This design comes from an exercise in tuning for small area and a short achievable clock period on the open sky130 flow, not from production work.
RTL that was checked went through simulation tests only; none was proved equivalent to the original.
Not every run is shown, and edits may drop behaviour that the tests do not exercise.
No functional check of the RTL was part of run 7.
No activity file was given, so power comes from the tool's default toggle rates.

## flow/design.v

```verilog
module alu(
    input  [31:0] A, B,
    input         sub,
    input         s_sum, s_slt, s_sltu, s_and, s_or, s_xor, s_sll, s_sr, s_imm,
    input         sra,
    input  [31:0] imm,
    output [31:0] out,
    output [31:0] sum,
    output        lt,       
    output        ltu,      
    output        eq        
);
    wire [31:0] bx = B ^ {32{sub}};
    wire [32:0] s  = {1'b0, A} + {1'b0, bx} + {32'b0, sub};
    assign sum = s[31:0];
    assign lt  = s[31];
    assign ltu = ~s[32];
    assign eq  = (A == B);
    wire big  = |B[31:5];
    wire fill = sra & A[31];
    wire [31:0] shl = A << B[4:0];
    wire [31:0] shr = $signed({fill, A}) >>> B[4:0];
    assign out = ({32{s_sum}}  & sum)
               | ({32{s_slt}}  & {31'b0, lt})
               | ({32{s_sltu}} & {31'b0, ltu})
               | ({32{s_and}}  & (A & B))
               | ({32{s_or}}   & (A | B))
               | ({32{s_xor}}  & (A ^ B))
               | ({32{s_sll & ~big}} & shl)
               | ({32{s_sr}}   & (big ? {32{fill}} : shr[31:0]))
               | ({32{s_imm}}  & imm);
endmodule
module Register_File(
    input             clk,
    input      [4:0]  ra1, ra2,
    output     [31:0] rd1, rd2,
    input             we,
    input      [4:0]  wa,
    input      [31:0] wd
);
    reg [31:0] regs [1:31];
    genvar i;
    generate
        for (i = 1; i < 32; i = i + 1) begin : g_reg
            always @(posedge clk)
                if (we && wa == i) regs[i] <= wd;
        end
    endgenerate
    reg [31:0] r1, r2;
    integer k;
    always @(*) begin
        r1 = 32'b0;
        r2 = 32'b0;
        for (k = 1; k < 32; k = k + 1) begin
            if (ra1 == k) r1 = regs[k];
            if (ra2 == k) r2 = regs[k];
        end
    end
    assign rd1 = r1;
    assign rd2 = r2;
endmodule
`timescale 1ns / 1ps
module processor_main(
    input  clk, reset_n,
    input  [31:0] dmem_datain,
    input  [31:0] imem_data,
    output [31:0] dmem_addr, dmem_dataout, PC,
    output dmem_rw, io_rw
);
    reg  [31:0] pc_q;                  
    reg  [31:0] fd_inst;
    reg         fd_valid;
    reg  [31:0] de_pc, de_rs1, de_rs2, de_imm;
    reg  [4:0]  de_rd;
    reg         de_z;                  
    reg         de_we, de_me;
    reg         de_j, de_beq, de_bne, de_blt, de_bge, de_bltu, de_bgeu;
    reg         de_jalr, de_link, de_auipc, de_load;
    reg         de_fa, de_fb, de_alusrc, de_sub, de_sra;
    reg         de_s_sum, de_s_slt, de_s_sltu, de_s_and, de_s_or, de_s_xor,
                de_s_sll, de_s_sr, de_s_imm;
    reg  [31:0] em_cal, em_x, em_st;
    reg  [4:0]  em_rd;
    reg         em_we, em_me, em_load, em_xsel;
    reg  [31:0] mw_val;
    reg  [4:0]  mw_rd;
    reg         mw_we;
    wire [31:0] ex_a  = de_fa ? em_cal : de_rs1;
    wire [31:0] ex_r2 = de_fb ? em_cal : de_rs2;
    wire [31:0] ex_b  = de_alusrc ? de_imm : ex_r2;
    wire [31:0] alu_out, alu_sum;
    wire        lt, ltu, eq;
    alu u_alu(
        .A(ex_a), .B(ex_b), .sub(de_sub),
        .s_sum(de_s_sum), .s_slt(de_s_slt), .s_sltu(de_s_sltu), .s_and(de_s_and),
        .s_or(de_s_or), .s_xor(de_s_xor), .s_sll(de_s_sll), .s_sr(de_s_sr),
        .s_imm(de_s_imm), .sra(de_sra), .imm(de_imm),
        .out(alu_out), .sum(alu_sum), .lt(lt), .ltu(ltu), .eq(eq)
    );
    wire [31:0] pc_rel = de_pc + {de_imm[30:0], 1'b0} - 32'd4;
    wire taken = de_j | (de_beq & eq) | (de_bne & ~eq) | (de_blt & lt) | (de_bge & ~lt)
               | (de_bltu & ltu) | (de_bgeu & ~ltu);
    wire flush = taken;
    wire [31:0] target = de_jalr ? alu_sum : pc_rel;
    wire [31:0] pc_next = flush ? target : pc_q + 32'd4;
    wire [31:0] ex_x = de_link ? de_pc : de_auipc ? pc_rel : alu_sum;
    wire io_sel = &em_x[31:2];
    assign dmem_addr    = em_x;
    assign dmem_dataout = em_st;
    assign dmem_rw      = em_me & ~io_sel;
    assign io_rw        = em_me & io_sel;
    assign PC           = pc_q;
    wire [31:0] m_val = em_load ? dmem_datain : em_xsel ? em_x : em_cal;
    wire [6:0] op  = fd_inst[6:0];
    wire [2:0] f3  = fd_inst[14:12];
    wire       f7b = fd_inst[30];
    wire [4:0] rs1 = fd_inst[19:15];
    wire [4:0] rs2 = fd_inst[24:20];
    wire [4:0] rd  = fd_inst[11:7];
    wire is_r     = (op == 7'b0110011);
    wire is_i     = (op == 7'b0010011);
    wire is_ld    = (op == 7'b0000011);
    wire is_jalr  = (op == 7'b1100111);
    wire is_st    = (op == 7'b0100011);
    wire is_br    = (op == 7'b1100011);
    wire is_lui   = (op == 7'b0110111);
    wire is_auipc = (op == 7'b0010111);
    wire is_jal   = (op == 7'b1101111);
    wire is_alu   = is_r | is_i;
    wire d_we     = is_r | is_i | is_ld | is_jalr | is_lui | is_auipc | is_jal;
    wire d_alusrc = ~(is_r | is_br);
    reg [31:0] d_imm;
    always @(*) begin
        case (op)
            7'b0110111: d_imm = {fd_inst[31:12], 12'b0};
            7'b0010111: d_imm = {fd_inst[31], fd_inst[31:12], 11'b0};
            7'b1101111: d_imm = {{13{fd_inst[31]}}, fd_inst[19:12], fd_inst[20], fd_inst[30:21]};
            7'b1100111: d_imm = {{20{fd_inst[31]}}, fd_inst[31:20]};
            7'b0010011: d_imm = (f3 == 3'b001 || f3 == 3'b101) ? {27'b0, fd_inst[24:20]}
                                                                : {{20{fd_inst[31]}}, fd_inst[31:20]};
            7'b0100011: d_imm = {{20{fd_inst[31]}}, fd_inst[31:25], fd_inst[11:7]};
            7'b0000011: d_imm = {{20{fd_inst[31]}}, fd_inst[31:20]};
            7'b1100011: d_imm = {{20{fd_inst[31]}}, fd_inst[31], fd_inst[7], fd_inst[30:25], fd_inst[11:8]};
            default:    d_imm = 32'b0;
        endcase
    end
    wire [31:0] rf1, rf2;
    Register_File u_rf(
        .clk(clk), .ra1(rs1), .ra2(rs2), .rd1(rf1), .rd2(rf2),
        .we(mw_we), .wa(mw_rd), .wd(mw_val)
    );
    wire m_fwd = em_we | em_me;
    wire m_hit1 = (rs1 == em_rd) & m_fwd & (rs1 != 5'b0);
    wire m_hit2 = (rs2 == em_rd) & m_fwd & (rs2 != 5'b0);
    wire w_hit1 = (rs1 == mw_rd) & mw_we & (rs1 != 5'b0);
    wire w_hit2 = (rs2 == mw_rd) & mw_we & (rs2 != 5'b0);
    wire [31:0] d_rs1 = m_hit1 ? m_val : w_hit1 ? mw_val : rf1;
    wire [31:0] d_rs2 = m_hit2 ? m_val : w_hit2 ? mw_val : rf2;
    wire e_fwd = de_we | de_me;
    wire e_hit1 = (rs1 == de_rd) & e_fwd & (rs1 != 5'b0);
    wire e_hit2 = (rs2 == de_rd) & e_fwd & (rs2 != 5'b0);
    wire f3_0 = (f3 == 3'b000), f3_1 = (f3 == 3'b001), f3_2 = (f3 == 3'b010), f3_3 = (f3 == 3'b011);
    wire f3_4 = (f3 == 3'b100), f3_5 = (f3 == 3'b101), f3_6 = (f3 == 3'b110), f3_7 = (f3 == 3'b111);
    wire d_s_imm  = is_ld | is_lui;
    wire d_s_sll  = is_alu & f3_1;
    wire d_s_slt  = is_alu & f3_2;
    wire d_s_sltu = is_alu & f3_3;
    wire d_s_xor  = is_alu & f3_4;
    wire d_s_sr   = is_alu & f3_5;
    wire d_s_or   = is_alu & f3_6;
    wire d_s_and  = is_alu & f3_7;
    wire d_s_sum  = ~d_s_imm & ~(is_alu & ~f3_0);
    wire d_sub    = is_br | (is_r & f3_0 & f7b) | (is_alu & (f3_2 | f3_3));
    wire bg = fd_valid & ~flush & ~de_z;
    always @(posedge clk or negedge reset_n) begin
        if (~reset_n) begin
            pc_q     <= 32'b0;
            fd_valid <= 1'b0;
            de_z     <= 1'b1;
            de_we    <= 1'b0;
            de_me    <= 1'b0;
            de_j     <= 1'b0;
            de_beq   <= 1'b0;
            de_bne   <= 1'b0;
            de_blt   <= 1'b0;
            de_bge   <= 1'b0;
            de_bltu  <= 1'b0;
            de_bgeu  <= 1'b0;
            em_we    <= 1'b0;
            em_me    <= 1'b0;
            mw_we    <= 1'b0;
        end else begin
            pc_q     <= pc_next;
            fd_valid <= ~flush;
            de_z     <= flush | (pc_q == 32'b0);
            de_we    <= fd_valid & ~flush & d_we;
            de_me    <= fd_valid & ~flush & is_st;
            de_j     <= bg & (is_jal | is_jalr | (is_br & f3_2));
            de_beq   <= bg & is_br & f3_0;
            de_bne   <= bg & is_br & f3_1;
            de_blt   <= bg & is_br & f3_4;
            de_bge   <= bg & is_br & f3_5;
            de_bltu  <= bg & is_br & f3_6;
            de_bgeu  <= bg & is_br & f3_7;
            em_we    <= de_we;
            em_me    <= de_me;
            mw_we    <= em_we;
        end
    end
    always @(posedge clk) begin
        fd_inst   <= imem_data;
        de_pc     <= pc_q;
        de_rs1    <= d_rs1;
        de_rs2    <= d_rs2;
        de_imm    <= d_imm;
        de_rd     <= rd;
        de_jalr   <= is_jalr;
        de_link   <= is_jal | is_jalr;
        de_auipc  <= is_auipc;
        de_load   <= is_ld;
        de_fa     <= e_hit1;
        de_fb     <= e_hit2;
        de_alusrc <= d_alusrc;
        de_sub    <= d_sub;
        de_sra    <= f7b;
        de_s_sum  <= d_s_sum;
        de_s_slt  <= d_s_slt;
        de_s_sltu <= d_s_sltu;
        de_s_and  <= d_s_and;
        de_s_or   <= d_s_or;
        de_s_xor  <= d_s_xor;
        de_s_sll  <= d_s_sll;
        de_s_sr   <= d_s_sr;
        de_s_imm  <= d_s_imm;
        em_cal    <= alu_out;
        em_x      <= ex_x;
        em_st     <= ex_r2;
        em_rd     <= de_rd;
        em_load   <= de_load;
        em_xsel   <= de_link | de_auipc;
        mw_val    <= m_val;
        mw_rd     <= em_rd;
    end
endmodule
```

## flow/run.sh

```bash
#!/bin/bash
# synth_recipe.tcl (not shown) runs the flow's synth.tcl, then flattens the netlist and writes it again
# the make line also repeats each setting of config.mk as NAME=value (left out here)
make -C /OpenROAD-flow-scripts/flow DESIGN_CONFIG=/design/flow/config.mk WORK_HOME=/design/flow/orfs CLKGATE_MAP_FILE= SYNTH_SCRIPT=/design/flow/synth_recipe.tcl finish
```

## flow/config.mk

```make
export PLATFORM = sky130hd
export DESIGN_NAME = processor_main
export DESIGN_NICKNAME = processor_main
export VERILOG_FILES = /design/flow/design.v
export SDC_FILE = /design/flow/constraint.sdc
export NUM_CORES = 4
export LEC_CHECK = 0
export CAP_MARGIN = 20
export CORE_MARGIN = 2
export CORE_UTILIZATION = 40
export SLEW_MARGIN = 20
```

## flow/constraint.sdc

```tcl
create_clock -name core_clock -period 11.0 [get_ports {clk}]
set_input_delay 2.2000 -clock core_clock [delete_from_list [all_inputs] [get_ports {clk}]]
set_output_delay 2.2000 -clock core_clock [all_outputs]
set_load 0.01 [all_outputs]
```

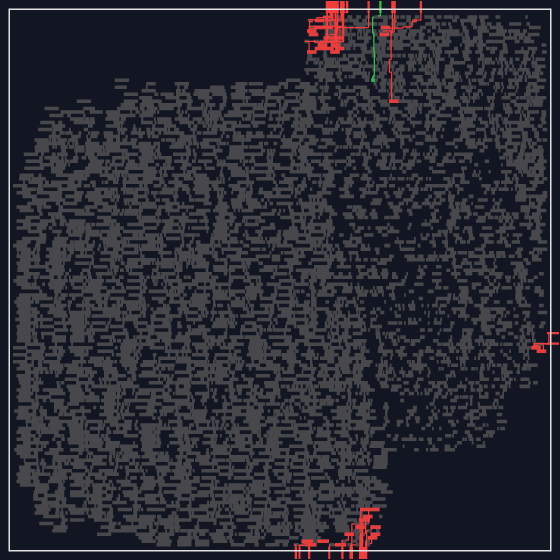
*Nets reached from selected ports, run 1*
| port | colour | bits | direction | edge | end cells | wire |
|---|---|---|---|---|---|---|
| dmem_rw | green | 1 | output | north | 1 | 58.0 µm |
| imem_data | red | 32 | input | 17 north, 13 south, 2 east | 32 | 984 µm |

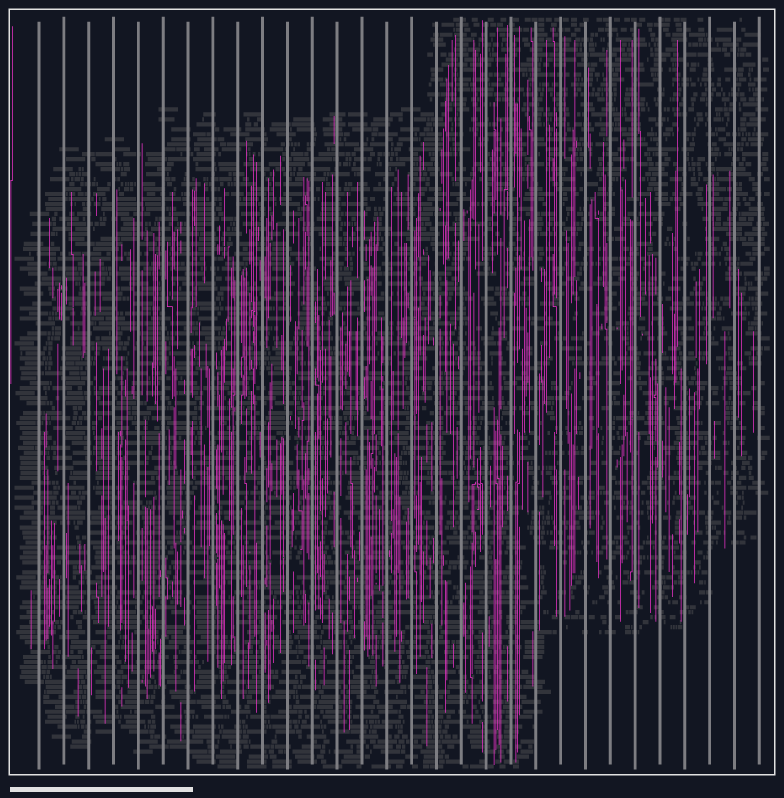
*Metal 4, run 1*
Scale bar: 100 µm. Supply wires on this layer in grey.
longest straight run: 203 µm
nets with wire on the layer: 390
share of all routed wire: 8.9%

==> run_results.csv, run 1 <==
group,metric,value,unit
setup_path,setup.reg_to_reg.worst_slack,4310,ps
drt,detail_route.iter0.violations,9286,
logic_synthesis,post_synth_num_cell_types,93,
setup_path,slowest_stage,"sky130_fd_sc_hd__buf_4",
drt,wl_met2,147,mm
sta,finalWorstPathRequiredPeriod,6690,ps
setup_path,worst-setup-path-type,"reg2reg",
final_layout,final_layout_size_suffix_gt1_share,11.9,%
global_routing,number_of_global_route_vias_before_repair,56200,
clock_network,hold_buffers,0,
logic_synthesis,synth_compound_area_share,18.8,%
clock_network,postcts_setup_bufs,0,
logic_synthesis,netlist.top_cell.by_area,"sky130_fd_sc_hd__edfxtp_1",
sta,rsz0062_at_grt,"false",
drt,drc_errors,0,
clock_network,cts_tree,"yes",
clock_network,cts-root-to-sink-buffers,3,
placement,place.port_buffers,163,
logic_synthesis,synth_area_per_cell,11.0,µm²
setup_path,reg2reg_from,"de_fb$_DFF_P_",
drt,detailroute.via_count,59600,
final_layout,layout_commonest_cell,"sky130_fd_sc_hd__edfxtp_1",
sta,fin_worst_skew,79.6,ps
drt,post_drt_via_cell_ratio,6.82,
floorplanning,starting_density_of_the_core,40.3,%
sta,timing.final.crit_share,60.8,%
placement,routabilityCongestion,1.02,
setup_path,worstPathRequired,11700,ps
sta,timing.max_slew.rel_slack,12.2,%
final_layout,nFillCells,15600,
logic_synthesis,post_synthesis_instance_total,6221,
logic_synthesis,main_combinational_cell_family_by_area_after_synthesis,"compound AO/OA/AOI/OAI gates",
final_layout,final_util,46.4,%
global_routing,grt_busiest_layer,"met2",
logic_synthesis,async_reset_ff_share,3.38,%
setup_path,reg_to_reg_end,"pc_q[0]$_DFFE_PN0N_",
drt,finalWirelength,335,mm
logic_synthesis,synth_mux_area_share,8.48,%
clock_network,clock-root-buffer,"sky130_fd_sc_hd__clkbuf_16",
logic_synthesis,synthSimpleGateAreaFrac,9.74,%
logic_synthesis,ys.warnings.count,3,
logic_synthesis,xor_xnor_portion_of_the_synthesized_cell_area,1.68,%
min_path,hold_end,"em_load$_DFF_P_",
min_path,holdCritStartpoint,"de_load$_DFF_P_",
drt,firstDrtPassIters,10,
clock_network,clk_transition_reported_paths,70,ps
pwr,power_density,196,nW/µm²
run_status,outcome,"complete, no violations",
sta,fin_worst_setup_slack,4310,ps
min_path,hold-path-cell-count,0,
final_layout,layout.cells.most_common_list,"sky130_fd_sc_hd__edfxtp_1, sky130_fd_sc_hd__nand2_1, sky130_fd_sc_hd__o21ai_0, sky130_fd_sc_hd__mux2i_1, sky130_fd_sc_hd__nor2_1",
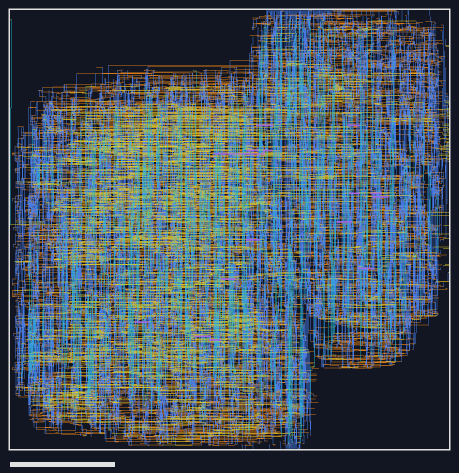
*Wiring by layer, run 1*
Scale bar: 100 µm.
| layer | colour | wire length |
|---|---|---|
| met5 | purple | 210 µm |
| met4 | cyan | 29.7 mm |
| met2 | blue | 147 mm |
| met1 | orange | 116 mm |
| met3 | yellow | 41.9 mm |

-- run 1: stage by stage --
step	instances	hold slack [ps]	instance area (µm²)
after CTS	8718	329	78600
after detailed placement	8440	322	73600
final	8735	332	78700
after global routing	8722	344	78600
after floorplan	6221	310	68400
after global placement	8438	316	73500
-- run 1: report_power, final --
group / switching (mW) / internal, mW
Sequential: 0.524 / 6.05
Clock: 2.27 / 2.89
Combinational: 2.36 / 1.32
-- run 1: sequential cells by signal, indices dropped and copies added (netlist names), 5 cells and up --
signal and flops:
u_rf.regs 992, de_pc 32, mw_val 32, de_rd 5, mw_rd 5, de_rs1 32, de_imm 32, em_x 32
pc_q 32, em_rd 5, fd_inst 32, em_st 32, de_rs2 32, em_cal 32
-- run 1: area by class of cell --
| class | count | area, µm² | area share [%] |
|---|---|---|---|
| Inverter | 239 | 897 | 1.14 |
| Antenna cell | 13 | 32.5 | 0.0414 |
| Tap cell | 2218 | 2780 | 3.53 |
| Clock buffer | 206 | 4190 | 5.33 |
| Sequential cell | 1361 | 37400 | 47.6 |
| Clock inverter | 72 | 757 | 0.962 |
| Timing Repair Buffer | 420 | 3660 | 4.65 |
| Multi-Input combinational cell | 4206 | 28900 | 36.7 |
### Signal metal coverage by tile, run 1

Scale bar: 100 µm. 21 x 21 tiles, from black (low) to pale yellow (high), scaled to the fullest tile. Values are wire area over tile area, all layers added.
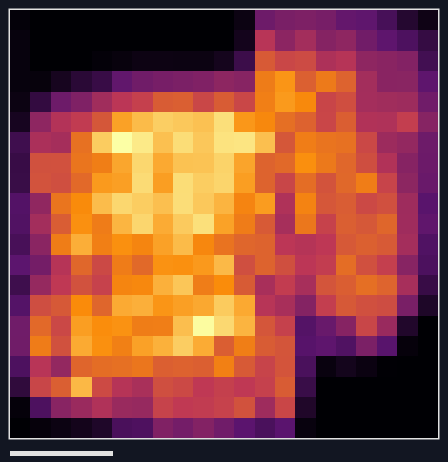

## Run 2: what changed since run 1
--- a/flow/config.mk
+++ b/flow/config.mk
@@ -9,3 +9,4 @@
 export CORE_MARGIN = 2
-export CORE_UTILIZATION = 40
+export CORE_UTILIZATION = 60
+export CTS_BUF_LIST = sky130_fd_sc_hd__clkbuf_4 sky130_fd_sc_hd__clkbuf_8
 export SLEW_MARGIN = 20
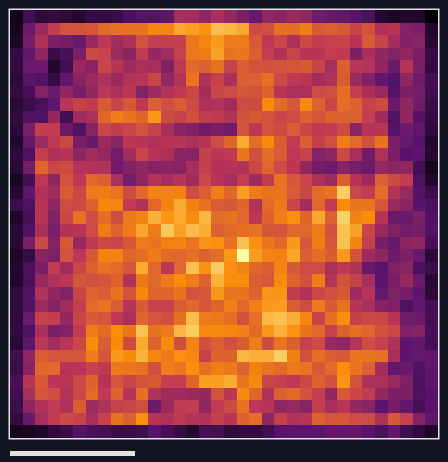
*Signal metal coverage by tile, run 2*
Scale bar: 100 µm. 34 x 34 tiles, from black (low) to pale yellow (high), scaled to the fullest tile. Values are wire area over tile area, all layers added.
densest ninth of the die: centre
fullest tile: 0.99
nearly empty tiles: 0.10%
emptiest ninth of the die: north-west

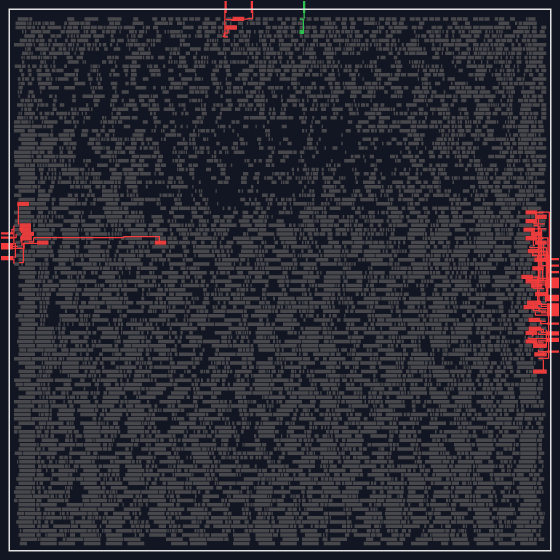
*Nets reached from selected ports, run 2*
| port | colour | bits | direction | edge | end cells | wire |
|---|---|---|---|---|---|---|
| dmem_rw | green | 1 | output | north | 1 | 17.5 µm |
| imem_data | red | 32 | input | 23 east, 7 west, 2 north | 32 | 998 µm |

==> run 2 against run 1 <==
Largest cell class unchanged. Fmax shrank 6.5%. Critical path type unchanged. Highest routed layer unchanged. Non-clock buffer count shrank 27. First-iteration DRC count grew 40%. Count of clock-buffer cells in the layout grew 103. Sequential share of layout area grew 1.0 points. Synthesized area is the same. Worst hold slack gained 8.2 ps. Core utilization grew 22 points. Critical path depth shrank 1. Power shrank 4.3%. Sequential power grew 1%. Die area shrank 33%.
==> run_results.csv, run 2 <==
group,metric,value,unit
sta,finalWorstPathRequiredPeriod,7150,ps
drt,detail_route.iter0.violations,13000,
sta,timing.final.crit_share,65.0,%
min_path,holdCritStartpoint,"de_load$_DFF_P_",
setup_path,reg_to_reg_end,"pc_q[1]$_DFFE_PN0N_",
setup_path,setup.reg_to_reg.worst_slack,3850,ps
logic_synthesis,ys.warnings.count,3,
clock_network,cts-root-to-sink-buffers,3,
logic_synthesis,synth_area_per_cell,11.0,µm²
clock_network,cts_tree,"yes",
final_layout,fin_nets,6643,
clock_network,clk_transition_reported_paths,70,ps
pwr,power_density,191,nW/µm²
final_layout,largest_reg_flops,992,
logic_synthesis,synthSimpleGateAreaFrac,9.74,%
clock_network,hold_buffers,0,
drt,wl_met2,118,mm
logic_synthesis,post_synth_num_cell_types,93,
sta,rsz0062_at_grt,"false",
final_layout,layout.cells.most_common_list,"sky130_fd_sc_hd__edfxtp_1, sky130_fd_sc_hd__nand2_1, sky130_fd_sc_hd__o21ai_0, sky130_fd_sc_hd__mux2i_1, sky130_fd_sc_hd__nor2_1",
setup_path,worst-setup-path-type,"reg2reg",
final_layout,regMostFlops,"u_rf.regs",
run_status,outcome,"complete, no violations",
global_routing,pin_count_of_the_biggest_net_entering_global_routing,83,
final_layout,ff_latch_area,37500,µm²
final_layout,final_util,68.3,%
drt,drc_errors,0,
setup_path,reg2reg_from,"de_fb$_DFF_P_",
setup_path,worstPathRequired,11850,ps
sta,fin_worst_skew,33.8,ps
floorplanning,starting_density_of_the_core,60.6,%
clock_network,postcts_setup_bufs,0,
logic_synthesis,synth-seq-area-share,54.7,%
final_layout,layout_commonest_cell,"sky130_fd_sc_hd__edfxtp_1",
setup_path,slowest_stage,"sky130_fd_sc_hd__buf_4",
clock_network,clock-root-buffer,"sky130_fd_sc_hd__clkbuf_8",
placement,routabilityCongestion,1.09,
drt,detailroute.via_count,61500,
sta,fin_worst_setup_slack,3850,ps
logic_synthesis,xor_xnor_portion_of_the_synthesized_cell_area,1.68,%
sta,finalHoldViolations,0,
drt,post_drt_via_cell_ratio,7.57,
placement,place.port_buffers,163,
logic_synthesis,async_reset_ff_share,3.38,%
logic_synthesis,main_combinational_cell_family_by_area_after_synthesis,"compound AO/OA/AOI/OAI gates",
final_layout,nFillCells,8354,
global_routing,track_usage,50.5,%
min_path,hold_end,"em_load$_DFF_P_",
setup_path,worstPathCellList,"buf_4 > mux2_2 > mux2i_4 > buf_4 > xnor2_1 > ha_1 > a211o_1 > a211o_1 > and3_4 > o21ai_1 > a31oi_1 > a311o_1 > a211o_1 > a21o_1 > o2111ai_4 > buf_4 > mux2_2",
sta,timing.max_slew.rel_slack,15.1,%
logic_synthesis,synth_mux_area_share,8.48,%
floorplanning,design.die.area,117000,µm²
logic_synthesis,synth_compound_area_share,18.8,%
final_layout,final_layout_size_suffix_gt1_share,13.7,%
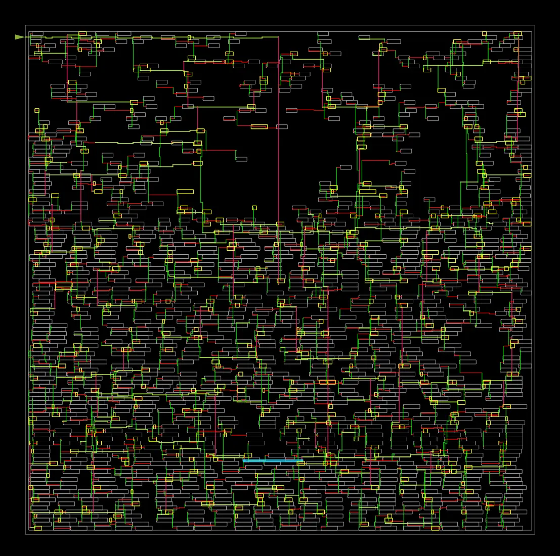
*Clock nets, run 2*
later-pin clock latency in the skew report: 970 ps
sinks on the clock net: 1361
cts bufs inserted: 217
sequential cells: 1361

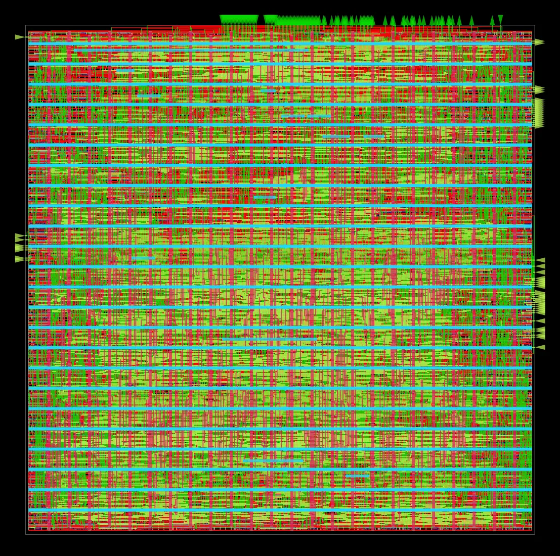
*Top view of the die, run 2*
Top-Level Pins: 164
floorplan die height: 342 µm
final wirelength: 302 mm
number of rows in the core area: 123
final cell area excluding filler cells: 77100 µm²

-- run 2: final cells by class --
cell class	count	share of cell area, %
Sequential cell	1361	48.6
Multi-Input combinational cell	4206	37.5
Clock buffer	309	4.90
Timing Repair Buffer	393	4.40
Tap cell	1500	2.44
Inverter	239	1.16
Clock inverter	95	0.867
Antenna cell	26	0.0844
-- run 2: critical path: cells and delay by family, from the launching register on --
family                     cells  cell delay, ps
buffers and inverters          3            1920
AOI/OAI and AO/OA              8            2890
xor gates and xnor gates       1             150
and+or+nand+nor                1             220
DFF                            1             310
muxes                          3            1010
adders and majority gates      1             420
-- run 2: power breakdown --
part	total (mW)	leakage [nW]	internal (mW)	switching [mW]
logic	3.57	13.7	1.31	2.25
registers	6.66	12.3	6.05	0.608
clock network	4.51	2.37	2.37	2.15
total	14.7	28.3	9.73	5.01
-- run 2: through the flow --
step	hold WS, ps	instances
6_report	340	8129
5_1_grt	356	8107
4_1_cts	340	8103
3_5_place_dp	316	7699
3_3_place_gp	313	7698
2_1_floorplan	310	6221
-- run 2: layer usage --
metal | vias up | global-route usage, %
li1 | 24400 | -
met1 | 29300 | 68.4
met2 | 6449 | 67.3
met3 | 1302 | 24.8
met4 | 26 | 23.9
met5 | - | 1.10
### Wiring by layer, run 2

Scale bar: 100 µm.
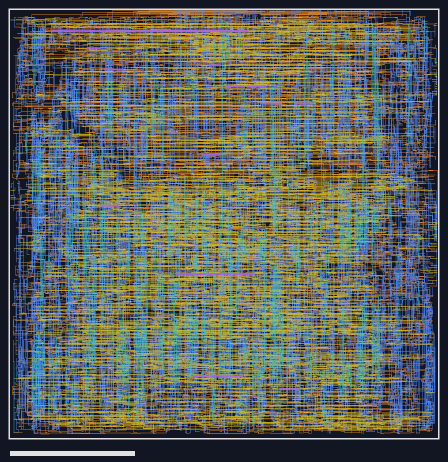

## Run 3: files that changed since run 2, shown whole
removed: flow/run.sh
==> flow/design.v <==
module alu(
    input  [31:0] A,
    input  [31:0] B,        
    input  [4:0]  sh,       
    input         sub,
    input         s_sum, s_slt, s_sltu, s_and, s_or, s_xor, s_sll, s_sr, s_imm,
    input         sra,      
    input  [31:0] imm,
    output [31:0] out,
    output [31:0] sum,
    output        lt,       
    output        ltu,      
    output        eq        
);
    wire [32:0] s  = {1'b0, A} + {1'b0, B} + {32'b0, sub};
    assign sum = s[31:0];
    assign lt  = s[31];
    assign ltu = ~s[32];
    assign eq  = &(A ^ B);      
    function [31:0] rev(input [31:0] v);
        integer i;
        for (i = 0; i < 32; i = i + 1) rev[i] = v[31 - i];
    endfunction
    wire big  = |B[31:5];
    wire fill = sra & A[31];
    wire [31:0] sh_in = s_sll ? rev(A) : A;
    wire [32:0] shr   = $signed({fill, sh_in}) >>> sh;
    wire [31:0] shres = big ? {32{fill}} : shr[31:0];
    assign out = ({32{s_sum}}  & sum)
               | ({32{s_slt}}  & {31'b0, lt})
               | ({32{s_sltu}} & {31'b0, ltu})
               | ({32{s_and}}  & (A & B))
               | ({32{s_or}}   & (A | B))
               | ({32{s_xor}}  & (A ^ B))
               | ({32{s_sll}}  & rev(shres))
               | ({32{s_sr}}   & shres)
               | ({32{s_imm}}  & imm);
endmodule
module Register_File(
    input             clk,
    input             we,
    input      [4:0]  wa,
    input      [31:0] wd,
    input      [31:1] oh1, oh2,       
    input      [2:0]  bs1, bs2,       
    input      [31:0] bv0, bv1, bv2,
    output reg [31:0] rd1, rd2
);
    reg [31:0] regs [1:31];
    genvar i;
    generate
        for (i = 1; i < 32; i = i + 1) begin : g_reg
            always @(posedge clk)
                if (we && wa == i) regs[i] <= wd;
        end
    endgenerate
    reg [31:0] r1, r2;
    integer k;
    always @(*) begin
        r1 = ({32{bs1[0]}} & bv0) | ({32{bs1[1]}} & bv1);
        r2 = ({32{bs2[0]}} & bv0) | ({32{bs2[1]}} & bv1);
        for (k = 1; k < 32; k = k + 1) begin
            r1 = r1 | ({32{oh1[k]}} & regs[k]);
            r2 = r2 | ({32{oh2[k]}} & regs[k]);
        end
        rd1 = bs1[2] ? bv2 : r1;
        rd2 = bs2[2] ? bv2 : r2;
    end
endmodule
`timescale 1ns / 1ps
module processor_main(
    input  clk, reset_n,
    input  [31:0] dmem_datain,
    input  [31:0] imem_data,
    output [31:0] dmem_addr, dmem_dataout, PC,
    output dmem_rw, io_rw
);
    reg  [31:0] pc_q;                  
    reg  [31:0] fd_inst;
    reg  [31:0] fd_pc;                 
    reg         fd_valid;
    reg  [31:0] de_rs1, de_b, de_o;    
    reg  [4:0]  de_sh;
    reg  [4:0]  de_rd;
    reg         de_z;                  
    reg         de_we, de_me;
    reg         de_j, de_beq, de_bne, de_blt, de_bge, de_bltu, de_bgeu;
    reg         de_jalr, de_link, de_auipc, de_load;
    reg         de_sub, de_sra;
    reg  [31:1] fd_oh1, fd_oh2;
    reg  [2:0]  fd_bs1, fd_bs2;
    reg         de_s_sum, de_s_slt, de_s_sltu, de_s_and, de_s_or, de_s_xor,
                de_s_sll, de_s_sr, de_s_imm;
    reg  [31:0] em_v, em_st;            
    reg  [4:0]  em_rd;
    reg         em_we, em_rw, em_io, em_load;
    reg  [31:0] mw_val;
    reg  [4:0]  mw_rd;
    reg         mw_we;
    wire [31:0] ex_a  = de_rs1;
    wire [31:0] ex_b  = de_b;
    wire [31:0] ex_st = de_o;
    wire [31:0] io_p = ex_a ^ ex_b;
    wire [31:0] io_g = ex_a & ex_b;
    wire        io_c2 = io_g[1] | (io_p[1] & io_g[0]);
    wire        io_ex = (io_p[2] ^ io_c2) & (&(io_p[31:3] ^ io_g[30:2]));
    wire [31:0] alu_out, alu_sum;
    wire        lt, ltu, eq;
    alu u_alu(
        .A(ex_a), .B(ex_b), .sh(de_sh), .sub(de_sub),
        .s_sum(de_s_sum), .s_slt(de_s_slt), .s_sltu(de_s_sltu), .s_and(de_s_and),
        .s_or(de_s_or), .s_xor(de_s_xor), .s_sll(de_s_sll), .s_sr(de_s_sr),
        .s_imm(de_s_imm), .sra(de_sra), .imm(de_o),
        .out(alu_out), .sum(alu_sum), .lt(lt), .ltu(ltu), .eq(eq)
    );
    wire taken = de_j | (de_beq & eq) | (de_bne & ~eq) | (de_blt & lt) | (de_bge & ~lt)
               | (de_bltu & ltu) | (de_bgeu & ~ltu);
    wire flush = taken;
    wire [31:0] target = de_jalr ? alu_sum : de_o;
    wire [31:0] pc_next = flush ? target : pc_q + 32'd4;
    wire [31:0] ex_v = de_load ? alu_sum : de_link ? fd_pc : de_auipc ? de_o : alu_out;
    assign dmem_addr    = em_v;
    assign dmem_dataout = em_st;
    assign dmem_rw      = em_rw;
    assign io_rw        = em_io;
    assign PC           = pc_q;
    wire [31:0] m_val = em_load ? dmem_datain : em_v;
    wire [6:0] op  = fd_inst[6:0];
    wire [2:0] f3  = fd_inst[14:12];
    wire       f7b = fd_inst[30];
    wire [4:0] rs1 = fd_inst[19:15];
    wire [4:0] rs2 = fd_inst[24:20];
    wire [4:0] rd  = fd_inst[11:7];
    wire is_r     = (op == 7'b0110011);
    wire is_i     = (op == 7'b0010011);
    wire is_ld    = (op == 7'b0000011);
    wire is_jalr  = (op == 7'b1100111);
    wire is_st    = (op == 7'b0100011);
    wire is_br    = (op == 7'b1100011);
    wire is_lui   = (op == 7'b0110111);
    wire is_auipc = (op == 7'b0010111);
    wire is_jal   = (op == 7'b1101111);
    wire is_alu   = is_r | is_i;
    wire d_we     = is_r | is_i | is_ld | is_jalr | is_lui | is_auipc | is_jal;
    wire d_alusrc = ~(is_r | is_br);
    reg [31:0] d_imm;
    always @(*) begin
        case (op)
            7'b0110111: d_imm = {fd_inst[31:12], 12'b0};
            7'b0010111: d_imm = {fd_inst[31], fd_inst[31:12], 11'b0};
            7'b1101111: d_imm = {{13{fd_inst[31]}}, fd_inst[19:12], fd_inst[20], fd_inst[30:21]};
            7'b1100111: d_imm = {{20{fd_inst[31]}}, fd_inst[31:20]};
            7'b0010011: d_imm = (f3 == 3'b001 || f3 == 3'b101) ? {27'b0, fd_inst[24:20]}
                                                                : {{20{fd_inst[31]}}, fd_inst[31:20]};
            7'b0100011: d_imm = {{20{fd_inst[31]}}, fd_inst[31:25], fd_inst[11:7]};
            7'b0000011: d_imm = {{20{fd_inst[31]}}, fd_inst[31:20]};
            7'b1100011: d_imm = {{20{fd_inst[31]}}, fd_inst[31], fd_inst[7], fd_inst[30:25], fd_inst[11:8]};
            default:    d_imm = 32'b0;
        endcase
    end
    wire [31:0] d_rs1v, d_rs2v;
    Register_File u_rf(
        .clk(clk), .we(mw_we), .wa(mw_rd), .wd(mw_val),
        .oh1(fd_oh1), .oh2(fd_oh2), .bs1(fd_bs1), .bs2(fd_bs2),
        .bv0(mw_val), .bv1(em_v), .bv2(dmem_datain),
        .rd1(d_rs1v), .rd2(d_rs2v)
    );
    wire [31:0] imm_pc = ~fd_inst[2] ? {{19{fd_inst[31]}}, fd_inst[31], fd_inst[7], fd_inst[30:25], fd_inst[11:8], 1'b0}
                       :  fd_inst[3] ? {{11{fd_inst[31]}}, fd_inst[31], fd_inst[19:12], fd_inst[20], fd_inst[30:21], 1'b0}
                       :               {fd_inst[31:12], 12'b0};
    wire [31:0] pc_rel = fd_pc + imm_pc;
    wire        d_pcrel = is_br | is_jal | is_auipc;
    wire [4:0] f_rs1 = imem_data[19:15];
    wire [4:0] f_rs2 = imem_data[24:20];
    wire f_mh1 = (f_rs1 == de_rd) & (de_we | de_me) & (f_rs1 != 5'b0);
    wire f_mh2 = (f_rs2 == de_rd) & (de_we | de_me) & (f_rs2 != 5'b0);
    wire f_wh1 = (f_rs1 == em_rd) & em_we & (f_rs1 != 5'b0);
    wire f_wh2 = (f_rs2 == em_rd) & em_we & (f_rs2 != 5'b0);
    wire [2:0] f_bs1 = {f_mh1 & de_load, f_mh1 & ~de_load, ~f_mh1 & f_wh1};
    wire [2:0] f_bs2 = {f_mh2 & de_load, f_mh2 & ~de_load, ~f_mh2 & f_wh2};
    reg  [31:1] busy;
    reg  [31:1] f_oh1, f_oh2;
    integer j;
    always @(*) begin
        for (j = 1; j < 32; j = j + 1) begin
            busy[j]  = ((de_rd == j) & (de_we | de_me)) | ((em_rd == j) & em_we);
            f_oh1[j] = (f_rs1 == j) & ~busy[j];
            f_oh2[j] = (f_rs2 == j) & ~busy[j];
        end
    end
    wire e_fwd = de_we | de_me;
    wire e_hit1 = (rs1 == de_rd) & e_fwd & (rs1 != 5'b0);
    wire e_hit2 = (rs2 == de_rd) & e_fwd & (rs2 != 5'b0);
    wire f3_0 = (f3 == 3'b000), f3_1 = (f3 == 3'b001), f3_2 = (f3 == 3'b010), f3_3 = (f3 == 3'b011);
    wire f3_4 = (f3 == 3'b100), f3_5 = (f3 == 3'b101), f3_6 = (f3 == 3'b110), f3_7 = (f3 == 3'b111);
    wire d_s_imm  = is_ld | is_lui;
    wire d_s_sll  = is_alu & f3_1;
    wire d_s_slt  = is_alu & f3_2;
    wire d_s_sltu = is_alu & f3_3;
    wire d_s_xor  = is_alu & f3_4;
    wire d_s_sr   = is_alu & f3_5;
    wire d_s_or   = is_alu & f3_6;
    wire d_s_and  = is_alu & f3_7;
    wire d_s_sum  = ~d_s_imm & ~(is_alu & ~f3_0);
    wire d_sub    = is_br | (is_r & f3_0 & f7b) | (is_alu & (f3_2 | f3_3));
    wire [31:0] d_bval = d_alusrc ? d_imm : e_hit2 ? alu_out : d_rs2v;
    wire bg = fd_valid & ~flush & ~de_z;
    always @(posedge clk or negedge reset_n) begin
        if (~reset_n) begin
            pc_q     <= 32'b0;
            fd_valid <= 1'b0;
            de_z     <= 1'b1;
            de_we    <= 1'b0;
            de_me    <= 1'b0;
            de_j     <= 1'b0;
            de_beq   <= 1'b0;
            de_bne   <= 1'b0;
            de_blt   <= 1'b0;
            de_bge   <= 1'b0;
            de_bltu  <= 1'b0;
            de_bgeu  <= 1'b0;
            em_we    <= 1'b0;
            em_rw    <= 1'b0;
            em_io    <= 1'b0;
            mw_we    <= 1'b0;
        end else begin
            pc_q     <= pc_next;
            fd_valid <= ~flush;
            de_z     <= flush | (pc_q == 32'b0);
            de_we    <= fd_valid & ~flush & d_we;
            de_me    <= fd_valid & ~flush & is_st;
            de_j     <= bg & (is_jal | is_jalr | (is_br & f3_2));
            de_beq   <= bg & is_br & f3_0;
            de_bne   <= bg & is_br & f3_1;
            de_blt   <= bg & is_br & f3_4;
            de_bge   <= bg & is_br & f3_5;
            de_bltu  <= bg & is_br & f3_6;
            de_bgeu  <= bg & is_br & f3_7;
            em_we    <= de_we;
            em_rw    <= de_me & ~io_ex;
            em_io    <= de_me & io_ex;
            mw_we    <= em_we;
        end
    end
    always @(posedge clk) begin
        fd_inst   <= imem_data;
        fd_pc     <= pc_q;
        fd_oh1    <= f_oh1;
        fd_oh2    <= f_oh2;
        fd_bs1    <= f_bs1;
        fd_bs2    <= f_bs2;
        de_rs1    <= e_hit1 ? alu_out : d_rs1v;
        de_b      <= d_bval ^ {32{d_sub}};
        de_sh     <= d_bval[4:0] & {5{d_s_sll | d_s_sr}};
        de_o      <= is_st ? (e_hit2 ? alu_out : d_rs2v) : d_pcrel ? pc_rel : d_imm;
        de_rd     <= rd;
        de_jalr   <= is_jalr;
        de_link   <= is_jal | is_jalr;
        de_auipc  <= is_auipc;
        de_load   <= is_ld;
        de_sub    <= d_sub;
        de_sra    <= d_s_sr & f7b;
        de_s_sum  <= d_s_sum;
        de_s_slt  <= d_s_slt;
        de_s_sltu <= d_s_sltu;
        de_s_and  <= d_s_and;
        de_s_or   <= d_s_or;
        de_s_xor  <= d_s_xor;
        de_s_sll  <= d_s_sll;
        de_s_sr   <= d_s_sr;
        de_s_imm  <= d_s_imm;
        em_v      <= ex_v;
        em_st     <= ex_st;
        em_rd     <= de_rd;
        em_load   <= de_load;
        mw_val    <= m_val;
        mw_rd     <= em_rd;
    end
endmodule
==> flow/flow/run.sh <==
#!/bin/bash
set -euo pipefail
bash standard.sh "BUFFER_PORTS_ARGS=-buffer_cell sky130_fd_sc_hd__buf_2" SETUP_SLACK_MARGIN=7.5 finish > standard_flow.log 2>&1
==> flow/standard.sh <==
#!/bin/bash
# synth_recipe.tcl (not shown) runs the flow's synth.tcl, then flattens the netlist and writes it again
# the make line also repeats each setting of config.mk as NAME=value (left out here)
make -C /OpenROAD-flow-scripts/flow DESIGN_CONFIG=/design/flow/config.mk WORK_HOME=/design/flow/orfs CLKGATE_MAP_FILE= SYNTH_SCRIPT=/design/flow/synth_recipe.tcl "${@:-finish}"
==> flow/config.mk <==
export PLATFORM = sky130hd
export DESIGN_NAME = processor_main
export DESIGN_NICKNAME = processor_main
export VERILOG_FILES = /design/flow/design.v
export SDC_FILE = /design/flow/constraint.sdc
export NUM_CORES = 4
export LEC_CHECK = 0
export CAP_MARGIN = 20
export CORE_MARGIN = 2
export CORE_UTILIZATION = 40
export CTS_CLUSTER_DIAMETER = 60
export CTS_CLUSTER_SIZE = 20
export SLEW_MARGIN = 20
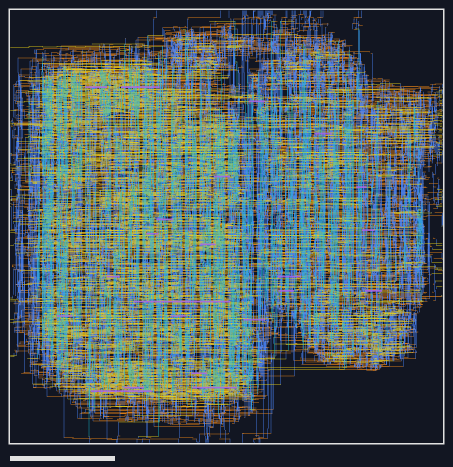
*Wiring by layer, run 3*
Scale bar: 100 µm.
| layer | colour | wire length |
|---|---|---|
| met3 | yellow | 63.8 mm |
| met4 | cyan | 37.9 mm |
| met5 | purple | 472 µm |
| met2 | blue | 147 mm |
| met1 | orange | 120 mm |

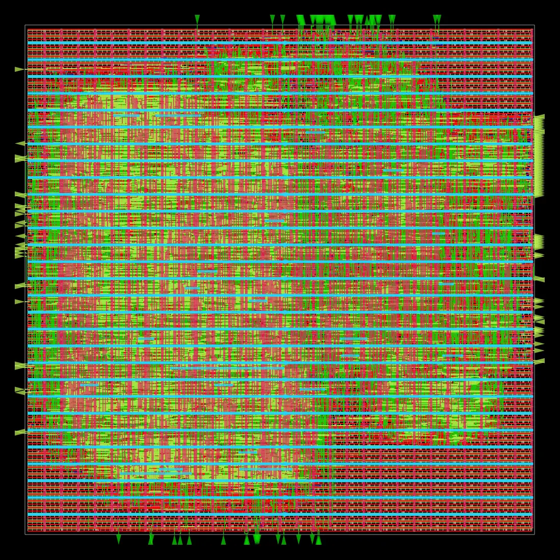
*Top view of the die, run 3*
floorplan die height: 412 µm
Non-Filler Instances: 7933
final cell area excluding filler cells: 78400 µm²
core occupancy in the finished layout: 47.5%

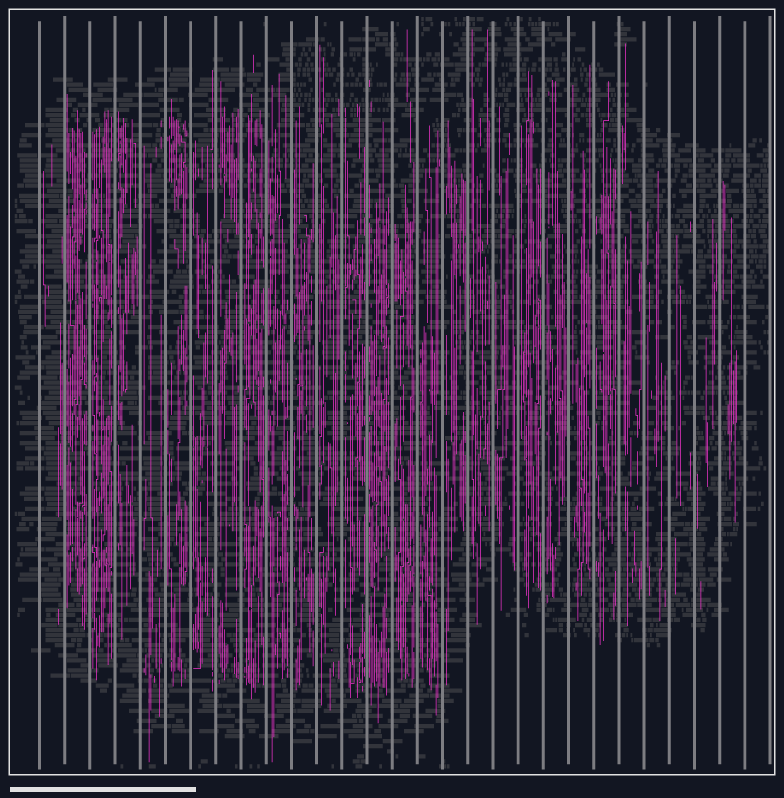
*Metal 4, run 3*
Scale bar: 100 µm. Supply wires on this layer in grey.
longest straight run: 199 µm
nets with wire on the layer: 466
wire length on this layer: 37.9 mm
main direction: vertical
share of all routed wire: 10%

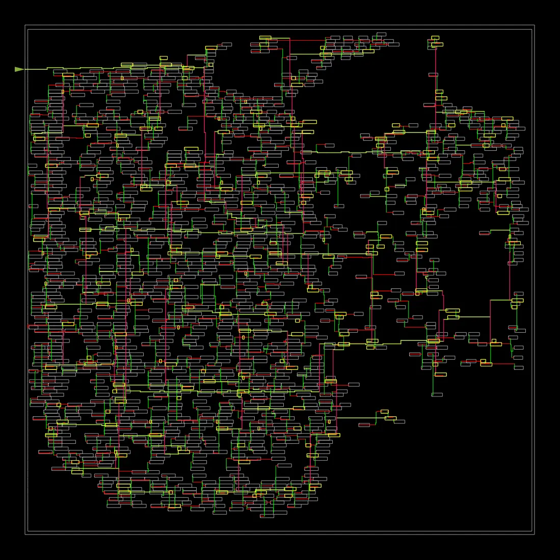
*Clock nets, run 3*
cts bufs inserted: 115
later-pin clock latency in the skew report: 870 ps
sinks on the clock net: 1399
clock distribution power: 4.49 mW
clock skew: 116 ps

==> run 3 against run 2 <==
Core utilization decreased by 21 points. Final cell count shrank 2.4%. First-iteration DRC count rose by 12%. Cell area grew 1.7%. Critical path depth down 11. Global-route usage fell by 8.5 points. Synthesized cell count down 14%. Largest cell class unchanged.
==> run_results.csv, run 3 <==
group,metric,value,unit
floorplanning,floorplan.rows,149,
setup_path,cp_top_family,"compound AO/OA/AOI/OAI gates",
global_routing,use_met2,58.6,%
logic_synthesis,post_synthesis_instance_total,5348,
setup_path,reg_to_reg_end,"de_rs1[17]$_DFF_P_",
final_layout,layout.cells.most_common_list,"sky130_fd_sc_hd__edfxtp_1, sky130_fd_sc_hd__a221oi_1, sky130_fd_sc_hd__a22o_1, sky130_fd_sc_hd__buf_4, sky130_fd_sc_hd__a22oi_1",
setup_path,reg2reg_from,"fd_oh1[4]$_DFF_P_",
drt,detailroute.via_count,61800,
final_layout,nFillCells,14600,
drt,drc_errors,0,
sta,finalWorstPathRequiredPeriod,3710,ps
logic_synthesis,xor_xnor_portion_of_the_synthesized_cell_area,1.77,%
final_layout,ff_latch_area,38600,µm²
clock_network,clock-root-buffer,"sky130_fd_sc_hd__clkbuf_16",
placement,place.port_buffers,163,
final_layout,multi_input_area,28000,µm²
global_routing,grt_busiest_layer,"met2",
pwr,power_density,168,nW/µm²
min_path,hold-path-cell-count,0,
clock_network,cts-root-to-sink-buffers,3,
logic_synthesis,main_combinational_cell_family_by_area_after_synthesis,"compound AO/OA/AOI/OAI gates",
global_routing,number_of_global_route_vias_before_repair,56100,
sta,finalHoldViolations,0,
final_layout,fin_nets,5810,
setup_path,slowest_stage,"sky130_fd_sc_hd__o32ai_2",
min_path,holdCritStartpoint,"fd_inst[9]$_DFF_P_",
setup_path,worst-setup-path-type,"reg2reg",
logic_synthesis,post_synth_num_cell_types,92,
drt,wl_met2,147,mm
placement,placedCellCount,7499,
placement,routabilityCongestion,1.03,
sta,timing.final.crit_share,33.7,%
run_status,outcome,"complete, no violations",
min_path,hold_end,"de_rd[2]$_DFF_P_",
logic_synthesis,synth-seq-area-share,57.5,%
logic_synthesis,async_reset_ff_share,3.36,%
sta,rsz0062_at_grt,"true",
global_routing,grt_use_met1,49.7,%
sta,timing.max_slew.rel_slack,12.1,%
drt,detail_route.iter0.violations,14600,
logic_synthesis,netlist.top_cell.by_area,"sky130_fd_sc_hd__edfxtp_1",
final_layout,final_layout_size_suffix_gt1_share,24.1,%
setup_path,worstPathRequired,11470,ps
global_routing,track_usage,42.0,%
setup_path,path_buf_inv,1,
logic_synthesis,synth_area_per_cell,12.4,µm²
logic_synthesis,synth_mux_area_share,5.45,%
setup_path,worstPathCellList,"buf_4 > a22o_1 > a221oi_1 > nand4_1 > o32ai_2 > mux2i_1",
run 3: cell types whose count changed in the layout (fill, tap and decap cells not counted), sizes merged, moves of 138 or more:
cell           delta
clkbuf          -166
buf             +322
a221oi          +314
a21oi           -163
nor2            -211
nand2           -307
clkdlybuf4s50   -162
o21ai           -274
o22ai           -138
mux2i           -253
a22o            +328
run 3: final cells by class:
| cell class | instances | share of cell area [%] |
|---|---|---|
| Sequential cell | 1399 | 49.2 |
| Multi-Input combinational cell | 3431 | 35.7 |
| Timing Repair Buffer | 560 | 5.78 |
| Clock buffer | 139 | 3.90 |
| Tap cell | 2189 | 3.49 |
| Clock inverter | 78 | 1.24 |
| Inverter | 108 | 0.532 |
| Antenna cell | 28 | 0.0894 |
| Timing Repair inverter | 1 | 0.00639 |
run 3: timing repair:
action                                  in CTS  in global routing
resized for setup                          418                166
buffers inserted                           111                 67
hold buffers                                 0                  0
endpoints found under the hold margin        0                  0
cloned                                       8                  1
pin swaps                                   48                 50
endpoints found under the setup margin     241                178
run 3: power breakdown:
part           switching (mW)  leakage (nW)  internal (mW)
logic                    1.34          12.5          0.786
clock network            2.28          1.94           2.21
registers               0.488          12.6           6.05
total                    4.11          27.0           9.05
### Signal metal coverage by tile, run 3

Scale bar: 100 µm. 21 x 21 tiles, from black (low) to pale yellow (high), scaled to the fullest tile. Values are wire area over tile area, all layers added.
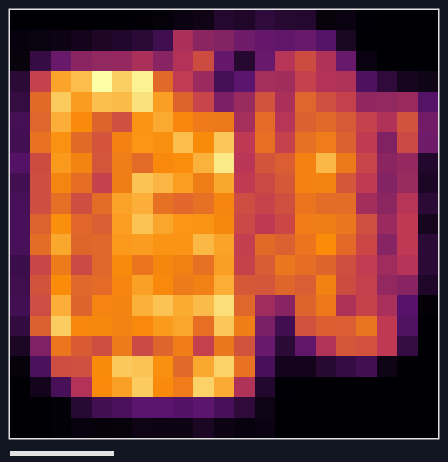

## Run 4: what changed since run 3
--- a/flow/config.mk
+++ b/flow/config.mk
@@ -13 +13,2 @@
 export SLEW_MARGIN = 20
+export TNS_END_PERCENT = 5
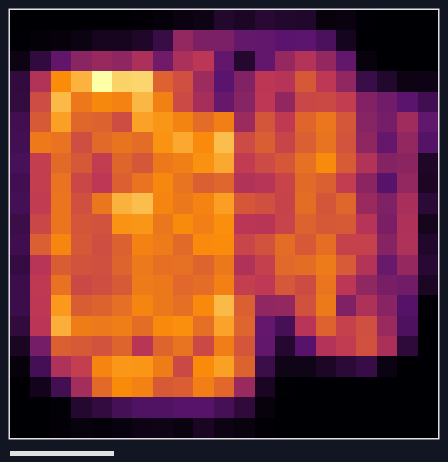
*Signal metal coverage by tile, run 4*
Scale bar: 100 µm. 21 x 21 tiles, from black (low) to pale yellow (high), scaled to the fullest tile. Values are wire area over tile area, all layers added.
emptiest ninth of the die: south-east
fullest tile: 1.0
densest ninth of the die: centre
nearly empty tiles: 14%

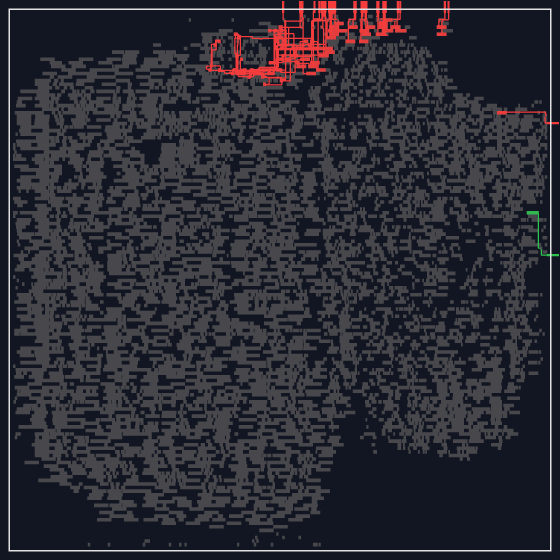
*Nets reached from selected ports, run 4*
| port | colour | bits | direction | edge | end cells | wire |
|---|---|---|---|---|---|---|
| imem_data | red | 32 | input | 31 north, 1 east | 94 | 2100 µm |
| dmem_rw | green | 1 | output | east | 1 | 37.6 µm |

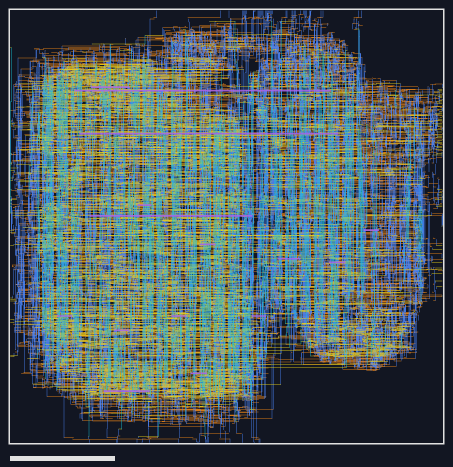
*Wiring by layer, run 4*
Scale bar: 100 µm.
| layer | colour | wire length |
|---|---|---|
| met1 | orange | 120 mm |
| met4 | cyan | 39.3 mm |
| met5 | purple | 853 µm |
| met2 | blue | 145 mm |
| met3 | yellow | 60.6 mm |

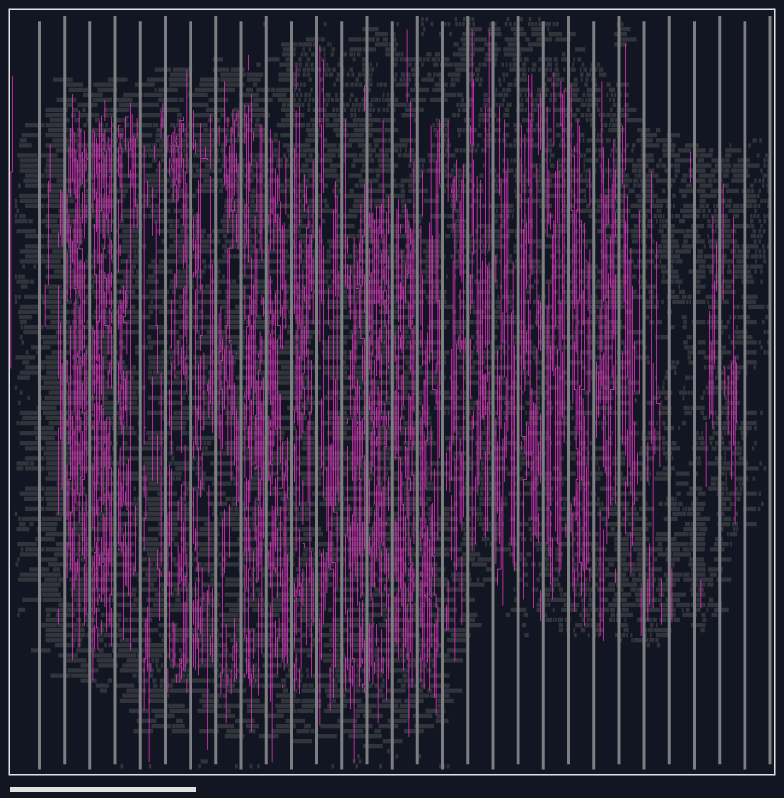
*Metal 4, run 4*
Scale bar: 100 µm. Supply wires on this layer in grey.
main direction: vertical
nets with wire on the layer: 463
wire length on this layer: 39.3 mm
longest straight run: 258 µm
share of all routed wire: 11%

==> run 4 against run 3 <==
Sequential share of layout area is 1.1 points higher. Sequential cell count stayed put. Cell area decreased by 2.3%. Worst hold slack is essentially flat. Clock skew fell by 1.6 ps. Power decreased by 1.6%. Sequential power rose by 0.6%. Setup slack got worse by 120 ps. Critical path type unchanged. Critical endpoint is now de_rs1[12]$_DFF_P_. Largest cell class unchanged. Highest routed layer unchanged.
==> run_results.csv, run 4 <==
group,metric,value,unit
final_layout,layout_commonest_cell,"sky130_fd_sc_hd__edfxtp_1",
logic_synthesis,post_synth_num_cell_types,92,
logic_synthesis,synth_area_per_cell,12.4,µm²
global_routing,grt_use_met3,18.1,%
setup_path,worstPathRequired,11520,ps
final_layout,nFillCells,14800,
final_layout,largest_reg_flops,992,
logic_synthesis,main_combinational_cell_family_by_area_after_synthesis,"compound AO/OA/AOI/OAI gates",
floorplanning,design.die.area,169000,µm²
setup_path,critical_path_depth,6,
setup_path,cp_top_family,"compound AO/OA/AOI/OAI gates",
pwr,share_comb_of_total_power,14.4,%
pwr,power_frac_seq,50.8,%
sta,finalWorstPathRequiredPeriod,3830,ps
global_routing,track_usage,41.6,%
drt,drc_errors,0,
logic_synthesis,synth_compound_area_share,21.5,%
run_status,outcome,"complete, no violations",
pwr,share_clk_of_total_power,34.8,%
sta,timing.final.crit_share,34.8,%
min_path,hold-path-cell-count,0,
clock_network,ctsResizeCount,271,
floorplanning,floorplan.io_pins,164,
final_layout,fin_nets,5702,
clock_network,postcts_setup_bufs,38,
clock_network,hold_buffers,0,
clock_network,cts_tree,"yes",
logic_synthesis,netlist.top_cell.by_area,"sky130_fd_sc_hd__edfxtp_1",
floorplanning,starting_density_of_the_core,40.3,%
clock_network,cts_bufs_inserted,115,
min_path,hold_end,"de_rd[2]$_DFF_P_",
sta,whs,362,ps
## run 4: changes by cell type in the layout (fill, tap and decap cells not counted), moves of 8 or more
| cell | previous run | this run |
|---|---|---|
| sky130_fd_sc_hd__buf_4 | 365 | 265 |
| sky130_fd_sc_hd__buf_6 | 71 | 11 |
| sky130_fd_sc_hd__buf_2 | 102 | 159 |
| sky130_fd_sc_hd__dfxtp_4 | 66 | 50 |
| sky130_fd_sc_hd__dfxtp_1 | 191 | 205 |
| sky130_fd_sc_hd__o21ai_0 | 128 | 142 |
| sky130_fd_sc_hd__ha_1 | 70 | 82 |
| sky130_fd_sc_hd__o21ai_1 | 20 | 9 |
| sky130_fd_sc_hd__a21oi_1 | 175 | 183 |
| sky130_fd_sc_hd__ha_4 | 13 | 5 |
## run 4: final cells by class
class	instances	area, µm²	area share, %
Inverter	108	413	0.539
Clock buffer	139	3060	4.00
Clock inverter	78	973	1.27
Tap cell	2189	2740	3.58
Multi-Input combinational cell	3431	27500	35.9
Timing Repair Buffer	452	3310	4.33
Timing Repair inverter	1	5.00	0.00653
Antenna cell	26	65.1	0.0849
Sequential cell	1399	38500	50.3
### Top view of the die, run 4

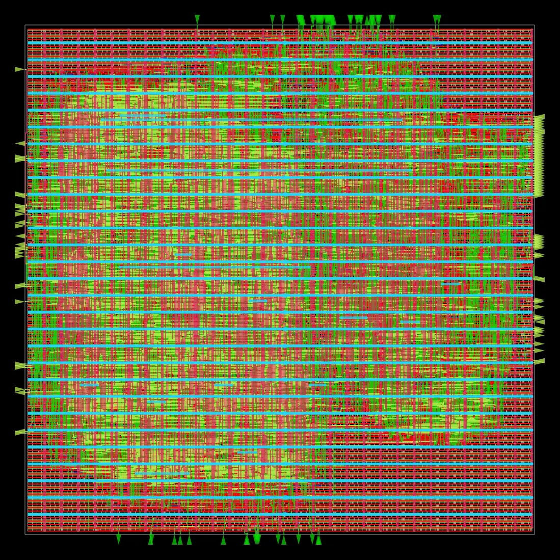

## Run 5: what changed since run 4
--- a/flow/config.mk
+++ b/flow/config.mk
@@ -10,5 +10,4 @@
 export CORE_UTILIZATION = 40
-export CTS_CLUSTER_DIAMETER = 60
-export CTS_CLUSTER_SIZE = 20
+export CTS_CLUSTER_DIAMETER = 80
+export CTS_CLUSTER_SIZE = 24
 export SLEW_MARGIN = 20
-export TNS_END_PERCENT = 5
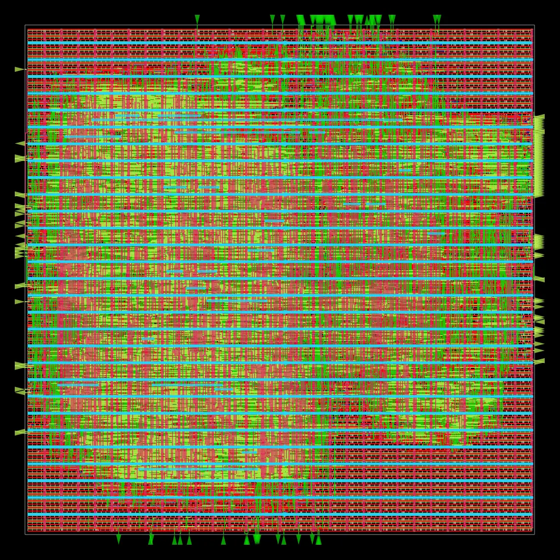
*Top view of the die, run 5*
number of rows in the core area: 149
final wirelength: 369 mm
core occupancy in the finished layout: 47.2%
final cell area excluding filler cells: 77900 µm²
Die Area: 169000 µm²

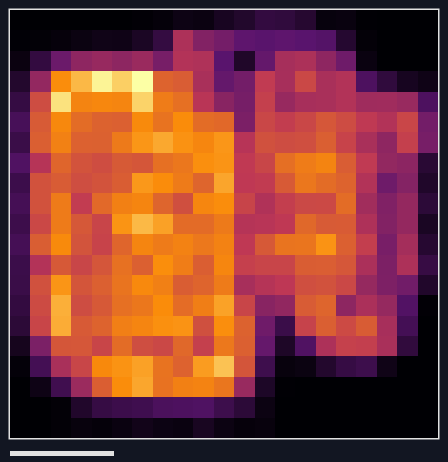
*Signal metal coverage by tile, run 5*
Scale bar: 100 µm. 21 x 21 tiles, from black (low) to pale yellow (high), scaled to the fullest tile. Values are wire area over tile area, all layers added.
emptiest ninth of the die: south-east
fullest tile: 1.0
nearly empty tiles: 14%
densest ninth of the die: centre

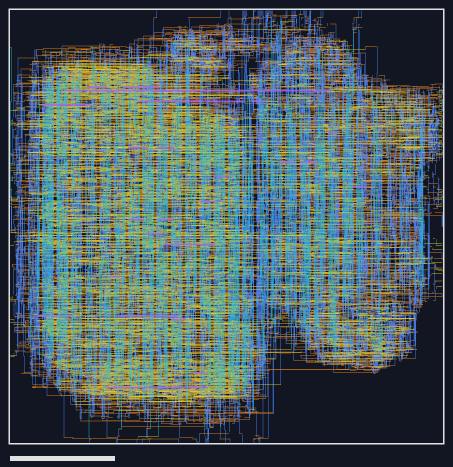
*Wiring by layer, run 5*
Scale bar: 100 µm.
| layer | colour | wire length |
|---|---|---|
| met4 | cyan | 39.2 mm |
| met2 | blue | 147 mm |
| met1 | orange | 119 mm |
| met3 | yellow | 63.5 mm |
| met5 | purple | 862 µm |

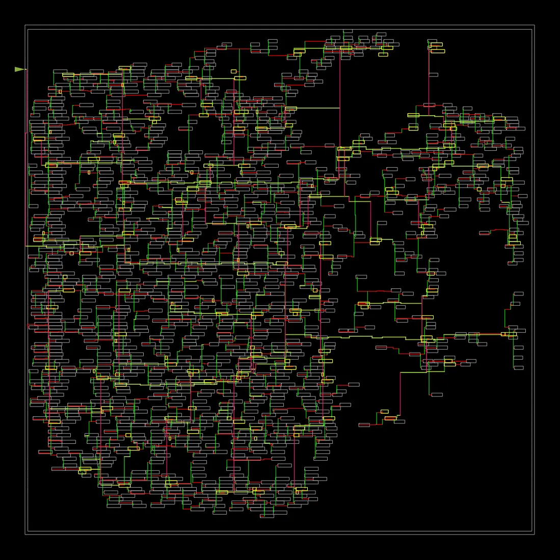
*Clock nets, run 5*
clk_buf instances: 107
cts bufs inserted: 88
later-pin clock latency in the skew report: 810 ps
clock skew: 99.5 ps
clock distribution power: 3.76 mW

==> run 5 against run 4 <==
Cell area up 1.7%. Largest cell class unchanged. Combinational power up 16%. Core utilization up 0.77 points. Worst hold slack better by 1.9 ps. Global-route usage up 0.39 points. Setup slack worse by 8.1 ps. Highest routed layer unchanged. Sequential power down 0.8%. First-iteration DRC count down 1.2%. Largest power group unchanged. Count of clock-buffer cells in the layout down 32. Still clean on timing, DRC and antenna. Clock skew down 15 ps. Wire length up 1.1%. Fmax down 0.21%.
==> run_results.csv, run 5 <==
group,metric,value,unit
pwr,comb-power,2.16,mW
floorplanning,starting_density_of_the_core,40.3,%
drt,detailroute.via_count,61200,
pwr,switching_share,31.7,%
run_status,outcome,"complete, no violations",
setup_path,worst-setup-path-type,"reg2reg",
sta,rsz0062_at_grt,"true",
final_layout,ff_latch_area,38600,µm²
setup_path,slowest_stage,"sky130_fd_sc_hd__a21oi_1",
clock_network,clk_transition_reported_paths,100,ps
sta,finalHoldViolations,0,
setup_path,reg_to_reg_end,"de_b[31]$_DFF_P_",
min_path,hold-path-cell-count,0,
pwr,pg_seq,6.53,mW
clock_network,clock_sinks,1399,
sta,fin_worst_setup_slack,7160,ps
setup_path,path_buf_inv,0,
drt,drc_errors,0,
final_layout,layout_commonest_cell,"sky130_fd_sc_hd__edfxtp_1",
pwr,power-top-group,"registers",
min_path,holdCritStartpoint,"fd_inst[9]$_DFF_P_",
sta,whs,364,ps
clock_network,clock-root-buffer,"sky130_fd_sc_hd__clkbuf_16",
final_layout,non_clock_buffer_area_share,6.05,%
pwr,netSwitchingPower,3.96,mW
pwr,cellInternalPower,8.50,mW
final_layout,largest_reg_flops,992,
final_layout,multiInputCombCellCount,3431,
placement,routabilityCongestion,1.03,
setup_path,worstPathCellList,"nand2_1 > a21oi_1 > a21o_1 > o31a_1 > o41a_1 > o21a_1 > o21ai_2 > xnor2_2",
clock_network,hold_buffers,0,
final_layout,layout.cells.most_common_list,"sky130_fd_sc_hd__edfxtp_1, sky130_fd_sc_hd__a221oi_1, sky130_fd_sc_hd__buf_4, sky130_fd_sc_hd__a22o_1, sky130_fd_sc_hd__a22oi_1",
final_layout,clock_buf_inv_share,3.90,%
logic_synthesis,synth-seq-area-share,57.5,%
final_layout,final_layout_size_suffix_gt1_share,24.3,%
setup_path,setup.reg_to_reg.worst_slack,7160,ps
logic_synthesis,async_reset_ff_share,3.36,%
logic_synthesis,ys.warnings.count,4,
logic_synthesis,post_synthesis_instance_total,5348,
setup_path,critical_path_depth,8,
pwr,share_clk_of_total_power,30.2,%
final_layout,nFillCells,14700,
final_layout,multi_input_area,28300,µm²
sta,timing.final.crit_share,34.9,%
final_layout,top_area_cell_class,"sequential cells",
final_layout,final.signal_buffer_count,585,
sta,timing.max_slew.rel_slack,5.77,%
drt,post_drt_via_cell_ratio,7.75,
global_routing,track_usage,42.0,%
clock_network,cts_tree,"yes",
global_routing,number_of_global_route_vias_before_repair,56100,
final_layout,count_of_antenna_diodes_in_the_layout,21,
logic_synthesis,netlist.top_cell.by_area,"sky130_fd_sc_hd__edfxtp_1",
sta,finalWorstPathRequiredPeriod,3840,ps
floorplanning,floorplan_die_height,412,µm
==> run 5: cell counts after synthesis <==
No cell type changed its count.
==> run 5: kinds of logic after synthesis <==
| group | count (synthesis) | synth area share (%) |
|---|---|---|
| buffers and inverters | 518 | 3.04 |
| adders and majority gates | 128 | 2.77 |
| muxes | 262 | 5.45 |
| and+or+nand+nor | 1058 | 8.02 |
| AOI/OAI and AO/OA | 1849 | 21.5 |
| DFF | 1399 | 57.5 |
| xor gates and xnor gates | 134 | 1.77 |
==> run 5: stage by stage <==
stage / instance area, µm² / instances / power [mW]
5_1_grt: 77800 / 7875 / 12.7
3_5_place_dp: 70400 / 7499 / 8.24
2_1_floorplan: 66400 / 5348 / 7.26
6_report: 77900 / 7896 / 12.5
3_3_place_gp: 70300 / 7498 / 8.24
4_1_cts: 76200 / 7793 / 12.1
==> run 5: timing repair <==
item,in CTS,in global routing
gates resized for setup,440,203
cloned,7,2
setup endpoints to repair,242,183
buffers inserted,125,79
pin swaps,51,87
==> run 5: routing by layer <==
metal	vias to the layer above	global-route usage, %	part of all wire [%]
met5	-	1.61	0.23
met4	48	32.9	11
met3	2253	19.5	17
met2	7031	58.6	40
met1	29500	49.6	32
li1	22400	-	-
### Nets reached from selected ports, run 5

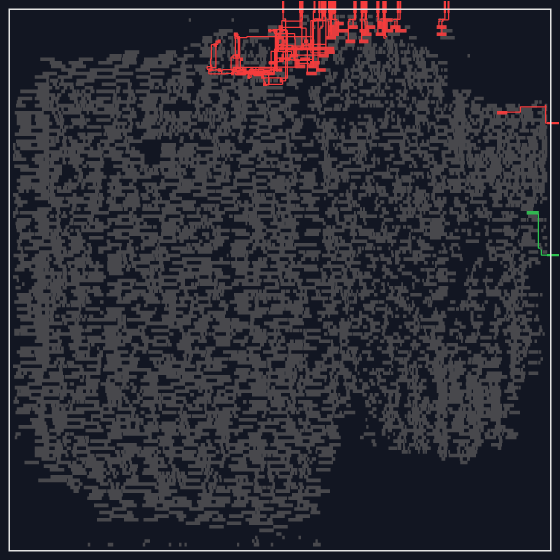

## Run 6: what changed since run 5
--- a/flow/config.mk
+++ b/flow/config.mk
@@ -13 +13,2 @@
 export SLEW_MARGIN = 20
+export TNS_END_PERCENT = 5
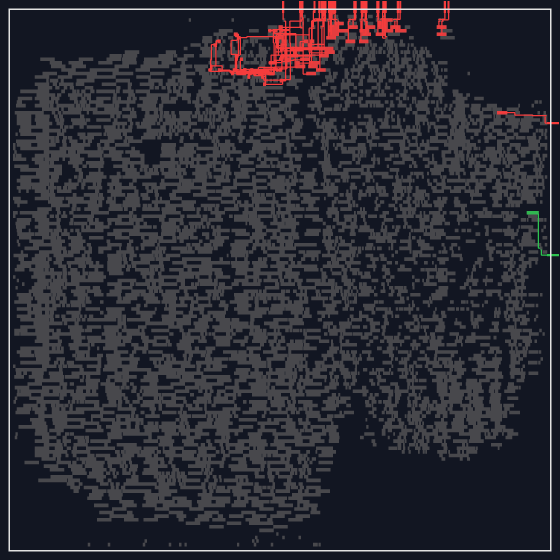
*Nets reached from selected ports, run 6*
| port | colour | bits | direction | edge | end cells | wire |
|---|---|---|---|---|---|---|
| dmem_rw | green | 1 | output | east | 1 | 37.6 µm |
| imem_data | red | 32 | input | 31 north, 1 east | 94 | 2070 µm |

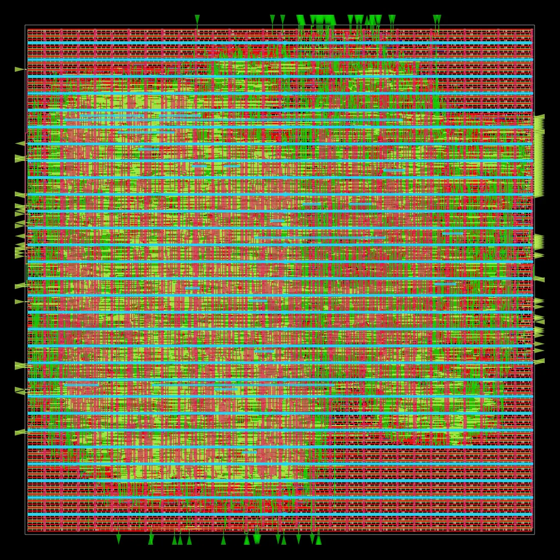
*Top view of the die, run 6*
final cell area excluding filler cells: 75300 µm²
core occupancy in the finished layout: 45.6%
final wirelength: 365 mm
Non-Filler Instances: 7755

==> run 6 against run 5 <==
Register-to-register slack better by 20 ps. Core utilization down 1.5 points. Sequential share of layout area increased by 1.5 points. Final cell count decreased by 1.8%. Count of clock-buffer cells in the layout unchanged. Worst hold slack worse by 2.9 ps. Synthesized area is the same. Synthesized cell count unchanged. First-iteration DRC count increased by 2.2%. Non-clock buffer count is 147 lower. Cell area shrank 3.3%. Fmax is 0.49% higher.
==> run_results.csv, run 6 <==
group,metric,value,unit
run_status,outcome,"complete, no violations",
final_layout,multi_input_area_share,36.6,%
final_layout,non_clock_buffer_area_share,4.14,%
clock_network,worst_skew_pair.late_latency,810,ps
final_layout,largest_reg_flops,992,
clock_network,postcts_setup_bufs,34,
clock_network,clk_transition_reported_paths,90,ps
min_path,holdCritStartpoint,"fd_inst[9]$_DFF_P_",
setup_path,cp_top_family,"compound AO/OA/AOI/OAI gates",
global_routing,track_usage,41.5,%
placement,placement.cell_area,70400,µm²
floorplanning,floorplan.io_pins,164,
placement,placedCellCount,7499,
setup_path,worstPathCellList,"buf_4 > a22o_1 > a221oi_1 > nand4_1 > o32a_1 > nand2_1 > o21ai_0 > o21ai_0 > xnor2_2",
setup_path,setup.reg_to_reg.worst_slack,7180,ps
drt,firstDrtPassIters,27,
logic_synthesis,synthSimpleGateAreaFrac,8.02,%
sta,fin_worst_skew,97.1,ps
clock_network,cts_bufs_inserted,88,
clock_network,hold_buffers,0,
logic_synthesis,post_synth_fa_ha_maj_area_fraction,2.77,%
final_layout,multi_input_area,27500,µm²
final_layout,ff_latch_area,38400,µm²
setup_path,slowest_stage,"sky130_fd_sc_hd__dfxtp_2",
logic_synthesis,synth_compound_area_share,21.5,%
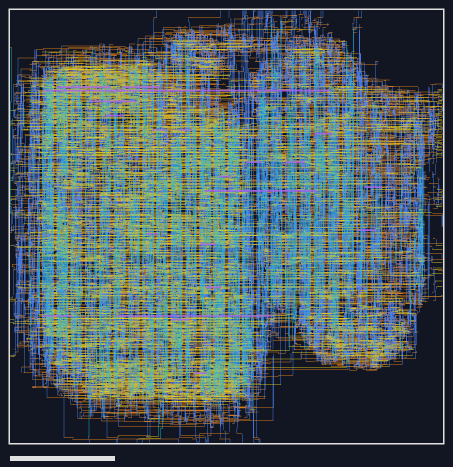
*Wiring by layer, run 6*
Scale bar: 100 µm.
| layer | colour | wire length |
|---|---|---|
| met4 | cyan | 38.7 mm |
| met3 | yellow | 60.9 mm |
| met1 | orange | 119 mm |
| met2 | blue | 145 mm |
| met5 | purple | 856 µm |

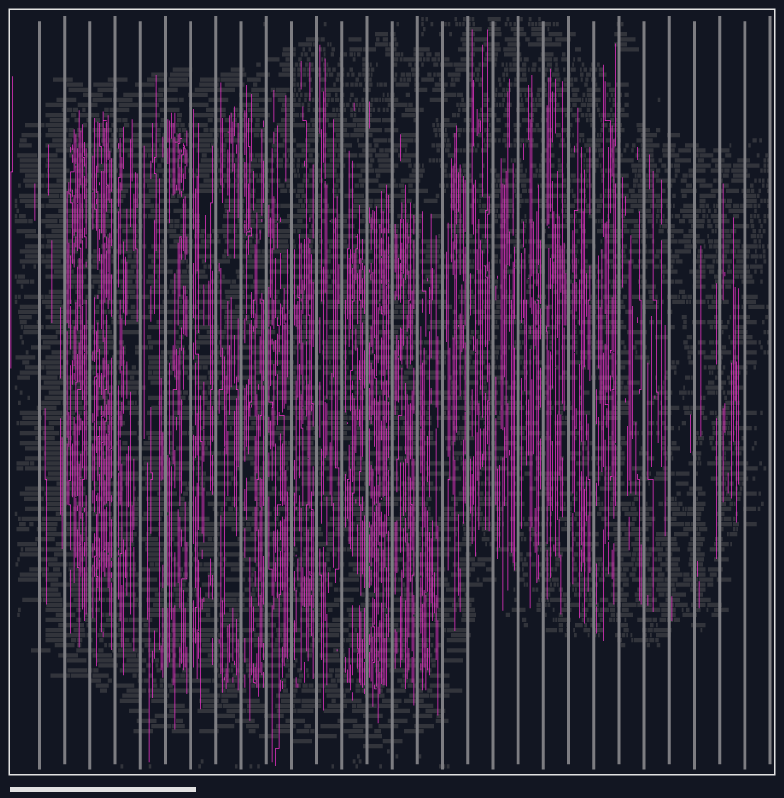
*Metal 4, run 6*
Scale bar: 100 µm. Supply wires on this layer in grey.
share of all routed wire: 11%
wire length on this layer: 38.7 mm
nets with wire on the layer: 455
longest straight run: 254 µm

## run 6: changes by cell type in the layout (fill, tap and decap cells not counted), moves of 12 or more
cell                      before  now
sky130_fd_sc_hd__o21ai_0     120  139
sky130_fd_sc_hd__dfxtp_2     106  129
sky130_fd_sc_hd__buf_2       108  164
sky130_fd_sc_hd__dfrtp_1      15   43
sky130_fd_sc_hd__dfrtp_2      31    3
sky130_fd_sc_hd__buf_4       384  252
sky130_fd_sc_hd__dfxtp_1     191  212
sky130_fd_sc_hd__buf_6        71    8
sky130_fd_sc_hd__dfxtp_4      63   19
sky130_fd_sc_hd__ha_1         68   84
sky130_fd_sc_hd__ha_4         15    3
## run 6: power breakdown
group / leakage, nW / internal [mW] / switching, mW
registers: 12.6 / 6.03 / 0.556
clock network: 1.46 / 1.65 / 2.11
logic: 11.7 / 0.624 / 1.20
total: 25.7 / 8.31 / 3.87
## run 6: metal layers
metal	wire length [µm]	track usage (%)	part of all wire, %	up-vias
li1	-	-	-	22100
met2	145000	58.0	40	7058
met3	60900	18.6	17	2270
met4	38700	32.6	11	43
met1	119000	49.4	33	29500
met5	856	2.15	0.23	-
### Clock nets, run 6

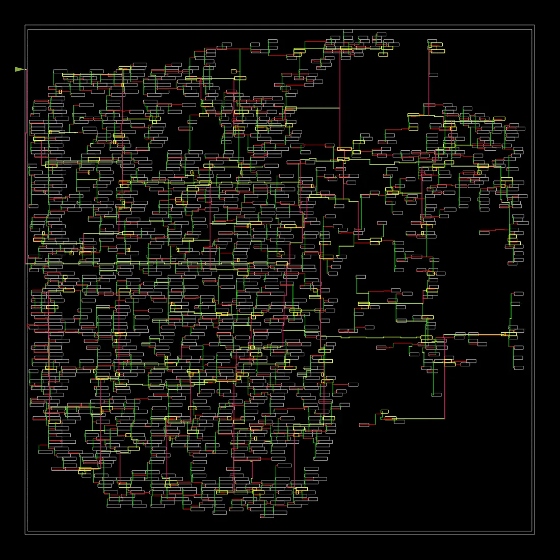

--- run 7: outline of the changes from run 6 ---
flow/design.v: 279 -> 786 lines; modules unchanged: 0
  cla: new, 21 lines
  cla_add: new, 17 lines
  cla32: new, 25 lines
  add: new, 25 lines
  alu: edited, 38 -> 118 lines
  alu_ctrl: new, 68 lines
  Control_Unit: new, 121 lines
  datafwd: new, 28 lines
  immediate_gen: new, 62 lines
  Register_File: edited, 31 -> 23 lines
  processor_main: edited, 209 -> 272 lines
==> module immediate_gen as of run 7 <==
module immediate_gen(
		input  [31:0] INSTRUCTION,
		output reg [31:0] IMMEDIATE_OUT
	);
	always@(*) begin
		case(INSTRUCTION[6:0])				
			7'b0110111:							 
				begin
					IMMEDIATE_OUT[31:12] <= INSTRUCTION[31:12];
					IMMEDIATE_OUT[11:0]  <= 12'b0;
				end
			7'b0010111:							 
				begin
					IMMEDIATE_OUT[31:11] <= {INSTRUCTION[31], INSTRUCTION[31:12]};
					IMMEDIATE_OUT[10:0]  <= 11'b0;
				end
			7'b1101111:							 
				begin
					IMMEDIATE_OUT[31:19] <= {13{INSTRUCTION[31]}};
					IMMEDIATE_OUT[18:11] <= INSTRUCTION[19:12];
					IMMEDIATE_OUT[10]    <= INSTRUCTION[20];
					IMMEDIATE_OUT[9:0]  <= INSTRUCTION[30:21];
				end
			7'b1100111:							 
				begin
					IMMEDIATE_OUT[31:12] <= {20{INSTRUCTION[31]}};
					IMMEDIATE_OUT[11:0]  <= INSTRUCTION[31:20];
				end
			7'b0010011:							 
				begin
					if ((INSTRUCTION[14:12] == 3'b001)|(INSTRUCTION[14:12] == 3'b101)) begin
						IMMEDIATE_OUT[31:5]  <= 27'b0;
						IMMEDIATE_OUT[4:0]   <= INSTRUCTION[24:20];
					end else begin
						IMMEDIATE_OUT[31:12] <= {20{INSTRUCTION[31]}};
						IMMEDIATE_OUT[11:0]  <= INSTRUCTION[31:20];
					end						
				end
			7'b0100011:		 
				begin
					IMMEDIATE_OUT[31:12] <= {20{INSTRUCTION[31]}};
					IMMEDIATE_OUT[11:5]  <= INSTRUCTION[31:25];
					IMMEDIATE_OUT[4:0]   <= INSTRUCTION[11:7];
				end
			7'b0000011:		 
				begin
					IMMEDIATE_OUT[31:12] <= {20{INSTRUCTION[31]}};
					IMMEDIATE_OUT[11:0]  <= INSTRUCTION[31:20];
				end
			7'b1100011:		 
				begin
					IMMEDIATE_OUT[31:12] <= {20{INSTRUCTION[31]}};
					IMMEDIATE_OUT[11]    <= INSTRUCTION[31];
					IMMEDIATE_OUT[10]    <= INSTRUCTION[7];
					IMMEDIATE_OUT[9:4]  <= INSTRUCTION[30:25];
					IMMEDIATE_OUT[3:0]   <= INSTRUCTION[11:8];
				end
			default:
				IMMEDIATE_OUT[31:0] <= 32'b0;
		endcase
	end
endmodule 
==> module cla32 as of run 7 <==
module cla32(
		input [31:0] A, B,
		input CIN,
		output OF,
		output [31:0] SUM, BAND, BXOR
	);
	wire [7:0] COUT;
	cla cla0(.A(A[3:0]  ), .B(B[3:0]), .CIN(CIN),     .COUT(COUT[0]), 
			   .SUM(SUM[3:0]  ), .BAND(BAND[3:0]  ), .BXOR(BXOR[3:0]  ));
	cla cla1(.A(A[7:4]  ), .B(B[7:4]), .CIN(COUT[0]), .COUT(COUT[1]), 
	         .SUM(SUM[7:4]  ), .BAND(BAND[7:4]  ), .BXOR(BXOR[7:4]  ));		
	cla cla2(.A(A[11:8] ), .B(B[11:8]), .CIN(COUT[1]), .COUT(COUT[2]), 
				.SUM(SUM[11:8] ), .BAND(BAND[11:8] ), .BXOR(BXOR[11:8] ));
	cla cla3(.A(A[15:12]), .B(B[15:12]), .CIN(COUT[2]), .COUT(COUT[3]), 
				.SUM(SUM[15:12]), .BAND(BAND[15:12]), .BXOR(BXOR[15:12]));
	cla cla4(.A(A[19:16]), .B(B[19:16]), .CIN(COUT[3]), .COUT(COUT[4]), 
				.SUM(SUM[19:16]), .BAND(BAND[19:16]), .BXOR(BXOR[19:16]));
	cla cla5(.A(A[23:20]), .B(B[23:20]), .CIN(COUT[4]), .COUT(COUT[5]), 
				.SUM(SUM[23:20]), .BAND(BAND[23:20]), .BXOR(BXOR[23:20]));
	cla cla6(.A(A[27:24]), .B(B[27:24]), .CIN(COUT[5]), .COUT(COUT[6]), 
				.SUM(SUM[27:24]), .BAND(BAND[27:24]), .BXOR(BXOR[27:24]));
	cla cla7(.A(A[31:28]), .B(B[31:28]), .CIN(COUT[6]), .COUT(COUT[7]), 
				.SUM(SUM[31:28]), .BAND(BAND[31:28]), .BXOR(BXOR[31:28]));
	assign OF = COUT[7];
endmodule 
==> module cla_add as of run 7 <==
module cla_add(
		input  [3:0] A, B,
		input  CIN,
		output COUT,
		output [3:0] SUM
	);
	wire [3:0] P, G; 
	assign P = A ^ B;
	assign G = A & B;
	wire [3:0] CARRY;
	assign CARRY[0] = G[0] | (P[0] & CIN);																															 
	assign CARRY[1] = G[1] | (P[1] & G[0]) | (P[1] & P[0] & CIN);																							 
	assign CARRY[2] = G[2] | (P[2] & G[1]) | (P[2] & P[1] & G[0]) | (P[2] & P[1] & P[0] & CIN);													 
	assign CARRY[3] = G[3] | (P[3] & G[2]) | (P[3] & P[2] & G[1]) | (P[3] & P[2] & P[1] & G[0]) | (P[3] & P[2] & P[1] & P[0] & CIN);  
	assign COUT  = CARRY[3];
	assign SUM = P ^ {CARRY[2:0], CIN};
endmodule 
==> module cla as of run 7 <==
module cla(
		input  [3:0] A, B,
		input  CIN,
		output COUT,
		output [3:0] SUM,
		output [3:0] BAND,
		output [3:0] BXOR
	);
	wire [3:0] P, G; 
	assign P = A ^ B;
	assign G = A & B;
	wire [3:0] CARRY;
	assign CARRY[0] = G[0] | (P[0] & CIN);																															 
	assign CARRY[1] = G[1] | (P[1] & G[0]) | (P[1] & P[0] & CIN);																							 
	assign CARRY[2] = G[2] | (P[2] & G[1]) | (P[2] & P[1] & G[0]) | (P[2] & P[1] & P[0] & CIN);													 
	assign CARRY[3] = G[3] | (P[3] & G[2]) | (P[3] & P[2] & G[1]) | (P[3] & P[2] & P[1] & G[0]) | (P[3] & P[2] & P[1] & P[0] & CIN);  
	assign COUT  = CARRY[3];
	assign SUM = P ^ {CARRY[2:0], CIN};
	assign BXOR = P;
	assign BAND = G;
endmodule 
==> module datafwd as of run 7 <==
module datafwd(
		input [4:0] rs1, rs2, exerd, memrd, 
		input ctrl_alusrc, clk, E_REGWRITE, M_REGWRITE, E_MEMWRITE, M_MEMWRITE,
		output reg [1:0] rs1sel, rs2sel, ddatasel
	);
	always@(posedge clk) begin
		if ((rs1 == exerd) & (E_REGWRITE | E_MEMWRITE) & (rs1 != 5'b0))
			rs1sel <= 2'b01;
		else if ((rs1 == memrd) & (M_REGWRITE | M_MEMWRITE) & (rs1 != 5'b0))
			rs1sel <= 2'b10;
		else
			rs1sel <= 2'b00;
		if (ctrl_alusrc)
			rs2sel <= 2'b11;
		else if ((rs2 == exerd) & (E_REGWRITE | E_MEMWRITE) & (rs2 != 5'b0))
			rs2sel <= 2'b01;
		else if ((rs2 == memrd) & (M_REGWRITE | M_MEMWRITE) & (rs2 != 5'b0))
			rs2sel <= 2'b10;
		else
			rs2sel <= 2'b00;
		if ((rs2 == exerd) & (E_REGWRITE | E_MEMWRITE) & (rs2 != 5'b0))
			ddatasel <= 2'b01;
		else if ((rs2 == memrd) & (M_REGWRITE | M_MEMWRITE) & (rs2 != 5'b0))
			ddatasel <= 2'b10;
		else
			ddatasel <= 2'b00;
	end
endmodule 
==> module add as of run 7 <==
module add(
		input [31:0] A, B,
		input CIN,
		output OF,
		output [31:0] SUM
	);
	wire [7:0] COUT;
	cla_add cla0(.A(A[3:0]  ), .B(B[3:0]), .CIN(CIN),     .COUT(COUT[0]), 
			   .SUM(SUM[3:0]  ));
	cla_add cla1(.A(A[7:4]  ), .B(B[7:4]), .CIN(COUT[0]), .COUT(COUT[1]), 
	         .SUM(SUM[7:4]  ));		
	cla_add cla2(.A(A[11:8] ), .B(B[11:8]), .CIN(COUT[1]), .COUT(COUT[2]), 
				.SUM(SUM[11:8] ));
	cla_add cla3(.A(A[15:12]), .B(B[15:12]), .CIN(COUT[2]), .COUT(COUT[3]), 
				.SUM(SUM[15:12]));
	cla_add cla4(.A(A[19:16]), .B(B[19:16]), .CIN(COUT[3]), .COUT(COUT[4]), 
				.SUM(SUM[19:16]));
	cla_add cla5(.A(A[23:20]), .B(B[23:20]), .CIN(COUT[4]), .COUT(COUT[5]), 
				.SUM(SUM[23:20]));
	cla_add cla6(.A(A[27:24]), .B(B[27:24]), .CIN(COUT[5]), .COUT(COUT[6]), 
				.SUM(SUM[27:24]));
	cla_add cla7(.A(A[31:28]), .B(B[31:28]), .CIN(COUT[6]), .COUT(COUT[7]), 
				.SUM(SUM[31:28]));
	assign OF = COUT[7];
endmodule 
==> module alu_ctrl as of run 7 <==
module alu_ctrl(
		input [1:0] ALUOp,
		input [2:0] FUNC3,
		input FUNC7, IMMFLAG,
		output reg [3:0] ALUCTRL,
		output reg [3:0] BRANCHCONDITION
	);
	parameter ADD = 4'b0000,  SUB = 4'b0001,  SLL = 4'b0010, 
				 SRL = 4'b0011,  SRA = 4'b0100,  AND = 4'b0101,
				 OR  = 4'b0110,  XOR = 4'b0111,  SLT = 4'b1000, 
				 SLTU = 4'b1001;
	always@(*) begin
		if (ALUOp == 2'b10) begin	 
			case (FUNC3)
				3'b000:
					begin
						if (FUNC7 && ~IMMFLAG)
							ALUCTRL <= SUB;
						else
							ALUCTRL <= ADD;
					end
				3'b001:
					ALUCTRL <= SLL;
				3'b010:
					ALUCTRL <= SLT;
				3'b011:
					ALUCTRL <= SLTU;
				3'b100:
					ALUCTRL <= XOR;
				3'b101:
					begin
						if (~FUNC7) 
							ALUCTRL <= SRL;
						else 
							ALUCTRL <= SRA;
					end
				3'b110:
					ALUCTRL <= OR;
				3'b111:
					ALUCTRL <= AND;
				default:
					ALUCTRL <= ADD;
			endcase		
		end else if (ALUOp == 2'b00) begin
			ALUCTRL <= ADD;
		end else if (ALUOp == 2'b01) begin
			case(FUNC3[2:1])
				2'b00:
					ALUCTRL <= SUB;
				2'b10:
					ALUCTRL <= SLT;
				2'b11:
					ALUCTRL <= SLTU;
				default:
					ALUCTRL <= ADD;
			endcase
		end else begin
			ALUCTRL <= ADD;
		end
		if (ALUOp == 2'b01) begin
			BRANCHCONDITION <= {1'b1,FUNC3};
		end else if (ALUOp == 2'b11) begin
			BRANCHCONDITION <= 4'b1010;
		end else begin
			BRANCHCONDITION <= 4'b0000;
		end
	end	
endmodule 
==> module Register_File as of run 7 <==
module Register_File(
    input [4:0] Read_reg01,  
    input [4:0] Read_reg02,  
    input [4:0] Write_reg,    
    input [31:0] Write_data,  
    output reg [31:0] Read_data01,
    output reg [31:0] Read_data02,
    input write_signal ,
    input clk
   );
    reg [31:0] registers [31:0]; 
    always @(*) begin
        Read_data01    = registers[Read_reg01];
        Read_data02    = registers[Read_reg02];
    end
    always @(negedge clk) begin
		registers[0] <= 32'b0;
        if (write_signal) begin
				if (Write_reg != 5'b0) 
					registers[Write_reg] <= Write_data;
        end
    end  
endmodule
==> flow/run.sh (new file) <==
#!/bin/bash
# synth_recipe.tcl (not shown) runs the flow's synth.tcl, then flattens the netlist and writes it again
# the make line also repeats each setting of config.mk as NAME=value (left out here)
make -C /OpenROAD-flow-scripts/flow DESIGN_CONFIG=/design/flow/config.mk WORK_HOME=/design/flow/orfs CLKGATE_MAP_FILE= SYNTH_SCRIPT=/design/flow/synth_recipe.tcl finish
--- a/flow/config.mk
+++ b/flow/config.mk
@@ -9,6 +9,3 @@
 export CORE_MARGIN = 2
 export CORE_UTILIZATION = 40
-export CTS_CLUSTER_DIAMETER = 80
-export CTS_CLUSTER_SIZE = 24
 export SLEW_MARGIN = 20
-export TNS_END_PERCENT = 5
removed: flow/flow/run.sh
removed: flow/standard.sh
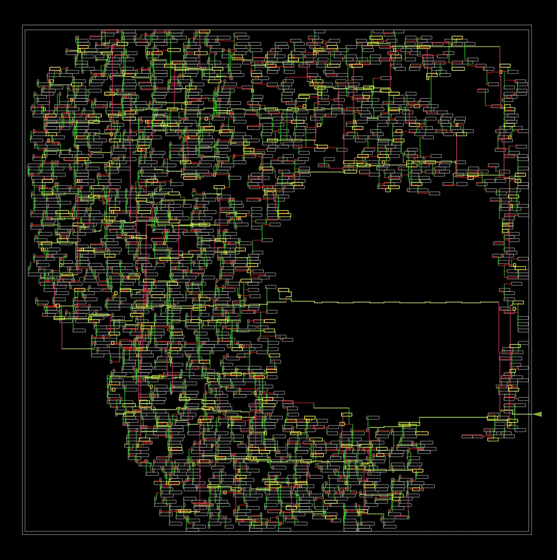
*Clock nets, run 7*
clock skew: 76.8 ps
cts bufs inserted: 170

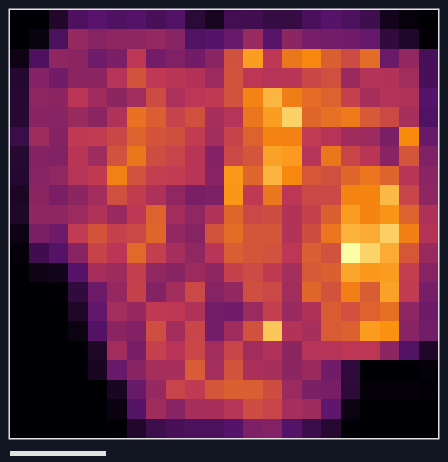
*Signal metal coverage by tile, run 7*
Scale bar: 100 µm. 22 x 22 tiles, from black (low) to pale yellow (high), scaled to the fullest tile. Values are wire area over tile area, all layers added.
mean over tiles: 0.26
densest ninth of the die: east
fullest tile: 0.66
emptiest ninth of the die: south-west
tiles over half the peak: 35%
nearly empty tiles: 12%

==> run 7 against run 6 <==
Still clean on timing, DRC and antenna. Die area rose by 17%. Power is 49% higher. First-iteration DRC count fell by 54%. Non-clock buffer count is 82 lower. Sequential cell count increased by 144. Setup slack worse by 5500 ps. Fmax shrank 59%. Sequential power up about 10%. Clock skew down 20 ps. Critical endpoint is now PDE_RS1[7]$_DFF_PN0_. Largest cell class unchanged. Highest routed layer unchanged.
==> run_results.csv, run 7 <==
group,metric,value,unit
clock_network,ctsResizeCount,0,
setup_path,worst-setup-path-type,"reg2reg",
final_layout,top_area_cell_class,"sequential cells",
run_status,outcome,"complete, no violations",
sta,timing.max_slew.rel_slack,18.2,%
logic_synthesis,synth-seq-area-share,55.8,%
final_layout,final_design_area_no_fill,93200,µm²
sta,rsz0062_at_grt,"false",
logic_synthesis,netlist.top_cell.by_area,"sky130_fd_sc_hd__edfxtp_1",
placement,routabilityCongestion,1.02,
sta,finalHoldViolations,0,
sta,finalWorstPathRequiredPeriod,9360,ps
setup_path,reg2reg_from,"PDE_F3[2]$_DFF_PN0_",
placement,placedCellCount,7657,
final_layout,count_of_antenna_diodes_in_the_layout,17,
setup_path,cp_top_family,"simple AND/OR/NAND/NOR gates",
setup_path,critical_path_depth,31,
placement,place.port_buffers,163,
floorplanning,design.die.area,198000,µm²
setup_path,path_buf_inv,5,
logic_synthesis,async_reset_ff_share,33.2,%
pwr,p_total,18.1,mW
final_layout,final_layout_size_suffix_gt1_share,21.2,%
floorplanning,well_tap_count,2526,
final_layout,multiInputCombCellCount,3133,
placement,placement.cell_area,83200,µm²
global_routing,number_of_global_route_vias_before_repair,57400,
drt,detail_route.iter0.violations,6525,
sta,fin_worst_setup_slack,1640,ps
setup_path,slowest_stage,"sky130_fd_sc_hd__a221oi_1",
clock_network,clk_transition_reported_paths,70,ps
setup_path,worstPathRequired,11690,ps
clock_network,hold_buffers,0,
final_layout,multi_input_area,33000,µm²
clock_network,worst_skew_pair.late_latency,850,ps
drt,finalWirelength,308,mm
min_path,holdCritStartpoint,"PEM_PCADDIMM[19]$_DFF_PN0_",
setup_path,reg_to_reg_end,"PDE_RS1[7]$_DFF_PN0_",
final_layout,nClkBuffers,191,
pwr,power_density,194,nW/µm²
drt,highest_routed_metal_layer,"met5",
global_routing,pin_count_of_the_biggest_net_entering_global_routing,145,
drt,post_drt_via_cell_ratio,6.20,
logic_synthesis,synth_area_per_cell,15.2,µm²
min_path,hold_end,"PMW_PCADDIMM[19]$_DFF_PN0_",
clock_network,cts-root-to-sink-buffers,3,
min_path,hold-path-cell-count,0,
final_layout,seq_cell_count,1543,
final_layout,seq_area_share,46.6,%
final_layout,final.signal_inverter_count,99,
drt,firstDrtPassIters,14,
global_routing,grt_use_met3,7.63,%
final_layout,layout.cells.most_common_list,"sky130_fd_sc_hd__inv_1, sky130_fd_sc_hd__edfxtp_1, sky130_fd_sc_hd__mux4_2, sky130_fd_sc_hd__dfrtp_1, sky130_fd_sc_hd__nand2_1",
clock_network,clock_sinks,1543,
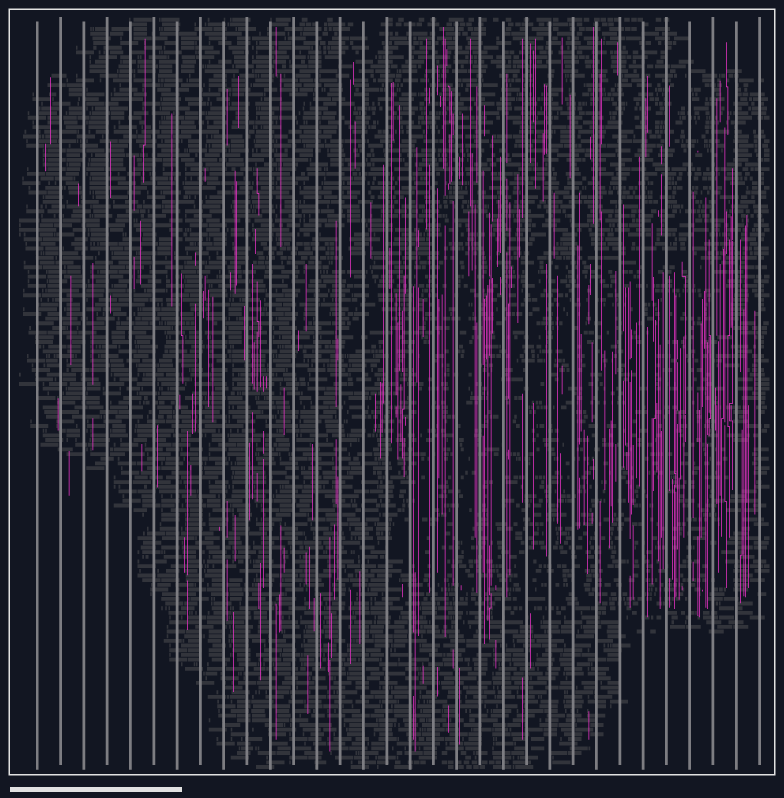
*Metal 4, run 7*
Scale bar: 100 µm. Supply wires on this layer in grey.
share of all routed wire: 6.1%
nets with wire on the layer: 213
longest straight run: 249 µm

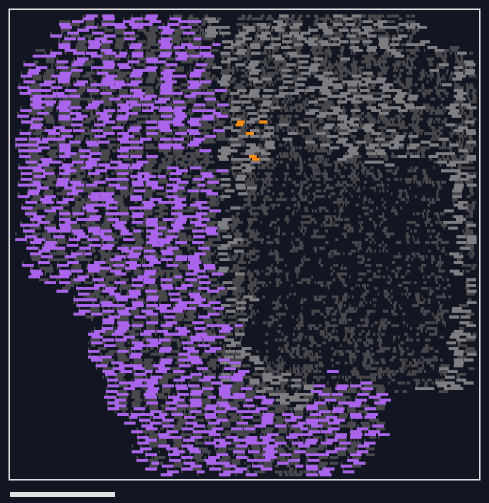
*Flops by top-level scope, run 7*
Scale bar: 100 µm. Other sequential cells in the stronger grey, the rest of the logic in the fainter grey.
| scope | colour | sequential cells |
|---|---|---|
| fwd | orange | 6 |
| register | purple | 1024 |
not coloured: 513

[run 7: cell count changes after synthesis, sizes merged, moves of 51 or more]
cell    before  now
mux4        70  674
a221oi     409   29
dfrtp       46  512
nor2       201  260
a22oi      313   77
ha          96  147
nand4      159   44
nand3      137   76
clkbuf     332  247
dfxtp      360   38
nor2b       13   96
nor3       119   62
a22o       378   16
mux2i      131  231
[run 7: cell families (layout without fill, tap and decap cells)]
| group | count (synthesis) | in the layout | share of synthesized area, % |
|---|---|---|---|
| buf+inv | 456 | 1794 | 2.38 |
| mux | 1001 | 1001 | 23.9 |
| simple gates | 990 | 990 | 6.42 |
| fa+ha+maj | 162 | 162 | 2.75 |
| flops | 1543 | 1543 | 55.8 |
| xor+xnor | 127 | 127 | 1.45 |
| other cells | 1 | 49 | 0.00482 |
| compound gates | 821 | 821 | 7.32 |
[run 7: where the power goes]
part	internal [mW]	switching [mW]
logic	1.04	2.18
clock network	4.13	3.49
registers	6.90	0.379

port drivers added, routing unchanged:
No port has a modelled driver above. Below, the same layouts with a new extraction and two added sets of constraints. Step 1, drivers: a clkbuf_16 drives clk and a buf_2 each remaining input, both assumed. Step 2, shift: input delay + t, output delay - t, t = (earliest + latest rising clock arrival at the registers) / 2. This alone moves slack from input paths to output paths. Slacks: ideal ports / drivers / drivers and shift; pairs: ideal ports / drivers.
| run | t (ns) | slack for setup (ns) | hold slack, ns |
|---|---|---|---|
| run 1 | 0.901 | 4.307 / 4.307 / 4.307 | 0.332 / 0.332 / 0.332 |
| run 2 | 1.038 | 3.846 / 3.846 / 3.846 | 0.340 / 0.340 / 0.340 |
| run 3 | 0.900 | 7.289 / 7.232 / 7.004 | 0.363 / 0.363 / 0.363 |
| run 4 | 0.904 | 7.169 / 7.169 / 6.892 | 0.362 / 0.362 / 0.362 |
| run 5 | 0.842 | 7.160 / 7.160 / 6.997 | 0.364 / 0.364 / 0.364 |
| run 6 | 0.841 | 7.179 / 7.125 / 6.984 | 0.361 / 0.361 / 0.361 |
After both steps every run listed still meets setup and hold. The setup slack of run 3, which loses most, moves by -0.057 ns with the drivers and by -0.285 ns with both steps.
